Context: an optimization exercise on an open-source flow, tuned for small area and a short achievable clock period. The choices shown serve that exercise and are no tape-out recipe.
The RTL was checked by simulation tests, not by an equivalence proof against the original design.
Not every run is shown, and edits may drop behaviour that the tests do not exercise.
No activity file was given, so power comes from the tool's default toggle rates.

### design/flow/run.sh
#!/bin/bash
# synth_recipe.tcl (not shown) runs the flow's synth.tcl, then flattens the netlist and writes it again
# the make line also repeats each setting of config.mk as NAME=value (left out here)
make -C /OpenROAD-flow-scripts/flow DESIGN_CONFIG=/design/flow/config.mk WORK_HOME=/design/flow/orfs CLKGATE_MAP_FILE= SYNTH_SCRIPT=/design/flow/synth_recipe.tcl finish
### design/flow/config.mk
export PLATFORM = sky130hd
export DESIGN_NAME = lasd_riscv8
export DESIGN_NICKNAME = lasd_riscv8
export VERILOG_FILES = /design/flow/design.v
export SDC_FILE = /design/flow/constraint.sdc
export NUM_CORES = 4
export LEC_CHECK = 0
export CAP_MARGIN = 40
export CORE_MARGIN = 2
export CORE_UTILIZATION = 25
export PLACE_DENSITY = 0.36
export SLEW_MARGIN = 40
### design/flow/constraint.sdc
create_clock -name core_clock -period 16.0 [get_ports {clk}]
set_input_delay 3.2000 -clock core_clock [delete_from_list [all_inputs] [get_ports {clk}]]
set_output_delay 3.2000 -clock core_clock [all_outputs]
set_load 0.01 [all_outputs]
### design/flow/design.v
module AND2X1 (
input i0,
input i1,
output reg out_and);
	always@(*)
		out_and = i0 & i1;
endmodule
module ADDER_4 (
input [7:0] DATA_ADDER,
output reg [7:0] out_adder);
always@(*)
	out_adder = DATA_ADDER + 8'h4;  
endmodule
module ADDER_8 (
input [7:0] DATA_ADDER0,
input [7:0] DATA_ADDER1,
output reg [7:0] out_adder);
always@(*)
	out_adder = DATA_ADDER0 + DATA_ADDER1;  
endmodule
module CONTROL_UNIT(
input [6:0] OP,  
input [2:0] Funct3,  
input [6:0] Funct7,  
output reg [2:0] ULAControl, output reg ULASrc, output reg RegWrite,
output reg MemWrite, ResultSrc, Branch, output reg [1:0] ImmSrc);
reg [16:0] register_concatenation;  
	always@(*)begin
		register_concatenation = {OP, Funct3, Funct7};  
		RegWrite = 0;
		ULASrc = 0;
		ULAControl = 3'b000;
		ImmSrc = 2'b00;
		MemWrite = 0;
		ResultSrc = 0;
		Branch = 0;
		casez(register_concatenation)
			17'b01100110000000000	:	begin  
								RegWrite = 1;
								ULASrc = 0;
								ULAControl = 3'b000;
								ImmSrc = 2'b00;
								MemWrite = 0;
								ResultSrc = 0;
								Branch = 0;
							end
			17'b01100110000100000	:	begin  
								RegWrite = 1;
								ULASrc = 0;
								ULAControl = 3'b001;
								ImmSrc = 2'b00;
								MemWrite = 0;
								ResultSrc = 0;
								Branch = 0;
							end
			17'b01100111110000000	:	begin  
								RegWrite = 1;
								ULASrc = 0;
								ULAControl = 3'b010;
								ImmSrc = 2'b00;
								MemWrite = 0;
								ResultSrc = 0;
								Branch = 0;
							end
			17'b01100111100000000	:	begin  
								RegWrite = 1;
								ULASrc = 0;
								ULAControl = 3'b011;
								ImmSrc = 2'b00;
								MemWrite = 0;
								ResultSrc = 0;
								Branch = 0;
							end
			17'b01100111000000000	:	begin  
								RegWrite = 1;
								ULASrc = 0;
								ULAControl = 3'b100;
								ImmSrc = 2'b00;
								MemWrite = 0;
								ResultSrc = 0;
								Branch = 0;
							end
			17'b01100110100000000	:	begin  
								RegWrite = 1;
								ULASrc = 0;
								ULAControl = 3'b101;
								ImmSrc = 2'b00;
								MemWrite = 0;
								ResultSrc = 0;
								Branch = 0;
							end
			17'b0010011000???????	:	begin  
								RegWrite = 1;
								ULASrc = 1;
								ULAControl = 3'b000;
								ImmSrc = 2'b00;
								MemWrite = 0;
								ResultSrc = 0;
								Branch = 0;
							end
			17'b0000011000???????	:	begin  
								RegWrite = 1;
								ULASrc = 1;
								ULAControl = 3'b000;
								ImmSrc = 2'b00;
								MemWrite = 0;
								ResultSrc = 1;
								Branch = 0;
							end
			17'b0100011000???????	:	begin  
								RegWrite = 0;
								ULASrc = 1;
								ULAControl = 3'b000;
								ImmSrc = 2'b01;
								MemWrite = 1;
								ResultSrc = 1'b0;
								Branch = 0;
							end
			17'b1100011000???????	:	begin  
								RegWrite = 0;
								ULASrc = 0;
								ULAControl = 3'b001;
								ImmSrc = 2'b10;
								MemWrite = 0;
								ResultSrc = 1'b0;
								Branch = 1;
							end
			default	: register_concatenation = 17'b00000000000000000; 
		endcase
		end
endmodule
module dma_controler(  
input clock_reg,  
input reset,  
input [7:0] dest_addr,  
input [7:0] data_input,  
output reg [7:0] data);  
always@(posedge clock_reg or negedge reset)begin
	if(!reset) begin
		data <= 0;  
	end
	else if(dest_addr != 8'hFF) begin  
		data <= data_input;  
	end
end
endmodule
module MUX_4X1 #(parameter BITS=12)(
input [BITS-1:0] i0,
input [BITS-1:0] i1,
input [BITS-1:0] i2,
input [1:0] sel,
output reg [7:0] out_mux);
	always@(*)
		casez(sel)
			2'b00	:	begin  
				out_mux = i0;
			end
			2'b01	:	begin  
				out_mux = i1;
			end
			2'b10	:	begin  
				out_mux = i2;
			end
			default : out_mux = 0; 
		endcase
endmodule
module MUX_2X1 #(parameter BITS=8)(
input [BITS-1:0] i0,
input [BITS-1:0] i1,
input sel,
output reg [7:0] out_mux);
	always@(*)
		if(sel == 0)
			out_mux= i0;
		else
			out_mux = i1;
endmodule
module PROGRAM_COUNTER_8(  
input clock_reg,  
input reset,  
input [7:0] PCin,  
output reg [7:0] PC);  
always@(posedge clock_reg or negedge reset)begin
	if(!reset) begin
		PC <= 0;  
	end
	else begin
		PC <= PCin;
	end
end
endmodule
module ULA (
input [7:0] SrcA,  
input [7:0] SrcB,  
input [2:0] ULAControl,  
  output reg [7:0] ULAResult, output reg Zero);
	always@(*)
		begin	
		case(ULAControl)
			3'b000	:	ULAResult = SrcA + SrcB;  
			3'b001	:	ULAResult = SrcA + ~SrcB + 1;  
			3'b010	:	ULAResult = SrcA & SrcB;  
			3'b011	:	ULAResult = SrcA | SrcB;  
				3'b100	:	ULAResult = SrcA ^ SrcB;  
			3'b101	:	begin  
								if(SrcA < SrcB)
									ULAResult = 1;
								else
									ULAResult = 0;
							end
			default	:	ULAResult = 0;
	endcase
    if(ULAResult == 0)
		Zero = 1;
	else
		Zero = 0;
	end
endmodule
module DATA_MEMORY(
input clk,  
input rst,  
input WE,  
input [7:0] WD, 
input [7:0] A, 
input start_DMA,  
input [7:0] WD_DMA, 
input [7:0] A_DMA, 
output [7:0] RD
 );
reg [7:0] register [255:0]; 
integer j; 
assign RD = register[A];  
always@(posedge clk or negedge rst)begin
	if(!rst) begin
		for(j = 0; j < 256; j = j + 1) begin
			register[j] <= 8'b00000000;  
		end
	end		
	else begin
	if(WE == 1)begin
		register[A] <= WD;  
		register[0] <= 0;  
	end
	if(start_DMA == 1)begin  
		register[A_DMA] <= WD_DMA;  
		register[0] <= 0;
	end
	end
end
endmodule
module Parallel_IN (
input [7:0] Address,  
input [7:0] MemData,  
input [7:0] DataIn,  
output reg [7:0] RegData);
always@(*)begin
	if(Address == 8'hFF)begin
		RegData = DataIn;
	end
	else begin
		RegData = MemData;
	end
	end
endmodule
module Parallel_OUT (
input EN, 
input [7:0] Address,  
input [7:0] RegData,  
input clk,
input rst,
output reg [7:0] DataOut);
reg [7:0] register;
always@(posedge clk or negedge rst)begin
	if(!rst) begin
		register <= 8'b00000000;  
		end		
	else if(EN == 1 & Address == 8'hFF)begin
		register <= RegData;  
	end
end
always@(*)
	DataOut = register;  
endmodule
module register_8BITS(
input clock_reg,  
input reset,  
input write_enable,  
input [2:0] write_address,  
input [7:0] write_data,  
input [2:0]register_address1,  
input [2:0]register_address2,
output [7:0] register_data1,register_data2,
output [7:0] x0,x1,x2,x3,x4,x5,x6,x7);
reg [7:0] register [7:0];
always@(posedge clock_reg or negedge reset)begin
	if(!reset) begin
		register[0] <= 0;
		register[1] <= 0;
		register[2] <= 0;
		register[3] <= 0;
		register[4] <= 0;
		register[5] <= 0;
		register[6] <= 0;
		register[7] <= 0;
	end		
	else if(write_enable == 1)begin
		register[write_address] <= write_data;
		register[0] <= 0;  
	end
end
assign x0 = register[0];
assign x1 = register[1];
assign x2 = register[2];
assign x3 = register[3];
assign x4 = register[4];
assign x5 = register[5];
assign x6 = register[6];
assign x7 = register[7];
assign register_data1 = register[register_address1];
assign register_data2 = register[register_address2];
endmodule
`default_nettype none
module lasd_riscv8 (
    input  wire        clk,
    input  wire        rst_n,       
    input  wire [31:0] instr,       
    input  wire [7:0]  sw_in,       
    input  wire [7:0]  dma_addr,    
    output wire [7:0]  pc,          
    output wire [7:0]  io_out,      
    output wire [55:0] xregs        
);
wire w_ULASrc;
wire [2:0] w_ULAControl;
wire [7:0] w_rd1SrcA;
wire [7:0] w_rd2;
wire [7:0] w_SrcB;
wire [7:0] w_ULAResult;
wire w_Zero;
wire [7:0] w_PC;
wire [7:0] w_PCp4;
wire w_RegWrite;
wire [31:0] w_Inst;
wire [1:0] w_ImmSrc;
wire w_MemWrite;
wire w_ResultSrc;
wire [7:0] w_Wd3;
wire [7:0] w_Imm;
wire [7:0] w_RData;
wire w_PCSrc;
wire w_Branch;
wire [7:0] w_ImmPC;
wire [7:0] w_PCn;
wire [7:0] w_DataOut;
wire [7:0] w_DataIn;
wire [7:0] w_RegData;
wire [7:0] w_A_DMA;
wire [7:0] w_WD_DMA;
wire [7:0] w_dest_addr;
wire [7:0] w_x0, w_x1, w_x2, w_x3, w_x4, w_x5, w_x6, w_x7;
assign w_Inst = instr;
assign w_DataIn = sw_in;
assign w_dest_addr = dma_addr;
assign pc = w_PC;
assign io_out = w_DataOut;
assign xregs = {w_x7, w_x6, w_x5, w_x4, w_x3, w_x2, w_x1};
register_8BITS myReg(
.clock_reg(clk),
.reset(rst_n),
.write_enable(w_RegWrite),
.write_address(w_Inst[9:7]),
.write_data(w_Wd3),
.register_address1(w_Inst[17:15]),
.register_address2(w_Inst[22:20]),
.register_data1(w_rd1SrcA),
.register_data2(w_rd2),
.x0(w_x0), .x1(w_x1), .x2(w_x2), .x3(w_x3),
.x4(w_x4), .x5(w_x5), .x6(w_x6), .x7(w_x7)
);
MUX_2X1 MuxULASrc(
.i0(w_rd2),
.i1(w_Imm),
.sel(w_ULASrc),
.out_mux(w_SrcB)
);
MUX_4X1 #(8) MuxImmSrc(
.i0(w_Inst[27:20]),
.i1({w_Inst[27:25], w_Inst[11:7]}),
.i2({w_Inst[27:25], w_Inst[11:8], 1'b0}),
.sel(w_ImmSrc),
.out_mux(w_Imm)
);
MUX_2X1 MuxResSrc(
.i0(w_ULAResult),
.i1(w_RegData),
.sel(w_ResultSrc),
.out_mux(w_Wd3)
);
MUX_2X1 MuxPCSrc(
.i0(w_PCp4),
.i1(w_ImmPC),
.sel(w_PCSrc),
.out_mux(w_PCn)
);
ULA myULA(
.SrcA(w_rd1SrcA),
.SrcB(w_SrcB),
.ULAControl(w_ULAControl),
.Zero(w_Zero),
.ULAResult(w_ULAResult)
);
CONTROL_UNIT my_unit_control(
.OP(w_Inst[6:0]),
.Funct3(w_Inst[14:12]),
.Funct7(w_Inst[31:25]),
.ULAControl(w_ULAControl),
.ULASrc(w_ULASrc),
.RegWrite(w_RegWrite),
.ImmSrc(w_ImmSrc),
.MemWrite(w_MemWrite),
.ResultSrc(w_ResultSrc),
.Branch(w_Branch)
);
ADDER_4 my_adder(
.DATA_ADDER(w_PC),
.out_adder(w_PCp4)
);
ADDER_8 myadder8(
.DATA_ADDER0(w_Imm),
.DATA_ADDER1(w_PC),
.out_adder(w_ImmPC)
);
PROGRAM_COUNTER_8 my_program_counter(
.clock_reg(clk),
.reset(rst_n),
.PCin(w_PCn),
.PC(w_PC)
);
DATA_MEMORY my_data_memory(
.clk(clk),
.rst(rst_n),
.WE(w_MemWrite),
.WD(w_rd2),
.A(w_ULAResult),
.start_DMA(1'b1),
.WD_DMA(w_WD_DMA),
.A_DMA(w_A_DMA),
.RD(w_RData)
);
AND2X1 myAND(
.i0(w_Branch),
.i1(w_Zero),
.out_and(w_PCSrc)
);
Parallel_OUT my_parall_out(
.EN(w_MemWrite),
.Address(w_ULAResult),
.RegData(w_rd2),
.clk(clk),
.rst(rst_n),
.DataOut(w_DataOut)
);
Parallel_IN my_parall_in(
.Address(w_ULAResult),
.MemData(w_RData),
.DataIn(w_DataIn),
.RegData(w_RegData)
);
dma_controler my_dma_controler(
.clock_reg(clk),
.reset(rst_n),
.dest_addr(w_A_DMA),
.data_input(w_DataIn),
.data(w_WD_DMA)
);
ADDER_4 dma_adder(
.DATA_ADDER(w_dest_addr),
.out_adder(w_A_DMA)
);
endmodule
`default_nettype wire
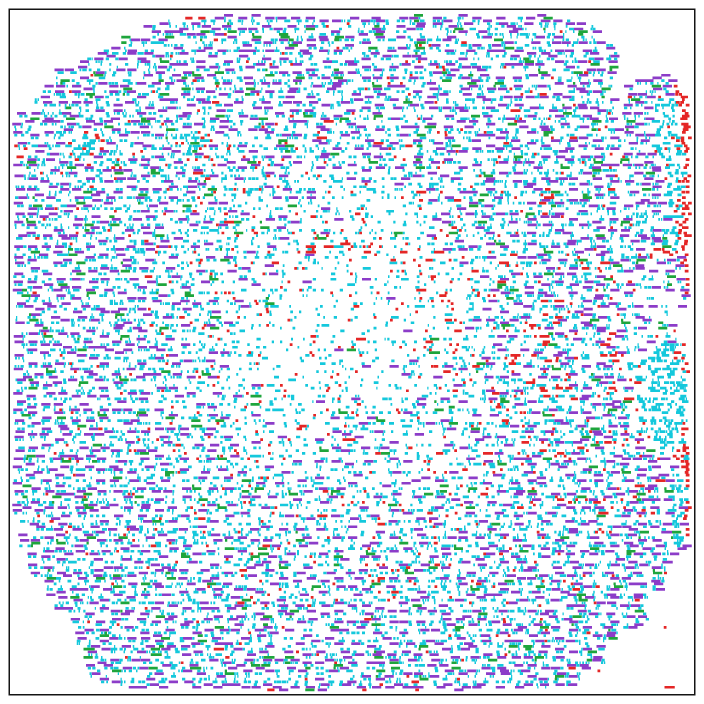
run_1/placement_by_type.png
Drawn at 1 px/um.
- remaining buffers and delay cells: red (cells 951)
- combinational and other logic: cyan (cells 11,707)
- clock drivers and dummy loads: green (cells 516)
- sequential cells: purple (cells 2,112)
final instance area: 139,800 um2
core area: 460,200 um2
sequential share of cell area: 37.82%
Placement Rows: 249
Layout Utilization: 30.39%

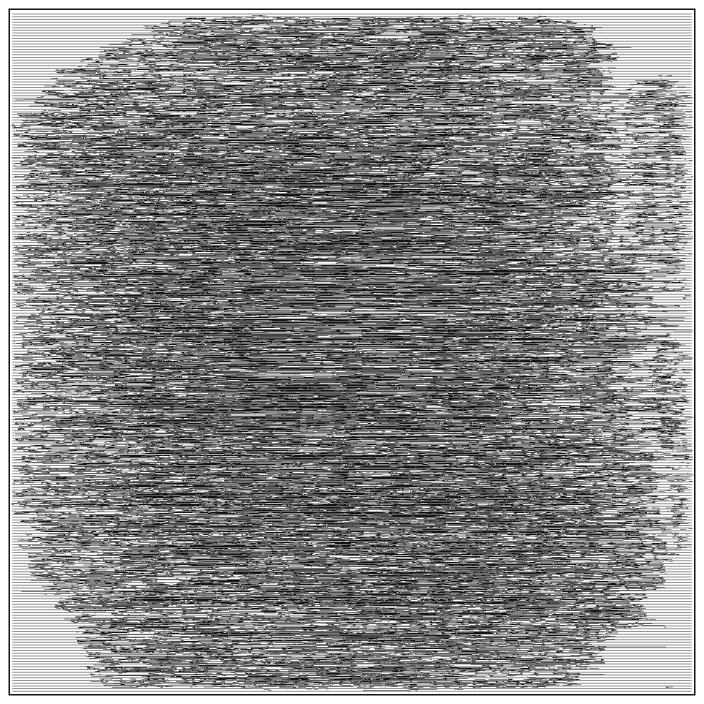
run_1/layer_met1.png
Drawn at 1 px/um. Supply wires on this layer in grey.
- wire length on this layer: 444 mm
- longest straight run: 179 um
- main direction: horizontal
- nets with wire on the layer: 14,253
- share of all routed wire: 38%
vias: 136.3k
Routed WL: 1,166,000 um

==> out/qor.yml, run 1 <==
p_leak_nw: 53.24
power_mw: 15.16
holdPathEnd: "my_program_counter.PC[7]"
rr_endpoint: "myReg.register[6][3]"
p_sw_share_pct: 34.33
clkPwrFrac_pct: 44.6
grt_pass1_vias: 114859
final.setup_skew_ns: 0.07053
synth_seq_cells: 2112
fin_cells: 21659
setup_viol: 0
via_per_inst: 6.295
synth_edf_count: 0
insertion_delay_ns: 1.10
fin_crit_sh_pct: 73.96
avgSynthCellArea_um2: 7.603
rsz0062_at_grt: "false"
seq_area_um2: 52890
placed_cells: 20891
finalSetupTns_ns: 0
drive_above_1_share_pct: 12.16
reg2reg_slack_ns: 7.09
worstHoldPathCells: 1
area_growth_pct: 20.96
synth_area_leader_cell: "dfrtp_1"
worstMarginPinSlew_ns: 1.142
cts.root.buffer_cell: "clkbuf_16"
drc: 0
critical_path.top_delay_family: "buffers and inverters"
worst-r2r-cell-count: 23
cp-start-kind: "input pin"
grt_antenna_before_repair: 248
dpl.hpwl_um: 856000
ir_drop_uv: 85.15
num-fill-cells: 49027
p_per_area_nw_per_um2: 108.4
slew_viol_final: 0
synthTopCellsByCount: "nand2_1 (2,694), nor2_1 (2,477), a21oi_1 (2,183), o21ai_0 (2,144), dfrtp_1 (2,112)"
cts_setup_buffers: 0
yosysWarnings: 15
setup_slack_ns: 4.166
hp-start: "my_program_counter.PC[7]"
ctsResizeCount: 0
ys_seq_area_share_pct: 45.71
holdWs_ns: 0.4715
outcome: "complete, no violations"
overflow: 0
setup.worst_path.class: "input pin to flip-flop"
multi_input_area_um2: 60200
cp.required_ns: 16.90
slew_headroom_pct: 23.41
crit_fanout: 22
cts_made_buffers: 291
critPathCaptureType: "flip-flop"
crit_top_cell: "buf_4"
crit_buf_inv: 8
hold_class: "flip-flop to flip-flop"
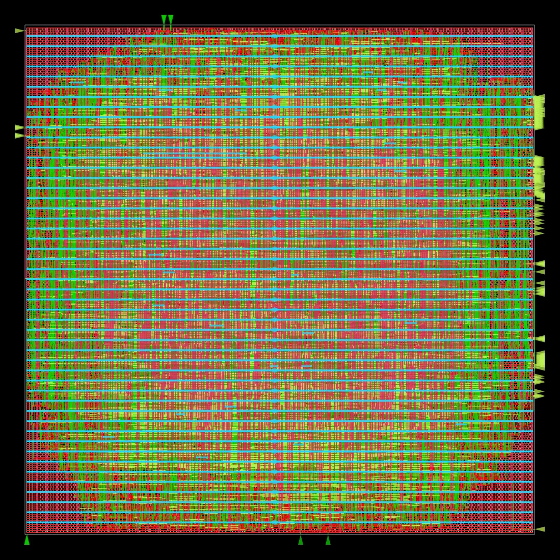
run_1/chip.png
die area: 467,900 um2
Die Width: 684.0 um

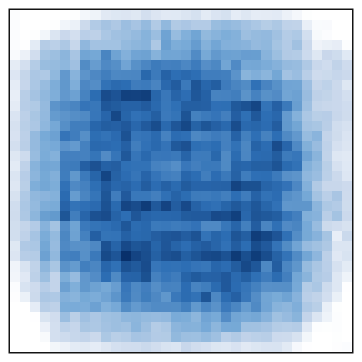
run_1/metal_density.png
Drawn at 0.5 px/um. 34 x 34 tiles, from white (low) to dark blue (high), scaled to the fullest tile. Values are wire area over tile area, all layers added.
- nearly empty tiles: 5.5%
- tiles over half the peak: 54%
- fullest tile: 0.89
- mean over tiles: 0.45
- densest ninth of the die: centre
WL/cell: 53.83 um
GR Util All Layers: 48.19%

[run 1: worst max path at each step]
stage / startpoint / cells after the start / endpoint / slack [ns]
after floorplan: instr[20] / 24 / myReg.register[3][1] / 6.62
after global placement: instr[21] / 25 / myReg.register[1][6] / 2.99
after detailed placement: instr[20] / 26 / myReg.register[6][3] / 3.50
after CTS: instr[20] / 26 / myReg.register[7][3] / 4.52
after global routing: instr[20] / 26 / myReg.register[5][7] / 4.45
final: instr[20] / 27 / myReg.register[1][0] / 4.17
[run 1: layer usage]
metal	vias up	part of all wire [%]	track usage, %
met2	11903	39	63.90
met5	-	0.037	0.01020
met4	48	10	43.10
li1	53043	-	-
met1	68214	38	58.18
met3	3137	13	21.22
[run 1: placed cells by master, fill, tap and decap left out, drive strengths merged, types with 149 or more instances in the layout]
| cell type | Yosys | layout |
|---|---|---|
| clkbuf | 914 | 459 |
| nand4 | 161 | 161 |
| a22oi | 293 | 293 |
| dfrtp | 2112 | 2112 |
| nor2 | 2477 | 2477 |
| nand3 | 348 | 348 |
| a21oi | 2185 | 2185 |
| buf | 474 | 831 |
| a32oi | 149 | 149 |
| nand2 | 2695 | 2695 |
| diode | 0 | 224 |
| o21ai | 2202 | 2202 |
[run 1: power by group through the flow]
| stage | Clock, mW | Combinational (mW) | Sequential [mW] |
|---|---|---|---|
| detailed placement | 0 | 1.74 | 6.56 |
| CTS | 6.77 | 1.74 | 6.47 |
| floorplan | 0 | 0.720 | 6.07 |
| finish | 6.77 | 1.86 | 6.54 |
| global placement | 0 | 1.71 | 6.56 |
| global route | 6.98 | 1.86 | 6.50 |
[run 1: cells by family after synthesis]
family / count (synthesis) / share of synthesized area, %
buf+inv: 1427 / 4.806
flops: 2112 / 45.71
xor+xnor: 21 / 0.1591
fa+ha+maj: 36 / 0.4069
simple gates: 6091 / 21.54
mux: 122 / 1.182
compound gates: 5398 / 26.20
[run 1: layout make-up]
cell class              instances  share of cell area (%)
clock inverters                61                  0.5091
inverters                      39                  0.1047
flip-flops and latches       2112                   37.82
multi-input cells           11668                   43.05
well taps                    6149                   5.502
clock buffers                 455                   6.088
diodes                        224                  0.4008
repair buffers                951                   6.531
[run 1: through the flow]
| stage | area [um2] | util [%] |
|---|---|---|
| after global routing | 139400 | 30.29 |
| after CTS | 138600 | 30.12 |
| after global placement | 126800 | 27.56 |
| after detailed placement | 129400 | 28.11 |
| after floorplan | 115600 | - |
| final | 139800 | 30.39 |
[run 1: sequential cells by signal, summed over array words and instances, names as in the netlist]
name and cells:
my_dma_controler.data 8, my_parall_out.register 8, myReg.register 56, my_data_memory.register 2032, my_program_counter.PC 8
==> run 1 -> run 2 <==
==> design/flow/design.v (replaced) <==
`default_nettype none
module lasd_riscv8 (
    input  wire        clk,
    input  wire        rst_n,       
    input  wire [31:0] instr,       
    input  wire [7:0]  sw_in,       
    input  wire [7:0]  dma_addr,    
    output wire [7:0]  pc,          
    output wire [7:0]  io_out,      
    output wire [55:0] xregs        
);
reg [7:0] pc_r;
reg [7:0] io_r;
reg [7:0] dmad;
reg [7:0] x1, x2, x3, x4, x5, x6, x7;
assign pc = pc_r;
assign io_out = io_r;
assign xregs = {x7, x6, x5, x4, x3, x2, x1};
wire [6:0] op = instr[6:0];
wire [2:0] f3 = instr[14:12];
wire [6:0] f7 = instr[31:25];
wire [2:0] rd = instr[9:7];
wire [2:0] ra = instr[17:15];
wire [2:0] rb = instr[22:20];
wire f3z = (f3 == 3'b000);
wire is_r   = (op == 7'b0110011);
wire is_add = is_r & f3z & (f7 == 7'b0000000);
wire is_sub = is_r & f3z & (f7 == 7'b0100000);
wire is_and = is_r & (f3 == 3'b111) & (f7 == 7'b0000000);
wire is_or  = is_r & (f3 == 3'b110) & (f7 == 7'b0000000);
wire is_xor = is_r & (f3 == 3'b100) & (f7 == 7'b0000000);
wire is_slt = is_r & (f3 == 3'b010) & (f7 == 7'b0000000);
wire is_addi = (op == 7'b0010011) & f3z;
wire is_lb   = (op == 7'b0000011) & f3z;
wire is_sb   = (op == 7'b0100011) & f3z;
wire is_beq  = (op == 7'b1100011) & f3z;
wire reg_we = is_add | is_sub | is_and | is_or | is_xor | is_slt | is_addi | is_lb;
wire [7:0] imm_i = instr[27:20];
wire [7:0] imm_s = {instr[27:25], instr[11:7]};
wire [7:0] imm_b = {instr[27:25], instr[11:8], 1'b0};
function [7:0] rsel;
    input [2:0] n;
    input [7:0] r1, r2, r3, r4, r5, r6, r7;
    case (n)
        3'd1: rsel = r1;
        3'd2: rsel = r2;
        3'd3: rsel = r3;
        3'd4: rsel = r4;
        3'd5: rsel = r5;
        3'd6: rsel = r6;
        3'd7: rsel = r7;
        default: rsel = 8'h00;
    endcase
endfunction
wire [7:0] rs1 = rsel(ra, x1, x2, x3, x4, x5, x6, x7);
wire [7:0] rs2 = rsel(rb, x1, x2, x3, x4, x5, x6, x7);
wire [7:0] alu_b = is_addi ? imm_i : rs2;
wire [7:0] sum   = rs1 + alu_b;
wire [7:0] diff  = rs1 - rs2;
wire       ltu   = (rs1 < rs2);
wire [7:0] alu =
      ({8{is_add | is_addi}} & sum)
    | ({8{is_sub}} & diff)
    | ({8{is_and}} & (rs1 & rs2))
    | ({8{is_or}}  & (rs1 | rs2))
    | ({8{is_xor}} & (rs1 ^ rs2))
    | {7'b0, is_slt & ltu};
wire [7:0] ma = rs1;
wire [7:0] mb = instr[5] ? imm_s : imm_i;
wire [7:0] mp = ma ^ mb;
wire [7:0] mg = ma & mb;
wire [7:0] mt = ma | mb;
wire [255:0] line;
genvar k;
generate
    for (k = 0; k < 256; k = k + 1) begin : dec
        wire [7:0] kk = k;
        wire [7:0] cin = {(kk[6:0] & mg[6:0]) | (~kk[6:0] & mt[6:0]), 1'b0};
        assign line[k] = ((mp ^ kk) == cin);
    end
endgenerate
wire [255:0] dsel;        
wire [7:0]   mem [0:255];
assign mem[0] = 8'h00;
assign mem[255] = sw_in;    
generate
    for (k = 1; k < 255; k = k + 1) begin : m
        reg [7:0] b;
        wire [7:0] ka = k - 4;
        wire dma_hit = (dma_addr == ka);
        wire st_hit = is_sb & line[k];
        always @(posedge clk or negedge rst_n) begin
            if (!rst_n)
                b <= 8'h00;
            else if (dma_hit)
                b <= dmad;
            else if (st_hit)
                b <= rs2;
        end
        assign mem[k] = b;
    end
endgenerate
reg [7:0] ld;
integer j;
always @(*) begin
    ld = 8'h00;
    for (j = 1; j < 256; j = j + 1)
        ld = ld | ({8{line[j]}} & mem[j]);
end
wire [7:0] wd = is_lb ? ld : alu;
wire beq_taken = is_beq & (rs1 == rs2);
wire [7:0] pc_next = beq_taken ? (pc_r + imm_b) : (pc_r + 8'd4);
wire io_we = is_sb & line[255];
wire dma_keep = (dma_addr == 8'hFB);
always @(posedge clk or negedge rst_n) begin
    if (!rst_n) begin
        pc_r <= 8'h00;
        io_r <= 8'h00;
        dmad <= 8'h00;
        x1 <= 8'h00; x2 <= 8'h00; x3 <= 8'h00; x4 <= 8'h00;
        x5 <= 8'h00; x6 <= 8'h00; x7 <= 8'h00;
    end else begin
        pc_r <= pc_next;
        if (io_we) io_r <= rs2;
        if (!dma_keep) dmad <= sw_in;
        if (reg_we) begin
            case (rd)
                3'd1: x1 <= wd;
                3'd2: x2 <= wd;
                3'd3: x3 <= wd;
                3'd4: x4 <= wd;
                3'd5: x5 <= wd;
                3'd6: x6 <= wd;
                3'd7: x7 <= wd;
                default: ;
            endcase
        end
    end
end
endmodule
`default_nettype wire
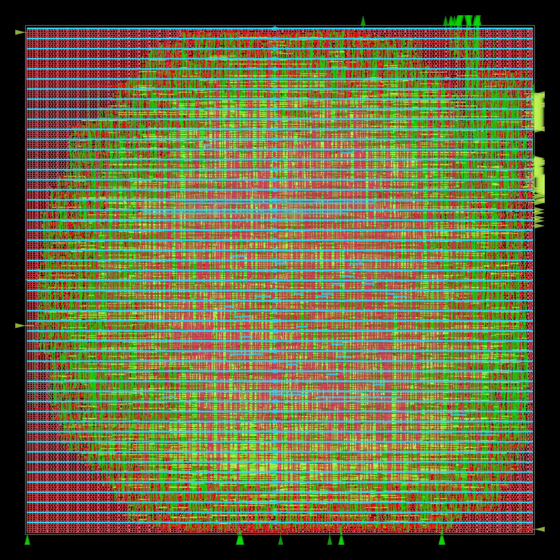
run_2/chip.png
Layout Utilization: 30.08%
Placement Rows: 250
num ports: 122

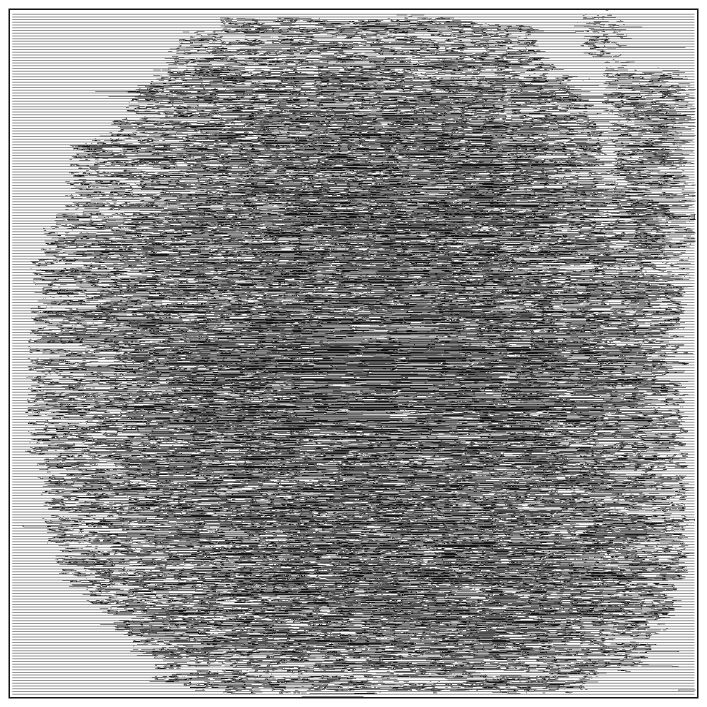
run_2/layer_met1.png
Drawn at 1 px/um. Supply wires on this layer in grey.
- longest straight run: 236 um
- nets with wire on the layer: 14,236
- main direction: horizontal
- wire length on this layer: 401 mm
- share of all routed wire: 40%
vias: 130.4k
Routed WL: 1,006,000 um
met1 GRT Util: 52.73%

==> out/qor.yml, run 2 <==
outcome: "complete, no violations"  # unchanged
insertion_delay_ns: 1.03  # was 1.10 ns
globalRoute.busiestLayer: "met2"  # unchanged
ys_seq_area_share_pct: 45.31  # was 45.71%
rsz0062_at_grt: "false"  # unchanged
p_per_area_nw_per_um2: 107.8  # was 108.4 nW/um2
slew_viol_final: 0  # unchanged
seq_area_um2: 52860  # was 52,890 um2
dieWidth_um: 686.9  # was 684.0 um
met2_usage_pct: 55.34  # was 63.90%
setup_viol: 0  # unchanged
core_um2: 463900  # was 460,200 um2
layout_common_cells: "nand2_1 (2,588), nor2_1 (2,216), o21ai_0 (2,157), a21oi_1 (2,108), dfrtp_1 (2,102)"  # was nand2_1 (2,635), nor2_1 (2,226), a21oi_1 (2,151), o21ai_0 (2,123), dfrtp_1 (2,100)
cp.required_ns: 16.83  # was 16.90 ns
via_per_inst: 6.050  # was 6.295
synth_area_leader_cell: "dfrtp_1"  # unchanged
power_mw: 15.04  # was 15.16 mW
cts.root.buffer_cell: "clkbuf_16"  # unchanged
worst-r2r-cell-count: 19  # was 23
worstMarginPinSlew_ns: 1.098  # was 1.142 ns
grt_pass1_vias: 114020  # was 114.9k
setup.worst_path.class: "input pin to flip-flop"  # unchanged
grtUsageTotal_pct: 41.30  # was 48.19%
p_sw_share_pct: 33.42  # was 34.33%
wl_per_cell_um: 46.65  # was 53.83 um
crit_fanout: 25  # was 22
p_leak_nw: 50.51  # was 53.24 nW
grt_antenna_before_repair: 188  # was 248
holdWs_ns: 0.4739  # was 0.4715 ns
synth_seq_cells: 2111  # was 2,112
## run 2: area by class of cell
| cell class | count | share of cell area (%) |
|---|---|---|
| multi-input cells | 11680 | 43.76 |
| inverters | 46 | 0.1237 |
| repair buffers | 899 | 5.787 |
| flip-flops and latches | 2111 | 37.88 |
| clock inverters | 74 | 0.6196 |
| clock buffers | 435 | 6.041 |
| diodes | 140 | 0.2511 |
| well taps | 6174 | 5.536 |
## run 2: worst max-delay path, delay by kind of cell
kind	cells	cell delay (ns)
buf+inv	7	3.22
xor+xnor	1	0.18
simple gates	4	0.95
fa+ha+maj	1	0.74
mux	2	1.17
compound gates	5	2.60
## run 2: layer usage
metal / share of wire (%) / wire [um]
met2: 39 / 388800
met1: 40 / 401500
met5: 0.11 / 1113
met3: 12 / 125500
met4: 8.8 / 88830
## run 2: power groups by stage
stage               combinational (mW)  clock, mW  sequential [mW]
finish                            2.02       6.77             6.24
floorplan                        0.753          0             6.02
global route                      2.02       7.01             6.25
detailed placement                1.90          0             6.30
global placement                  1.86          0             6.30
CTS                               1.90       6.81             6.20
## run 2: final timing paths
kind	start	slack [ns]	end
max	instr[15]	4.61	x1[0]
min reg2reg	io_r[4]	0.47	io_r[4]
min in group asynchronous	rst_n	2.08	m[252].b[5]
max in group asynchronous	rst_n	10.87	m[170].b[7]
max reg2reg	x6[1]	7.35	x1[0]
min	io_r[4]	0.47	io_r[4]
## run 2: logic make-up (layout without fill, tap and decap cells)
| kind of cell | count (synthesis) | after routing | synth area share [%] |
|---|---|---|---|
| buffers and inverters | 1436 | 1454 | 4.735 |
| multiplexers | 85 | 85 | 0.8640 |
| AND/OR/NAND/NOR | 5841 | 5841 | 20.24 |
| other | 1 | 141 | 0.003217 |
| adder cells (fa/ha/maj) | 55 | 55 | 0.6096 |
| XOR/XNOR | 44 | 44 | 0.3499 |
| flip-flops | 2111 | 2111 | 45.31 |
| AO/OA/AOI/OAI | 5654 | 5654 | 27.88 |
## run 2: stage by stage
stage               cell area, um2  instances
floorplan                   116600      15227
finish                      139500      21559
global placement            127000      20784
detailed placement          129200      20874
global route                139300      21451
CTS                         138500      21383
==> run 2 -> run 3 <==
--- a/design/flow/design.v
+++ b/design/flow/design.v
@@ -38,22 +38,20 @@
 wire [7:0] imm_i = instr[27:20];
 wire [7:0] imm_s = {instr[27:25], instr[11:7]};
 wire [7:0] imm_b = {instr[27:25], instr[11:8], 1'b0};
-function [7:0] rsel;
-    input [2:0] n;
-    input [7:0] r1, r2, r3, r4, r5, r6, r7;
-    case (n)
-        3'd1: rsel = r1;
-        3'd2: rsel = r2;
-        3'd3: rsel = r3;
-        3'd4: rsel = r4;
-        3'd5: rsel = r5;
-        3'd6: rsel = r6;
-        3'd7: rsel = r7;
-        default: rsel = 8'h00;
-    endcase
-endfunction
-wire [7:0] rs1 = rsel(ra, x1, x2, x3, x4, x5, x6, x7);
-wire [7:0] rs2 = rsel(rb, x1, x2, x3, x4, x5, x6, x7);
+genvar k;
+wire [7:1] ra_oh, rb_oh;
+generate
+    for (k = 1; k < 8; k = k + 1) begin : rdec
+        assign ra_oh[k] = (ra == k);
+        assign rb_oh[k] = (rb == k);
+    end
+endgenerate
+wire [7:0] rs1 = ({8{ra_oh[1]}} & x1) | ({8{ra_oh[2]}} & x2) | ({8{ra_oh[3]}} & x3)
+               | ({8{ra_oh[4]}} & x4) | ({8{ra_oh[5]}} & x5) | ({8{ra_oh[6]}} & x6)
+               | ({8{ra_oh[7]}} & x7);
+wire [7:0] rs2 = ({8{rb_oh[1]}} & x1) | ({8{rb_oh[2]}} & x2) | ({8{rb_oh[3]}} & x3)
+               | ({8{rb_oh[4]}} & x4) | ({8{rb_oh[5]}} & x5) | ({8{rb_oh[6]}} & x6)
+               | ({8{rb_oh[7]}} & x7);
 wire [7:0] alu_b = is_addi ? imm_i : rs2;
 wire [7:0] sum   = rs1 + alu_b;
 wire [7:0] diff  = rs1 - rs2;
@@ -71,7 +69,6 @@
 wire [7:0] mg = ma & mb;
 wire [7:0] mt = ma | mb;
 wire [255:0] line;
-genvar k;
 generate
     for (k = 0; k < 256; k = k + 1) begin : dec
         wire [7:0] kk = k;
@@ -100,13 +97,26 @@
         assign mem[k] = b;
     end
 endgenerate
-reg [7:0] ld;
-integer j;
-always @(*) begin
-    ld = 8'h00;
-    for (j = 1; j < 256; j = j + 1)
-        ld = ld | ({8{line[j]}} & mem[j]);
-end
+wire [7:0] row [0:15];
+generate
+    for (k = 0; k < 16; k = k + 1) begin : rd_row
+        wire [7:0] t [0:15];
+        genvar c;
+        for (c = 0; c < 16; c = c + 1) begin : col
+            assign t[c] = {8{line[16*k+c]}} & mem[16*k+c];
+        end
+        wire [7:0] q0 = t[0] | t[1] | t[2] | t[3];
+        wire [7:0] q1 = t[4] | t[5] | t[6] | t[7];
+        wire [7:0] q2 = t[8] | t[9] | t[10] | t[11];
+        wire [7:0] q3 = t[12] | t[13] | t[14] | t[15];
+        assign row[k] = (q0 | q1) | (q2 | q3);
+    end
+endgenerate
+wire [7:0] r0 = row[0] | row[1] | row[2] | row[3];
+wire [7:0] r1 = row[4] | row[5] | row[6] | row[7];
+wire [7:0] r2 = row[8] | row[9] | row[10] | row[11];
+wire [7:0] r3 = row[12] | row[13] | row[14] | row[15];
+wire [7:0] ld = (r0 | r1) | (r2 | r3);
 wire [7:0] wd = is_lb ? ld : alu;
 wire beq_taken = is_beq & (rs1 == rs2);
 wire [7:0] pc_next = beq_taken ? (pc_r + imm_b) : (pc_r + 8'd4);
==> design/flow/flow/run.sh (new file) <==
#!/bin/bash
# Own layout flow: the standard ORFS flow (standard.sh, with the standard
# synthesis unchanged), with these changes to how the layout is optimised:
#  - timing repair (CTS and global-route stages) aims for 10 ns of setup slack
#    instead of 0, so it keeps shortening the critical paths although the
#    16 ns clock is met; only the worst 5% of endpoints are repaired;
#  - the floorplan-stage repair is replaced by plain removal of synthesis
#    buffers (REMOVE_ABC_BUFFERS);
set -euo pipefail
export REMOVE_ABC_BUFFERS=1
export SETUP_SLACK_MARGIN=10
export TNS_END_PERCENT=5
export BUFFER_PORTS_ARGS="-buffer_cell sky130_fd_sc_hd__buf_4"
bash standard.sh synth > make_synth.log 2>&1
bash standard.sh > make_finish.log 2>&1
==> design/flow/standard.sh (new file) <==
#!/bin/bash
# synth_recipe.tcl (not shown) runs the flow's synth.tcl, then flattens the netlist and writes it again
# the make line also repeats each setting of config.mk as NAME=value (left out here)
make -C /OpenROAD-flow-scripts/flow DESIGN_CONFIG=/design/flow/config.mk WORK_HOME=/design/flow/orfs CLKGATE_MAP_FILE= SYNTH_SCRIPT=/design/flow/synth_recipe.tcl "${@:-finish}"
--- a/design/flow/config.mk
+++ b/design/flow/config.mk
@@ -7,6 +7,6 @@
 export LEC_CHECK = 0
 export CAP_MARGIN = 40
 export CORE_MARGIN = 2
-export CORE_UTILIZATION = 25
-export PLACE_DENSITY = 0.36
+export CORE_UTILIZATION = 55
+export PLACE_DENSITY = 0.65
 export SLEW_MARGIN = 40
removed: design/flow/run.sh
==> out/qor.yml, run 3 <==
stop_error: "[ERROR GRT-0116] Global routing finished with congestion. Check the congestion regions in the DRC Viewer."
cts_made_buffers: 228  # was 295
yosysTopAreaCellShare_pct: 46.10  # was 45.31%
synth_seq_cells: 2111  # unchanged
synth_area_leaders: "dfrtp_1 (46%), o21ai_0 (9.3%), a21oi_1 (9.2%)"  # was dfrtp_1 (45%), o21ai_0 (9.4%), a21oi_1 (9.1%)
cts.root.buffer_cell: "clkbuf_16"  # unchanged
synth_area_leader_cell: "dfrtp_1"  # unchanged
outcome: "aborted with a tool error"  # was complete, no violations
yosysWarnings: 1  # unchanged
yosys.area_share.xor_xnor_pct: 0.3964  # was 0.3499%
dpl.hpwl_um: 552000  # was 720,800 um
overflow: 1322
grt_max_degree: 162
avgSynthCellArea_um2: 7.687  # was 7.656 um2
synth_fa_ha_area_share_pct: 0.5984  # was 0.6096%
synth_edf_count: 0  # unchanged
synth_top_family_by_area: "compound AO/OA/AOI/OAI gates"  # unchanged
dieWidth_um: 460.4  # was 686.9 um
yosysMostFrequentCell: "nand2_1"  # unchanged
synthMuxAreaShare_pct: 0.6410  # was 0.8640%
synth-simple-area-share_pct: 20.62  # was 20.24%
pre_cts_ws_ns: 5.543  # was 4.091 ns
num_io_pins: 122  # unchanged
grt_pass1_vias: 142710
stop_stage: "global routing (5_1_grt)"
rows: 167  # was 250
portBuffers: 118  # unchanged
start_util_pct: 55.33  # was 25.13%
ys_seq_area_share_pct: 46.10  # was 45.31%
synthTopCellsByCount: "nand2_1 (2,515), nor2_1 (2,434), o21ai_0 (2,129), a21oi_1 (2,117), dfrtp_1 (2,111)"  # was nand2_1 (2,622), nor2_1 (2,472), o21ai_0 (2,178), a21oi_1 (2,131), dfrtp_1 (2,111)
grtUsageTotal_pct: 86.90
synth_compound_area_share_pct: 26.99  # was 27.88%
[run 3: cell count changes after synthesis, moves of 23 or more]
cell / delta
nor3_1: +114
nand2_1: -107
nand4_1: +99
o21ai_0: -49
nor4_1: -48
a211oi_1: -41
buf_2: -41
nor2_1: -38
buf_1: -37
o211ai_1: -30
and3_1: -25
o31ai_1: -23
[run 3: how the worst min path moves through the flow]
stage	from	endpoint	slack (ns)	cells after the start
2_1_floorplan	pc_r[7]	pc_r[7]	0.51	1
3_3_place_gp	io_r[1]	io_r[1]	0.46	2
3_5_place_dp	pc_r[7]	pc_r[7]	0.47	1
4_1_cts	pc_r[7]	pc_r[7]	0.48	1
[run 3: layer usage]
layer,GRT overflow,GRT usage [%]
met1,165,88.77
met2,600,94.51
met3,161,80.58
met4,380,80.60
met5,16,66.43
[run 3: timing repair]
action | CTS
endpoints found under the setup margin | 2098
gates cloned | 34
resized for setup | 769
pin swaps | 153
buffers inserted | 202
[run 3: kinds of logic after synthesis]
group	count (synthesis)
xor+xnor	48
simple gates	5819
compound gates	5432
flops	2111
mux	62
fa+ha+maj	53
other cells	1
buf+inv	1379
[run 3: stage by stage]
stage,instances,area (um2),utilization [%]
4_1_cts,17689,135200,65.28
3_5_place_dp,17027,120500,58.19
3_3_place_gp,16963,118800,57.35
2_1_floorplan,13568,109400,-
[run 3: power groups by stage]
| stage | sequential (mW) | combinational (mW) | clock [mW] |
|---|---|---|---|
| detailed placement | 6.27 | 1.56 | 0 |
| floorplan | 6.07 | 0.618 | 0 |
| CTS | 6.19 | 1.83 | 5.58 |
| global placement | 6.26 | 1.49 | 0 |
==> run 3 -> run 4 <==
--- a/design/flow/design.v
+++ b/design/flow/design.v
@@ -46,9 +46,17 @@
         assign rb_oh[k] = (rb == k);
     end
 endgenerate
-wire [7:0] rs1 = ({8{ra_oh[1]}} & x1) | ({8{ra_oh[2]}} & x2) | ({8{ra_oh[3]}} & x3)
-               | ({8{ra_oh[4]}} & x4) | ({8{ra_oh[5]}} & x5) | ({8{ra_oh[6]}} & x6)
-               | ({8{ra_oh[7]}} & x7);
+wire [7:0] rs1;
+generate
+    for (k = 0; k < 8; k = k + 1) begin : r1b
+        wire n12, n34, n56, n7;
+        g_aoi22 u12 (.a1(ra_oh[1]), .a2(x1[k]), .b1(ra_oh[2]), .b2(x2[k]), .y(n12));
+        g_aoi22 u34 (.a1(ra_oh[3]), .a2(x3[k]), .b1(ra_oh[4]), .b2(x4[k]), .y(n34));
+        g_aoi22 u56 (.a1(ra_oh[5]), .a2(x5[k]), .b1(ra_oh[6]), .b2(x6[k]), .y(n56));
+        g_nand2 u7 (.a(ra_oh[7]), .b(x7[k]), .y(n7));
+        g_nand4 uo (.a(n12), .b(n34), .c(n56), .d(n7), .y(rs1[k]));
+    end
+endgenerate
 wire [7:0] rs2 = ({8{rb_oh[1]}} & x1) | ({8{rb_oh[2]}} & x2) | ({8{rb_oh[3]}} & x3)
                | ({8{rb_oh[4]}} & x4) | ({8{rb_oh[5]}} & x5) | ({8{rb_oh[6]}} & x6)
                | ({8{rb_oh[7]}} & x7);
@@ -82,41 +90,61 @@
 assign mem[255] = sw_in;    
 generate
     for (k = 1; k < 255; k = k + 1) begin : m
-        reg [7:0] b;
+        reg  [7:0] b;
+        wire [7:0] d;
         wire [7:0] ka = k - 4;
-        wire dma_hit = (dma_addr == ka);
-        wire st_hit = is_sb & line[k];
+        wire sd = (dma_addr == ka);           
+        wire ss = is_sb & line[k] & ~sd;     
+        wire h = ~(sd | ss);                  
+        genvar i;
+        for (i = 0; i < 8; i = i + 1) begin : wb
+            wsel u (.q(b[i]), .h(h), .dm(dmad[i]), .sd(sd), .r(rs2[i]), .ss(ss), .d(d[i]));
+        end
         always @(posedge clk or negedge rst_n) begin
             if (!rst_n)
                 b <= 8'h00;
-            else if (dma_hit)
-                b <= dmad;
-            else if (st_hit)
-                b <= rs2;
+            else
+                b <= d;
         end
         assign mem[k] = b;
     end
 endgenerate
-wire [7:0] row [0:15];
-generate
-    for (k = 0; k < 16; k = k + 1) begin : rd_row
-        wire [7:0] t [0:15];
-        genvar c;
-        for (c = 0; c < 16; c = c + 1) begin : col
-            assign t[c] = {8{line[16*k+c]}} & mem[16*k+c];
-        end
-        wire [7:0] q0 = t[0] | t[1] | t[2] | t[3];
-        wire [7:0] q1 = t[4] | t[5] | t[6] | t[7];
-        wire [7:0] q2 = t[8] | t[9] | t[10] | t[11];
-        wire [7:0] q3 = t[12] | t[13] | t[14] | t[15];
-        assign row[k] = (q0 | q1) | (q2 | q3);
-    end
-endgenerate
-wire [7:0] r0 = row[0] | row[1] | row[2] | row[3];
-wire [7:0] r1 = row[4] | row[5] | row[6] | row[7];
-wire [7:0] r2 = row[8] | row[9] | row[10] | row[11];
-wire [7:0] r3 = row[12] | row[13] | row[14] | row[15];
-wire [7:0] ld = (r0 | r1) | (r2 | r3);
+wire [7:0] ld;
+generate
+    for (k = 0; k < 8; k = k + 1) begin : ldt
+        wire [127:0] l0;    
+        wire [63:0]  l1;    
+        wire [31:0]  l2;    
+        wire [15:0]  l3;    
+        wire [7:0]   l4;    
+        wire [3:0]   l5;    
+        wire [1:0]   l6;    
+        genvar j;
+        g_nand2 p0 (.a(line[1]), .b(mem[1][k]), .y(l0[0]));
+        for (j = 1; j < 128; j = j + 1) begin : p
+            g_aoi22 u (.a1(line[2*j]), .a2(mem[2*j][k]), .b1(line[2*j+1]), .b2(mem[2*j+1][k]), .y(l0[j]));
+        end
+        for (j = 0; j < 64; j = j + 1) begin : t1
+            g_nand2 u (.a(l0[2*j]), .b(l0[2*j+1]), .y(l1[j]));
+        end
+        for (j = 0; j < 32; j = j + 1) begin : t2
+            g_nor2 u (.a(l1[2*j]), .b(l1[2*j+1]), .y(l2[j]));
+        end
+        for (j = 0; j < 16; j = j + 1) begin : t3
+            g_nand2 u (.a(l2[2*j]), .b(l2[2*j+1]), .y(l3[j]));
+        end
+        for (j = 0; j < 8; j = j + 1) begin : t4
+            g_nor2 u (.a(l3[2*j]), .b(l3[2*j+1]), .y(l4[j]));
+        end
+        for (j = 0; j < 4; j = j + 1) begin : t5
+            g_nand2 u (.a(l4[2*j]), .b(l4[2*j+1]), .y(l5[j]));
+        end
+        for (j = 0; j < 2; j = j + 1) begin : t6
+            g_nor2 u (.a(l5[2*j]), .b(l5[2*j+1]), .y(l6[j]));
+        end
+        g_nand2 t7 (.a(l6[0]), .b(l6[1]), .y(ld[k]));
+    end
+endgenerate
 wire [7:0] wd = is_lb ? ld : alu;
 wire beq_taken = is_beq & (rs1 == rs2);
 wire [7:0] pc_next = beq_taken ? (pc_r + imm_b) : (pc_r + 8'd4);
@@ -148,4 +176,27 @@
     end
 end
 endmodule
+module wsel (
+    input  wire q,
+    input  wire h,
+    input  wire dm,
+    input  wire sd,
+    input  wire r,
+    input  wire ss,
+    output wire d
+);
+assign d = (q & h) | (dm & sd) | (r & ss);
+endmodule
+module g_aoi22 (input wire a1, input wire a2, input wire b1, input wire b2, output wire y);
+assign y = ~((a1 & a2) | (b1 & b2));
+endmodule
+module g_nand2 (input wire a, input wire b, output wire y);
+assign y = ~(a & b);
+endmodule
+module g_nand4 (input wire a, input wire b, input wire c, input wire d, output wire y);
+assign y = ~(a & b & c & d);
+endmodule
+module g_nor2 (input wire a, input wire b, output wire y);
+assign y = ~(a | b);
+endmodule
 `default_nettype wire
--- a/design/flow/config.mk
+++ b/design/flow/config.mk
@@ -7,6 +7,7 @@
 export LEC_CHECK = 0
 export CAP_MARGIN = 40
 export CORE_MARGIN = 2
-export CORE_UTILIZATION = 55
-export PLACE_DENSITY = 0.65
+export CORE_UTILIZATION = 40
+export PLACE_DENSITY = 0.5
 export SLEW_MARGIN = 40
+export SYNTH_HIERARCHICAL = 1
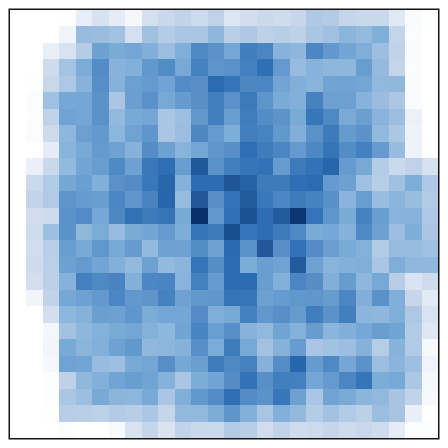
run_4/metal_density.png
26 x 26 tiles, from white (low) to dark blue (high), scaled to the fullest tile. Values are wire area over tile area, all layers added.
- mean over tiles: 0.34
- nearly empty tiles: 9.5%
- densest ninth of the die: centre
vias: 102.6k
GR Util All Layers: 36.03%
Routed WL: 513,900 um

==> out/qor.yml, run 4 <==
wl_per_cell_um: 34.96
clk_pin_slew_ns: 0.06
fin_crit_sh_pct: 40.75
ir_drop_uv: 92.49
outcome: "complete, no violations"  # was aborted with a tool error
p_leak_nw: 68.13
via_per_inst: 6.981
portBuffers: 118  # unchanged
num_io_pins: 122  # unchanged
ys_seq_area_share_pct: 49.18  # was 46.10%
worstMarginPinSlew_ns: 0.9706
drive_above_1_share_pct: 29.09
synth_area_leaders: "dfrtp_1 (49%), a222oi_1 (19%), a22oi_2 (12%)"  # was dfrtp_1 (46%), o21ai_0 (9.3%), a21oi_1 (9.2%)
cts_made_buffers: 248  # was 228
final_cell_area_um2: 134500
slew_viol_final: 0
grt_pass1_vias: 97823
grt_max_degree: 155
slew_headroom_pct: 35.30
pre_cts_ws_ns: 6.296  # was 5.543 ns
dpl.hpwl_um: 303800  # was 552,000 um
cp-start-kind: "input pin"
overflow: 0
avgSynthCellArea_um2: 10.56  # was 7.687 um2
top_register: "m.b"
cts.root.buffer_cell: "clkbuf_16"  # unchanged
yosysTopAreaCellShare_pct: 49.18  # was 46.10%
rows: 190  # was 167
postPlaceCellArea_um2: 114700  # was 120,500 um2
core_um2: 267400
final_common_cell: "dfrtp_1"
hold_class: "flip-flop to flip-flop"
layout_common_cells: "dfrtp_1 (2,103), inv_1 (2,061), a222oi_1 (2,032), a22oi_2 (1,040), nand2_1 (702)"
synth_seq_cells: 2111  # unchanged
power_mw: 13.74
setup_slack_ns: 9.481
p_per_area_nw_per_um2: 102.2
grt_antenna_before_repair: 23
yosysWarnings: 7  # was 1
drc: 0
crit_fanout: 8
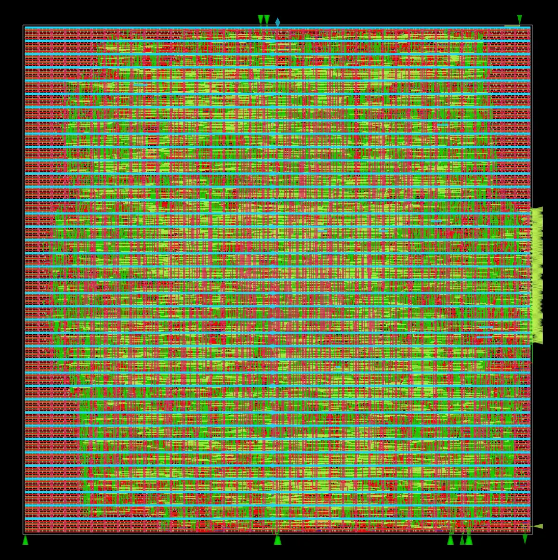
run_4/chip.png
Die Width: 522.2 um
fin cells: 14.70k
die area: 272,700 um2

## run 4: cell types whose count changed after synthesis, sizes merged, moves of 66 or more
| cell | before | now |
|---|---|---|
| a22oi | 430 | 1042 |
| nand4 | 210 | 17 |
| buf | 376 | 42 |
| a22o | 153 | 2 |
| a21oi | 2117 | 282 |
| clkbuf | 961 | 116 |
| a221oi | 71 | 5 |
| nand3 | 246 | 25 |
| nand2 | 2515 | 861 |
| o21ai | 2142 | 71 |
| inv | 39 | 2069 |
| a222oi | 17 | 2032 |
| a32oi | 161 | 0 |
| nor2 | 2435 | 968 |
## run 4: path summary, 6_finish.rpt
check / start / to / slack (ns) / cells after the start
hold / removal: pc_r[7] / pc_r[7] / 0.47 / 1
max in group asynchronous: rst_n / m[118].b[2] / 10.87 / 5
setup reg to reg: x3[5] / m[6].b[0] / 11.75 / 12
setup / recovery: instr[17] / m[6].b[0] / 9.48 / 14
hold reg to reg: pc_r[7] / pc_r[7] / 0.47 / 1
min in group asynchronous: rst_n / dmad[4] / 2.13 / 1
## run 4: layout make-up
type | count | area, um2
multi-input cells | 5838 | 53200
repair buffers | 661 | 7555
flip-flops and latches | 2111 | 52860
clock inverters | 95 | 1285
diodes | 19 | 47.55
clock buffers | 354 | 7321
well taps | 3552 | 4444
fillers | 23921 | 132900
inverters | 2070 | 7791
## run 4: stage by stage
stage	TNS, ns	hold WS, ns
floorplan	-1236.77	0.4896
global placement	0	0.4682
detailed placement	0	0.4724
CTS	0	0.4844
global route	0	0.4951
finish	0	0.4748
## run 4: cells by family (layout without fill, tap and decap cells)
group,after synthesis,count (layout),share of synthesized area [%]
muxes,37,37,0.4147
DFF,2111,2111,49.18
AOI/OAI and AO/OA,3494,3495,33.28
buffers and inverters,2228,3180,7.836
xor gates and xnor gates,38,38,0.3098
and+or+nand+nor,2207,2212,8.316
adders and majority gates,55,55,0.6616
other,1,20,0.003491
## run 4: worst max-delay path, cell delays in order
cell and delay (ns):
buf_8 0.11, and3b_2 0.40, a22oi_2 0.12, nand4_1 0.12, buf_6 0.14, inv_4 0.05
ha_4 0.40, xor2_4 0.28, buf_4 0.17, nand2_1 0.47, nor2_1 0.88, a21oi_1 0.42
a222oi_1 0.45, inv_1 0.08
## run 4: routing by layer
metal	routed length (um)	global-route usage, %	vias to the layer above
met4	31270	19.43	16
met3	75110	10.93	1353
met5	73	0.1755	-
met2	215900	51.42	7793
met1	191600	48.75	51805
li1	-	-	41655
## run 4: power breakdown
| group | internal (mW) | total (mW) | leakage [nW] | switching (mW) |
|---|---|---|---|---|
| registers | 5.76 | 6.11 | 28.8 | 0.356 |
| clock network | 3.64 | 6.06 | 4.24 | 2.42 |
| logic | 0.632 | 1.57 | 35.1 | 0.938 |
## run 4: per-module statistics from Yosys, one instance, submodules excluded
module / cell area, um2 / times used / cells / flip-flops and latches
lasd_riscv8: 62510 / 1 / 4027 / 2111
wsel: 13.76 / 2032 / 2 / 0
g_aoi22: 12.51 / 1040 / 1 / 0
g_nand4: 6.256 / 8 / 1 / 0
g_nand2: 3.754 / 696 / 1 / 0
g_nor2: 3.754 / 336 / 1 / 0
## run 4: timing repair
item                       4_1_cts  5_1_grt
setup endpoints to repair     2103     2078
pin swaps                      109      245
gates cloned                    13        6
gates resized for setup       1237      420
buffers inserted               133      179
run_4/layer_met1.png
Drawn at 1 px/um. Supply wires on this layer in grey.
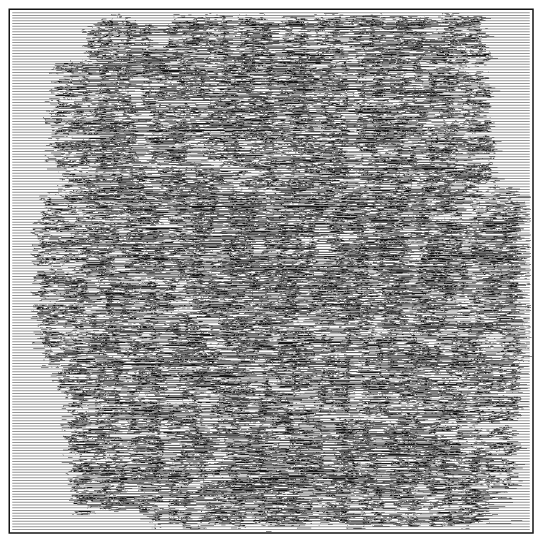

==> run 4 -> run 5 <==
--- a/design/flow/design.v
+++ b/design/flow/design.v
@@ -46,7 +46,7 @@
         assign rb_oh[k] = (rb == k);
     end
 endgenerate
-wire [7:0] rs1;
+wire [7:0] rs1, rs1m;
 generate
     for (k = 0; k < 8; k = k + 1) begin : r1b
         wire n12, n34, n56, n7;
@@ -55,6 +55,14 @@
         g_aoi22 u56 (.a1(ra_oh[5]), .a2(x5[k]), .b1(ra_oh[6]), .b2(x6[k]), .y(n56));
         g_nand2 u7 (.a(ra_oh[7]), .b(x7[k]), .y(n7));
         g_nand4 uo (.a(n12), .b(n34), .c(n56), .d(n7), .y(rs1[k]));
+    end
+    for (k = 0; k < 8; k = k + 1) begin : r1m
+        wire n12, n34, n56, n7;
+        g_aoi22 u12 (.a1(ra_oh[1]), .a2(x1[k]), .b1(ra_oh[2]), .b2(x2[k]), .y(n12));
+        g_aoi22 u34 (.a1(ra_oh[3]), .a2(x3[k]), .b1(ra_oh[4]), .b2(x4[k]), .y(n34));
+        g_aoi22 u56 (.a1(ra_oh[5]), .a2(x5[k]), .b1(ra_oh[6]), .b2(x6[k]), .y(n56));
+        g_nand2 u7 (.a(ra_oh[7]), .b(x7[k]), .y(n7));
+        g_nand4 uo (.a(n12), .b(n34), .c(n56), .d(n7), .y(rs1m[k]));
     end
 endgenerate
 wire [7:0] rs2 = ({8{rb_oh[1]}} & x1) | ({8{rb_oh[2]}} & x2) | ({8{rb_oh[3]}} & x3)
@@ -71,7 +79,7 @@
     | ({8{is_or}}  & (rs1 | rs2))
     | ({8{is_xor}} & (rs1 ^ rs2))
     | {7'b0, is_slt & ltu};
-wire [7:0] ma = rs1;
+wire [7:0] ma = rs1m;
 wire [7:0] mb = instr[5] ? imm_s : imm_i;
 wire [7:0] mp = ma ^ mb;
 wire [7:0] mg = ma & mb;
@@ -145,7 +153,22 @@
         g_nand2 t7 (.a(l6[0]), .b(l6[1]), .y(ld[k]));
     end
 endgenerate
-wire [7:0] wd = is_lb ? ld : alu;
+wire [7:0] xq [1:7];
+wire [7:0] xd [1:7];
+assign xq[1] = x1; assign xq[2] = x2; assign xq[3] = x3; assign xq[4] = x4;
+assign xq[5] = x5; assign xq[6] = x6; assign xq[7] = x7;
+generate
+    for (k = 1; k < 8; k = k + 1) begin : wbk
+        wire we = reg_we & (rd == k);
+        wire sl = we & is_lb;
+        wire sa = we & ~is_lb;
+        wire h = ~we;
+        genvar i;
+        for (i = 0; i < 8; i = i + 1) begin : wb
+            wsel u (.q(xq[k][i]), .h(h), .dm(ld[i]), .sd(sl), .r(alu[i]), .ss(sa), .d(xd[k][i]));
+        end
+    end
+endgenerate
 wire beq_taken = is_beq & (rs1 == rs2);
 wire [7:0] pc_next = beq_taken ? (pc_r + imm_b) : (pc_r + 8'd4);
 wire io_we = is_sb & line[255];
@@ -161,18 +184,8 @@
         pc_r <= pc_next;
         if (io_we) io_r <= rs2;
         if (!dma_keep) dmad <= sw_in;
-        if (reg_we) begin
-            case (rd)
-                3'd1: x1 <= wd;
-                3'd2: x2 <= wd;
-                3'd3: x3 <= wd;
-                3'd4: x4 <= wd;
-                3'd5: x5 <= wd;
-                3'd6: x6 <= wd;
-                3'd7: x7 <= wd;
-                default: ;
-            endcase
-        end
+        x1 <= xd[1]; x2 <= xd[2]; x3 <= xd[3]; x4 <= xd[4];
+        x5 <= xd[5]; x6 <= xd[6]; x7 <= xd[7];
     end
 end
 endmodule
--- a/design/flow/config.mk
+++ b/design/flow/config.mk
@@ -7,7 +7,7 @@
 export LEC_CHECK = 0
 export CAP_MARGIN = 40
 export CORE_MARGIN = 2
-export CORE_UTILIZATION = 40
-export PLACE_DENSITY = 0.5
+export CORE_UTILIZATION = 30
+export PLACE_DENSITY = 0.42
 export SLEW_MARGIN = 40
 export SYNTH_HIERARCHICAL = 1
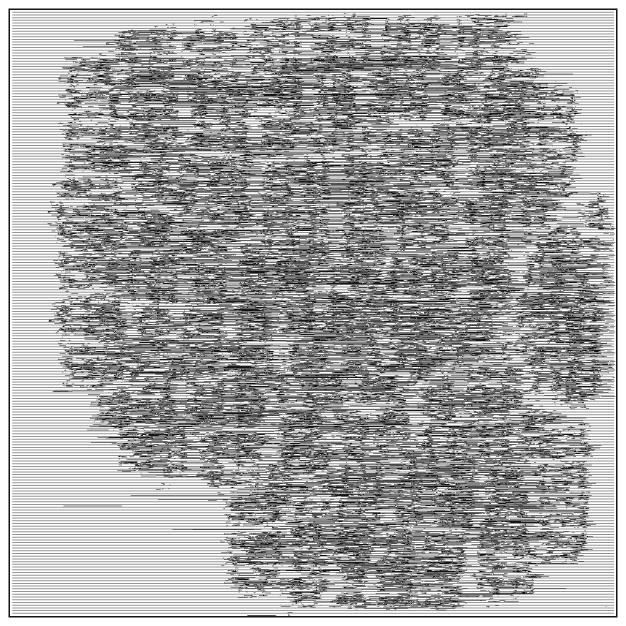
run_5/layer_met1.png
Drawn at 1 px/um. Supply wires on this layer in grey.
- share of all routed wire: 40%
- wire length on this layer: 216 mm
- longest straight run: 128 um
- main direction: horizontal
- nets with wire on the layer: 10,714
met1 GRT Util: 38.17%
Routed WL: 545,000 um
vias: 102.1k

==> out/qor.yml, run 5 <==
worstHoldPathCells: 1  # unchanged
postPlaceCellArea_um2: 117700  # was 114,700 um2
num_io_pins: 122  # unchanged
dpl.hpwl_um: 331400  # was 303,800 um
grtUsageTotal_pct: 28.49  # was 36.03%
insertion_delay_ns: 0.91  # was 0.94 ns
p_sw_mw: 3.866  # was 3.715 mW
cts.root.buffer_cell: "clkbuf_16"  # unchanged
start_util_pct: 30.06  # was 40.16%
holdPathEnd: "pc_r[7]"  # unchanged
startpoint: "instr[15]"  # was instr[17]
slew_viol_final: 0  # unchanged
hold_class: "flip-flop to flip-flop"  # unchanged
ir_drop_uv: 75.66  # was 92.49 uV
largest_register_ff_count: 2032  # unchanged
drive_above_1_share_pct: 28.59  # was 29.09%
crit_fanout: 8  # unchanged
slew_headroom_pct: 33.30  # was 35.30%
layout_common_cells: "inv_1 (2,129), dfrtp_1 (2,103), a222oi_1 (2,089), a22oi_2 (1,064), nand2_1 (661)"  # was dfrtp_1 (2,103), inv_1 (2,061), a222oi_1 (2,032), a22oi_2 (1,040), nand2_1 (702)
outcome: "complete, no violations"  # unchanged
p_leak_nw: 68.43  # was 68.13 nW
synth_edf_count: 0  # unchanged
rr_endpoint: "x4[2]"  # was m[6].b[0]
cp-start-kind: "input pin"  # unchanged
drc: 0  # unchanged
yosysMostFrequentCell: "inv_1"  # was dfrtp_1
setup.worst_path.class: "input pin to flip-flop"  # unchanged
cts_made_buffers: 262  # was 248
finalSetupTns_ns: 0  # unchanged
grt_pass1_vias: 99522  # was 97.82k
overflow: 0  # unchanged
synth_seq_cells: 2111  # unchanged
wl_per_cell_um: 34.16  # was 34.96 um
rsz0062_at_grt: "true"  # unchanged
fin_cells: 15953  # was 14.70k
final.setup_skew_ns: 0.05974  # was 0.06750 ns
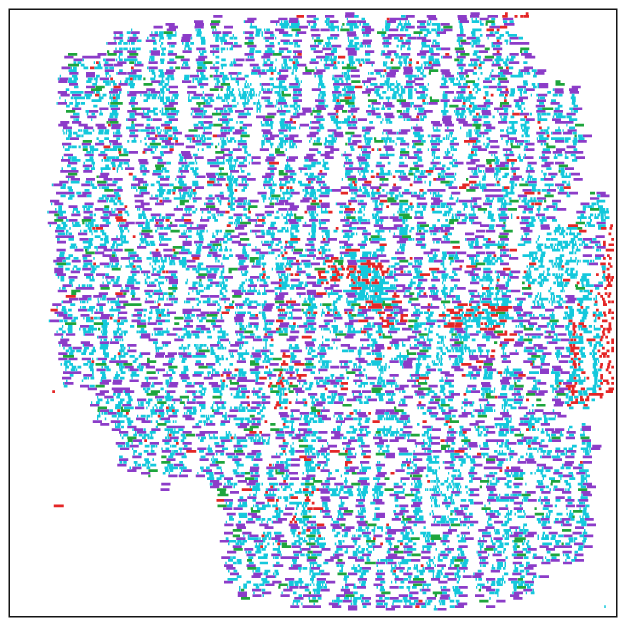
run_5/placement_by_type.png
Drawn at 1 px/um.
- sequential cells: purple (cells 2,111)
- clock drivers and dummy loads: green (cells 457)
- remaining buffers and delay cells: red (cells 633)
- combinational and other logic: cyan (cells 7,946)
sequential share of cell area: 39.22%
Layout Utilization: 37.26%
Placement Rows: 221
final instance area: 134,800 um2
core area: 361,700 um2

==> run 5: cell count changes in the layout (fill, tap and decap cells not counted), sizes merged, moves of 6 or more <==
cell / change
clkinvlp: -9
inv: +79
a222oi: +57
o31ai: -10
nand2b: +8
buf: -31
nand2: -51
clkbuf: +28
a21oi: -6
bufinv: -16
o21ai: -48
diode: -7
a22oi: +29
==> run 5: repair_timing <==
item,in CTS,in global routing
buffers inserted,199,85
endpoints found under the setup margin,2096,2087
gates cloned,14,5
pin swaps,136,216
gates resized for setup,949,246
==> run 5: final cells by class <==
cell class / instances / area [um2]
repair buffers: 633 / 7092
clock inverters: 77 / 863.3
multi-input cells: 5809 / 52090
inverters: 2137 / 8046
flip-flops and latches: 2111 / 52860
fillers: 35507 / 226900
clock buffers: 380 / 7800
diodes: 12 / 30.03
well taps: 4794 / 5998
==> run 5: per-layer routing <==
layer  vias up  track usage (%)  part of all wire [%]
li1      41865                -                     -
met1     52448            38.17                    40
met2      6674            43.55                    44
met3      1113            6.351                    11
met4         2            13.38                   5.3
met5         -                0                0.0018
==> run 5: worst max-delay path, cell delays in order <==
cell      delay, ns
buf_12         0.11
and3b_4        0.20
buf_12         0.14
a22oi_2        0.15
nand4_1        0.28
inv_2          0.15
ha_4           0.24
xnor2_4        0.26
nand4b_1       0.27
buf_12         0.21
nor2_4         0.09
a22oi_2        0.23
nand2_2        0.12
nor2_4         0.33
nand2_2        0.11
nor2_4         0.11
nand2_4        0.12
nor2_4         0.36
nand2_4        0.18
buf_4          0.18
a222oi_1       0.21
inv_1          0.07
==> run 5: cell families (layout without fill, tap and decap cells) <==
family                   Yosys count  count (layout)  synth area share, %
AO/OA/AOI/OAI                   3504            3504                33.27
XOR/XNOR                          38              38               0.3187
adder cells (fa/ha/maj)           55              55               0.6536
buffers and inverters           2283            3227                8.079
flip-flops                      2111            2111                48.58
multiplexers                      34              34               0.3602
other                              1              13             0.003449
AND/OR/NAND/NOR                 2168            2177                8.730
==> run 5: per-module statistics from Yosys, one instance, submodules excluded <==
module | cell area (um2) | flip-flops and latches | copies in the design | cells
lasd_riscv8 | 62680 | 2111 | 1 | 3898
wsel | 13.76 | 0 | 2088 | 2
g_aoi22 | 12.51 | 0 | 1064 | 1
g_nand4 | 6.256 | 0 | 16 | 1
g_nand2 | 3.754 | 0 | 704 | 1
g_nor2 | 3.754 | 0 | 336 | 1
==> run 5: worst max-delay path by stage <==
stage | cells past startpoint | slack (ns) | end
5_1_grt | 25 | 9.36 | x3[2]
3_3_place_gp | 20 | 5.75 | x1[2]
3_5_place_dp | 21 | 6.12 | x3[2]
2_1_floorplan | 13 | -4.76 | x1[6]
4_1_cts | 24 | 9.58 | x4[0]
6_report | 22 | 9.36 | x4[2]
==> run 5: power by group through the flow <==
stage	Combinational [mW]	Sequential, mW	Clock (mW)
2_1_floorplan	0.773	6.13	0
3_3_place_gp	1.31	6.19	0
3_5_place_dp	1.37	6.20	0
4_1_cts	1.52	6.11	6.26
5_1_grt	1.68	6.15	6.48
6_report	1.59	6.12	6.16
run_5/metal_density.png
Drawn at 0.5 px/um. 30 x 30 tiles, from white (low) to dark blue (high), scaled to the fullest tile. Values are wire area over tile area, all layers added.
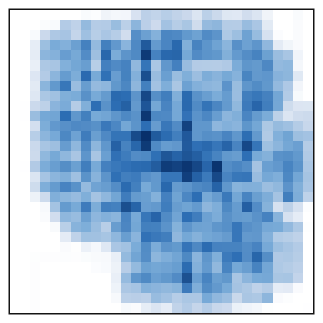

==> run 5 -> run 6 <==
--- a/design/flow/design.v
+++ b/design/flow/design.v
@@ -84,12 +84,37 @@
 wire [7:0] mp = ma ^ mb;
 wire [7:0] mg = ma & mb;
 wire [7:0] mt = ma | mb;
+wire [1:0] z0;
+wire [3:0] zz [1:7];
+g_inv  z0n (.a(mp[0]), .y(z0[0]));
+assign z0[1] = mp[0];
+generate
+    for (k = 1; k < 8; k = k + 1) begin : zb
+        g_xnor2 u00 (.a(mp[k]), .b(mt[k-1]), .y(zz[k][0]));    
+        g_xnor2 u01 (.a(mp[k]), .b(mg[k-1]), .y(zz[k][1]));    
+        g_xor2  u10 (.a(mp[k]), .b(mt[k-1]), .y(zz[k][2]));    
+        g_xor2  u11 (.a(mp[k]), .b(mg[k-1]), .y(zz[k][3]));    
+    end
+endgenerate
+wire [7:0]  ga_n;    
+wire [15:0] gb_n;    
+wire [7:0]  gc_n;    
+generate
+    for (k = 0; k < 8; k = k + 1) begin : pga
+        g_nand3 u (.a(z0[k & 1]), .b(zz[1][(k >> 0) & 3]), .c(zz[2][(k >> 1) & 3]), .y(ga_n[k]));
+    end
+    for (k = 0; k < 16; k = k + 1) begin : pgb
+        g_nand3 u (.a(zz[3][(k >> 0) & 3]), .b(zz[4][(k >> 1) & 3]), .c(zz[5][(k >> 2) & 3]), .y(gb_n[k]));
+    end
+    for (k = 0; k < 8; k = k + 1) begin : pgc
+        g_nand2 u (.a(zz[6][(k >> 0) & 3]), .b(zz[7][(k >> 1) & 3]), .y(gc_n[k]));
+    end
+endgenerate
 wire [255:0] line;
-generate
-    for (k = 0; k < 256; k = k + 1) begin : dec
-        wire [7:0] kk = k;
-        wire [7:0] cin = {(kk[6:0] & mg[6:0]) | (~kk[6:0] & mt[6:0]), 1'b0};
-        assign line[k] = ((mp ^ kk) == cin);
+assign line[0] = 1'b0;      
+generate
+    for (k = 1; k < 256; k = k + 1) begin : dec
+        g_nor3 u (.a(ga_n[k & 7]), .b(gb_n[(k >> 2) & 15]), .c(gc_n[(k >> 5) & 7]), .y(line[k]));
     end
 endgenerate
 wire [255:0] dsel;        
@@ -209,6 +234,21 @@
 module g_nand4 (input wire a, input wire b, input wire c, input wire d, output wire y);
 assign y = ~(a & b & c & d);
 endmodule
+module g_inv (input wire a, output wire y);
+assign y = ~a;
+endmodule
+module g_xor2 (input wire a, input wire b, output wire y);
+assign y = a ^ b;
+endmodule
+module g_xnor2 (input wire a, input wire b, output wire y);
+assign y = ~(a ^ b);
+endmodule
+module g_nand3 (input wire a, input wire b, input wire c, output wire y);
+assign y = ~(a & b & c);
+endmodule
+module g_nor3 (input wire a, input wire b, input wire c, output wire y);
+assign y = ~(a | b | c);
+endmodule
 module g_nor2 (input wire a, input wire b, output wire y);
 assign y = ~(a | b);
 endmodule
--- a/design/flow/config.mk
+++ b/design/flow/config.mk
@@ -7,7 +7,7 @@
 export LEC_CHECK = 0
 export CAP_MARGIN = 40
 export CORE_MARGIN = 2
-export CORE_UTILIZATION = 30
-export PLACE_DENSITY = 0.42
+export CORE_UTILIZATION = 25
+export PLACE_DENSITY = 0.36
 export SLEW_MARGIN = 40
 export SYNTH_HIERARCHICAL = 1
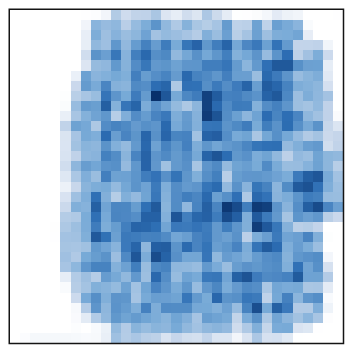
run_6/metal_density.png
Drawn at 0.5 px/um. 33 x 33 tiles, from white (low) to dark blue (high), scaled to the fullest tile. Values are wire area over tile area, all layers added.
- nearly empty tiles: 21%
- mean over tiles: 0.20
- emptiest ninth of the die: upper left
- tiles over half the peak: 45%
- fullest tile: 0.49
GR Util All Layers: 22.91%
vias: 101.6k
WL/cell: 31.31 um
Routed WL: 537,200 um

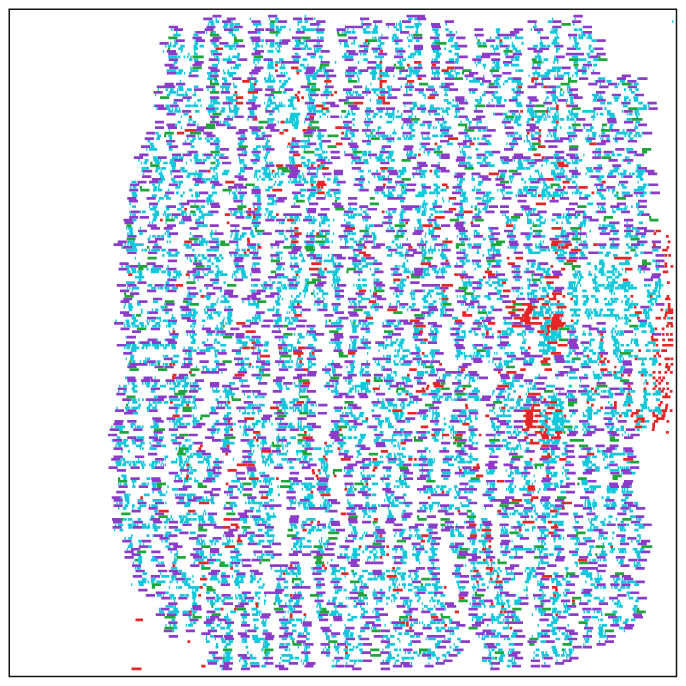
run_6/placement_by_type.png
Drawn at 1 px/um.
- sequential cells: purple (cells 2,111)
- clock drivers and dummy loads: green (cells 462)
- combinational and other logic: cyan (cells 8,113)
- remaining buffers and delay cells: red (cells 695)
core area: 436,900 um2
Placement Rows: 243
sequential share of cell area: 38.15%
final instance area: 138,500 um2
Layout Utilization: 31.71%

==> out/qor.yml, run 6 <==
cp-start-kind: "input pin"  # unchanged
fin_cells: 17159  # was 15.95k
clk_pin_slew_ns: 0.06  # was 0.05 ns
yosysWarnings: 7  # unchanged
critPathCaptureType: "flip-flop"  # unchanged
area_growth_pct: 26.55  # was 23.95%
reg2reg_slack_ns: 11.71  # was 11.52 ns
outcome: "complete, no violations"  # unchanged
via_per_inst: 5.919  # was 6.400
dpl.hpwl_um: 310900  # was 331,400 um
grt_max_degree: 151  # was 155
grt_antenna_before_repair: 19  # was 22
avgSynthCellArea_um2: 10.65  # was 10.67 um2
die_area_um2: 443200  # was 367,300 um2
worstMarginPinSlew_ns: 0.9714  # was 1.000 ns
final.setup_skew_ns: 0.03339  # was 0.05974 ns
crit_fanout: 9  # was 8
rsz0062_at_grt: "true"  # unchanged
slew_viol_final: 0  # unchanged
grt_pass1_vias: 99342  # was 99.52k
hold_class: "flip-flop to flip-flop"  # unchanged
synth_area_leaders: "dfrtp_1 (48%), a222oi_1 (19%), a22oi_2 (12%)"  # was dfrtp_1 (49%), a222oi_1 (19%), a22oi_2 (12%)
power_mw: 14.19  # was 13.86 mW
fin_crit_sh_pct: 41.05  # was 41.48%
r2r-start: "x5[2]"  # was x5[1]
setup.worst_path.class: "input pin to flip-flop"  # unchanged
p_per_area_nw_per_um2: 102.5  # was 102.8 nW/um2
clkPwrFrac_pct: 44.0  # was 44.4%
[run 6: changes by cell type after synthesis, moves of 22 or more]
cell,change
nor3_2,+136
clkbuf_1,-49
nor3_1,-141
buf_6,-22
buf_2,+37
nand2_1,+215
nand3_1,+25
nor2_1,-70
[run 6: cells by family after synthesis]
family	count (synthesis)	synth area share (%)
DFF	2111	48.26
other	1	0.003426
buffers and inverters	2244	7.772
and+or+nand+nor	2288	9.590
adders and majority gates	55	0.6492
AOI/OAI and AO/OA	3506	33.01
xor gates and xnor gates	44	0.3520
muxes	32	0.3692
[run 6: metrics by stage]
step / setup slack, ns / hold slack (ns) / TNS [ns] / cell area (um2)
after CTS: 9.568 / 0.4893 / 0 / 135500
after global placement: 6.154 / 0.4708 / 0 / 119100
after detailed placement: 6.157 / 0.4759 / 0 / 120500
after global routing: 9.374 / 0.5155 / 0 / 138500
final: 9.432 / 0.4802 / 0 / 138500
after floorplan: -2.565 / 0.4896 / -4274.31 / 109000
[run 6: layer usage]
layer / part of all wire, % / track usage, % / routed length [um]
met4: 3.7 / 8.704 / 19870
met5: 0.0076 / 0 / 41
met3: 9.7 / 4.295 / 52210
met2: 45 / 35.52 / 241100
met1: 42 / 31.56 / 224000
[run 6: power groups by stage]
stage / combinational, mW / clock, mW / sequential [mW]
floorplan: 0.778 / 0 / 6.13
global placement: 1.41 / 0 / 6.20
detailed placement: 1.49 / 0 / 6.21
CTS: 1.72 / 6.42 / 6.11
global route: 1.94 / 6.63 / 6.16
finish: 1.82 / 6.25 / 6.12
[run 6: repair_timing]
item | CTS | global route
endpoints found under the setup margin | 2096 | 2076
setup buffers | 211 | 125
gates resized for setup | 719 | 192
gates cloned | 35 | 38
pin swaps | 164 | 93
[run 6: worst min-delay path by stage]
stage / start / end
2_1_floorplan: m[1].b[0] / m[1].b[0]
3_3_place_gp: io_r[5] / io_r[5]
3_5_place_dp: io_r[5] / io_r[5]
4_1_cts: io_r[5] / io_r[5]
5_1_grt: pc_r[7] / pc_r[7]
6_report: pc_r[7] / pc_r[7]
[run 6: cell type report]
class,instances,area [um2],share of cell area [%]
flip-flops and latches,2111,52860,38.15
multi-input cells,5975,52590,37.96
repair buffers,695,8962,6.470
inverters,2137,8100,5.847
clock buffers,399,7944,5.734
well taps,5757,7203,5.200
clock inverters,63,813.3,0.5871
diodes,21,52.55,0.03793
repair inverters,1,11.26,0.008129
[run 6: per-module statistics from Yosys, one instance, submodules excluded]
module | cell area (um2) | cells inside | times used | flip-flops and latches
g_nand3 | 5.005 | 1 | 24 | 0
lasd_riscv8 | 60460 | 3669 | 1 | 2111
g_nand4 | 6.256 | 1 | 16 | 0
g_xor2 | 8.758 | 1 | 14 | 0
g_inv | 3.754 | 1 | 1 | 0
g_nand2 | 3.754 | 1 | 712 | 0
g_nor3 | 10.01 | 1 | 255 | 0
g_xnor2 | 8.758 | 1 | 14 | 0
wsel | 13.76 | 2 | 2088 | 0
g_nor2 | 3.754 | 1 | 336 | 0
g_aoi22 | 12.51 | 1 | 1064 | 0
run_6/layer_met1.png
Drawn at 1 px/um. Supply wires on this layer in grey.
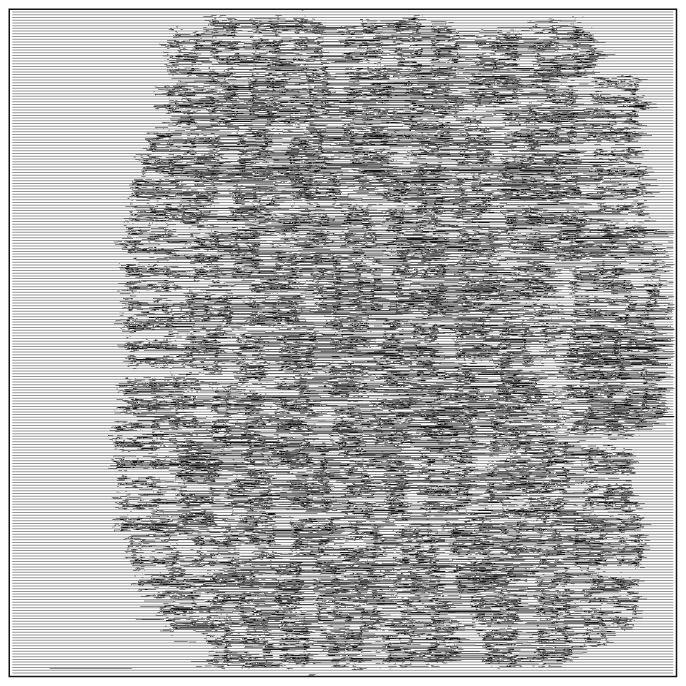

==> run 6 -> run 7 <==
--- a/design/flow/config.mk
+++ b/design/flow/config.mk
@@ -7,7 +7,8 @@
 export LEC_CHECK = 0
 export CAP_MARGIN = 40
 export CORE_MARGIN = 2
-export CORE_UTILIZATION = 25
-export PLACE_DENSITY = 0.36
+export CORE_UTILIZATION = 30
+export CTS_BUF_LIST = sky130_fd_sc_hd__clkbuf_8
+export PLACE_DENSITY = 0.42
 export SLEW_MARGIN = 40
 export SYNTH_HIERARCHICAL = 1
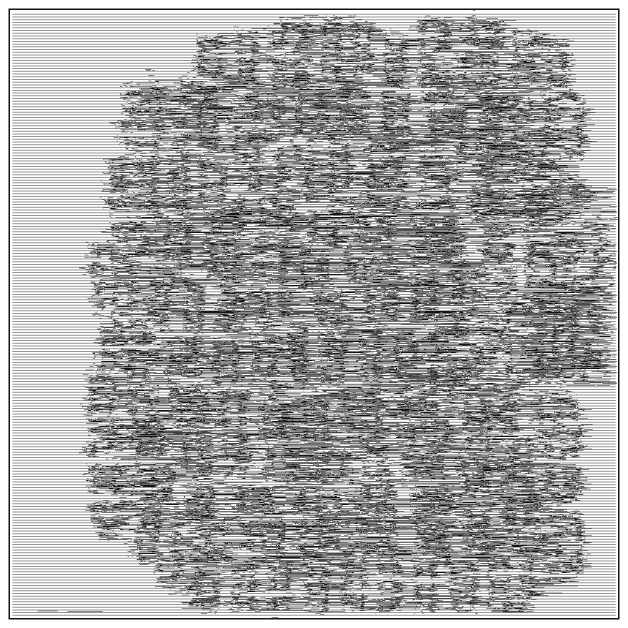
run_7/layer_met1.png
Drawn at 1 px/um. Supply wires on this layer in grey.
- longest straight run: 139 um
- nets with wire on the layer: 11,077
- main direction: horizontal
met1 GRT Util: 36.74%
Routed WL: 514,600 um

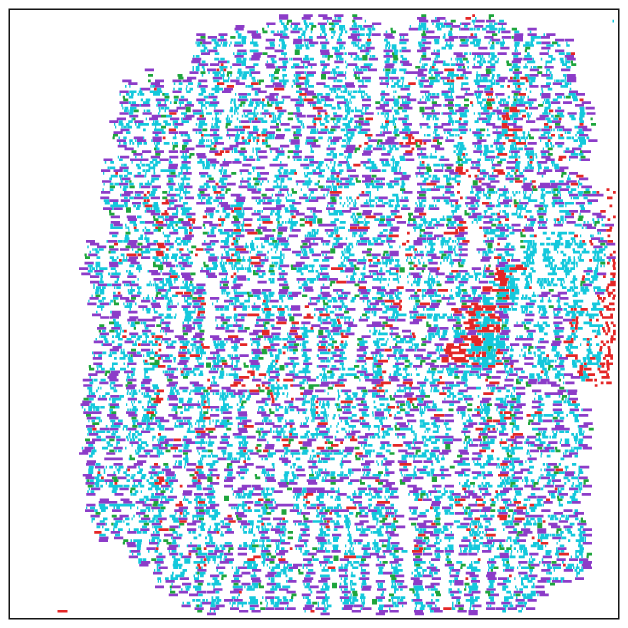
run_7/placement_by_type.png
Drawn at 1 px/um.
- combinational and other logic: cyan (cells 8,116)
- clock drivers and dummy loads: green (cells 714)
- remaining buffers and delay cells: red (cells 754)
- sequential cells: purple (cells 2,111)
core area: 362,800 um2
Placement Rows: 221
final instance area: 137,700 um2

==> out/qor.yml, run 7 <==
outcome: "complete, no violations"  # unchanged
cp.required_ns: 16.97  # was 16.78 ns
rsz0062_at_grt: "true"  # unchanged
synth_seq_cells: 2111  # unchanged
portBuffers: 118  # unchanged
worstMarginPinSlew_ns: 0.9687  # was 0.9714 ns
top_register: "m.b"  # unchanged
clkPwrFrac_pct: 39.9  # was 44.0%
pre_cts_ws_ns: 6.388  # was 6.157 ns
ys_seq_area_share_pct: 48.26  # unchanged
overflow: 0  # unchanged
grtUsageTotal_pct: 26.63  # was 22.91%
largest_register_ff_count: 2032  # unchanged
synth_area_leader_cell: "dfrtp_1"  # unchanged
multi_input_area_um2: 52650  # was 52,590 um2
grt_use_met3_pct: 6.180  # was 4.295%
seq_area_um2: 52860  # unchanged
setup.worst_path.class: "input pin to flip-flop"  # unchanged
synth_area_leaders: "dfrtp_1 (48%), a222oi_1 (19%), a22oi_2 (12%)"  # unchanged
via_per_inst: 6.235  # was 5.919
layout_common_cells: "inv_1 (2,285), dfrtp_1 (2,103), a222oi_1 (2,089), a22oi_2 (1,064), nand2_1 (873)"  # was inv_1 (2,126), dfrtp_1 (2,103), a222oi_1 (2,089), a22oi_2 (1,064), nand2_1 (882)
critPathCaptureType: "flip-flop"  # unchanged
clk_pin_slew_ns: 0.06  # about the same
area_growth_pct: 25.76  # was 26.55%
globalRoute.busiestLayer: "met2"  # unchanged
met2_usage_pct: 40.03  # was 35.52%
grt_antenna_before_repair: 20  # was 19
setup_viol: 0  # unchanged
p_per_area_nw_per_um2: 96.67  # was 102.5 nW/um2
final_common_cell: "inv_1"  # unchanged
vias: 102862  # was 101.6k
insertion_delay_ns: 1.13  # was 0.91 ns
yosysWarnings: 7  # unchanged
p_comb_share_pct: 14.1  # was 12.8%
p_sw_share_pct: 30.03  # was 28.38%
slew_viol_final: 0  # unchanged
num-fill-cells: 35670  # was 44.26k
cp-start-kind: "input pin"  # unchanged
cts_made_buffers: 395  # was 269
num_io_pins: 122  # unchanged
start_util_pct: 30.17  # was 25.05%
drive_above_1_share_pct: 26.77  # was 25.84%
grt_pass1_vias: 100338  # was 99.34k
final.setup_skew_ns: 0.06501  # was 0.03339 ns
synthTopCellsByCount: "inv_1 (2,137), dfrtp_1 (2,111), a222oi_1 (2,089), a22oi_2 (1,064), nand2_1 (1,021)"  # unchanged
hold_class: "flip-flop to flip-flop"  # unchanged
p_sw_mw: 3.996  # was 4.028 mW
dieWidth_um: 608.1  # was 665.7 um
yosysMostFrequentCell: "inv_1"  # unchanged
cts.root.buffer_cell: "clkbuf_8"  # was clkbuf_16
holdWs_ns: 0.4799  # was 0.4802 ns
yosysTopAreaCellShare_pct: 48.26  # unchanged
## run 7: changes by cell type in the layout (fill, tap and decap cells not counted), sizes merged, moves of 7 or more
cell	before	now
diode	21	8
inv	2141	2303
bufinv	17	1
buf	682	746
clkbuf	410	498
clkinvlp	7	14
## run 7: per-stage QoR
step,utilization [%],area (um2)
6_report,37.94,137700
5_1_grt,37.94,137700
4_1_cts,37.59,136400
3_5_place_dp,32.77,118900
3_3_place_gp,32.44,117700
2_1_floorplan,-,109000
## run 7: critical path: cells and delay by family
kind | cells | cell delay [ns]
AOI/OAI and AO/OA | 3 | 0.55
xor gates and xnor gates | 1 | 0.23
adders and majority gates | 1 | 0.15
buffers and inverters | 9 | 1.32
and+or+nand+nor | 11 | 1.84
## run 7: final timing paths
path / start / to / slack (ns) / cells after the start
worst max-delay path: instr[15] / x7[3] / 9.60 / 25
worst min-delay path: io_r[1] / io_r[1] / 0.48 / 2
worst max register to register: dmad[0] / m[67].b[0] / 11.54 / 6
worst min register to register: io_r[1] / io_r[1] / 0.48 / 2
max in group asynchronous: rst_n / m[239].b[0] / 11.41 / 5
min in group asynchronous: rst_n / m[12].b[4] / 1.95 / 1
## run 7: cells by family (layout without fill, tap and decap cells)
logic type | count (synthesis) | count (layout) | synth area share [%]
adders and majority gates | 55 | 55 | 0.6492
DFF | 2111 | 2111 | 48.26
buffers and inverters | 2244 | 3606 | 7.772
AOI/OAI and AO/OA | 3506 | 3506 | 33.01
xor gates and xnor gates | 44 | 44 | 0.3520
and+or+nand+nor | 2288 | 2340 | 9.590
other | 1 | 9 | 0.003426
muxes | 32 | 32 | 0.3692
## run 7: power groups by stage
stage | clock network, mW | logic [mW] | registers [mW]
2_1_floorplan | 0 | 0.778 | 6.13
3_3_place_gp | 0 | 1.36 | 6.20
3_5_place_dp | 0 | 1.45 | 6.20
4_1_cts | 5.44 | 1.82 | 6.11
5_1_grt | 5.69 | 1.99 | 6.15
6_report | 5.31 | 1.88 | 6.12
## run 7: cell type report
class	instances	share of cell area [%]
flip-flops and latches	2111	38.40
multi-input cells	5978	38.24
repair buffers	754	7.410
inverters	2137	5.881
clock buffers	498	4.979
well taps	4794	4.357
clock inverters	216	0.7117
diodes	8	0.01454
repair inverters	1	0.006362
## run 7: per-module statistics from Yosys, one instance, submodules excluded, excerpt
module	copies in the design	cells	area, um2	flip-flops and latches
g_xnor2	14	1	8.758	0
g_nand4	16	1	6.256	0
g_aoi22	1064	1	12.51	0
wsel	2088	2	13.76	0
g_inv	1	1	3.754	0
g_nand3	24	1	5.005	0
g_xor2	14	1	8.758	0
g_nand2	712	1	3.754	0
g_nor3	255	1	10.01	0
## run 7: timing repair
| item | in CTS | in global routing |
|---|---|---|
| pin swaps | 284 | 136 |
| setup buffers | 343 | 45 |
| gates resized for setup | 830 | 102 |
| gates cloned | 84 | 14 |
| hold buffers | 0 | 0 |
| endpoints found under the hold margin | 0 | 0 |
| endpoints found under the setup margin | 2096 | 1242 |
## run 7: metal layers
| metal | up-vias | share of wire, % |
|---|---|---|
| met3 | 884 | 12 |
| met5 | - | 0.013 |
| met4 | 10 | 4.0 |
| met2 | 6439 | 44 |
| li1 | 42992 | - |
| met1 | 52537 | 41 |

-- static timing again, ports no longer ideal --
In the flow no input, the clock included, has a driving cell. The finished layouts below were timed again as built, in two steps. Step 1 assumes that a clkbuf_16 drives the clock port and a buf_2 every other input. Step 2 moves the port delays by t, midway between the first and last clock arrival at a register: inputs arrive t later, outputs are due t later. That takes back most of the time a late clock gives input paths. a / b / c = no drivers / after step 1 / after step 2; a / b = the first two.
run	t (ns)	setup slack, ns	hold slack, ns	worst setup path after step 2	worst slew at a driven data input, ns
run 1	1.185	4.166 / 4.263 / 3.077	0.472 / 0.472 / 0.472	input to register	0.14
run 2	1.122	4.607 / 4.705 / 3.583	0.474 / 0.474 / 0.474	input to register	0.09
run 4	1.022	9.481 / 9.552 / 8.530	0.475 / 0.475 / 0.475	input to register	0.16
run 5	1.000	9.364 / 9.378 / 8.377	0.483 / 0.483 / 0.483	input to register	0.23
run 6	1.023	9.432 / 9.496 / 8.473	0.480 / 0.480 / 0.480	input to register	0.17
run 7	1.222	9.599 / 9.671 / 8.449	0.480 / 0.480 / 0.480	input to register	0.22
After both steps every run listed still meets setup and hold. The setup slack of run 7, which loses most, moves by +0.072 ns with the drivers and by -1.150 ns with both steps.
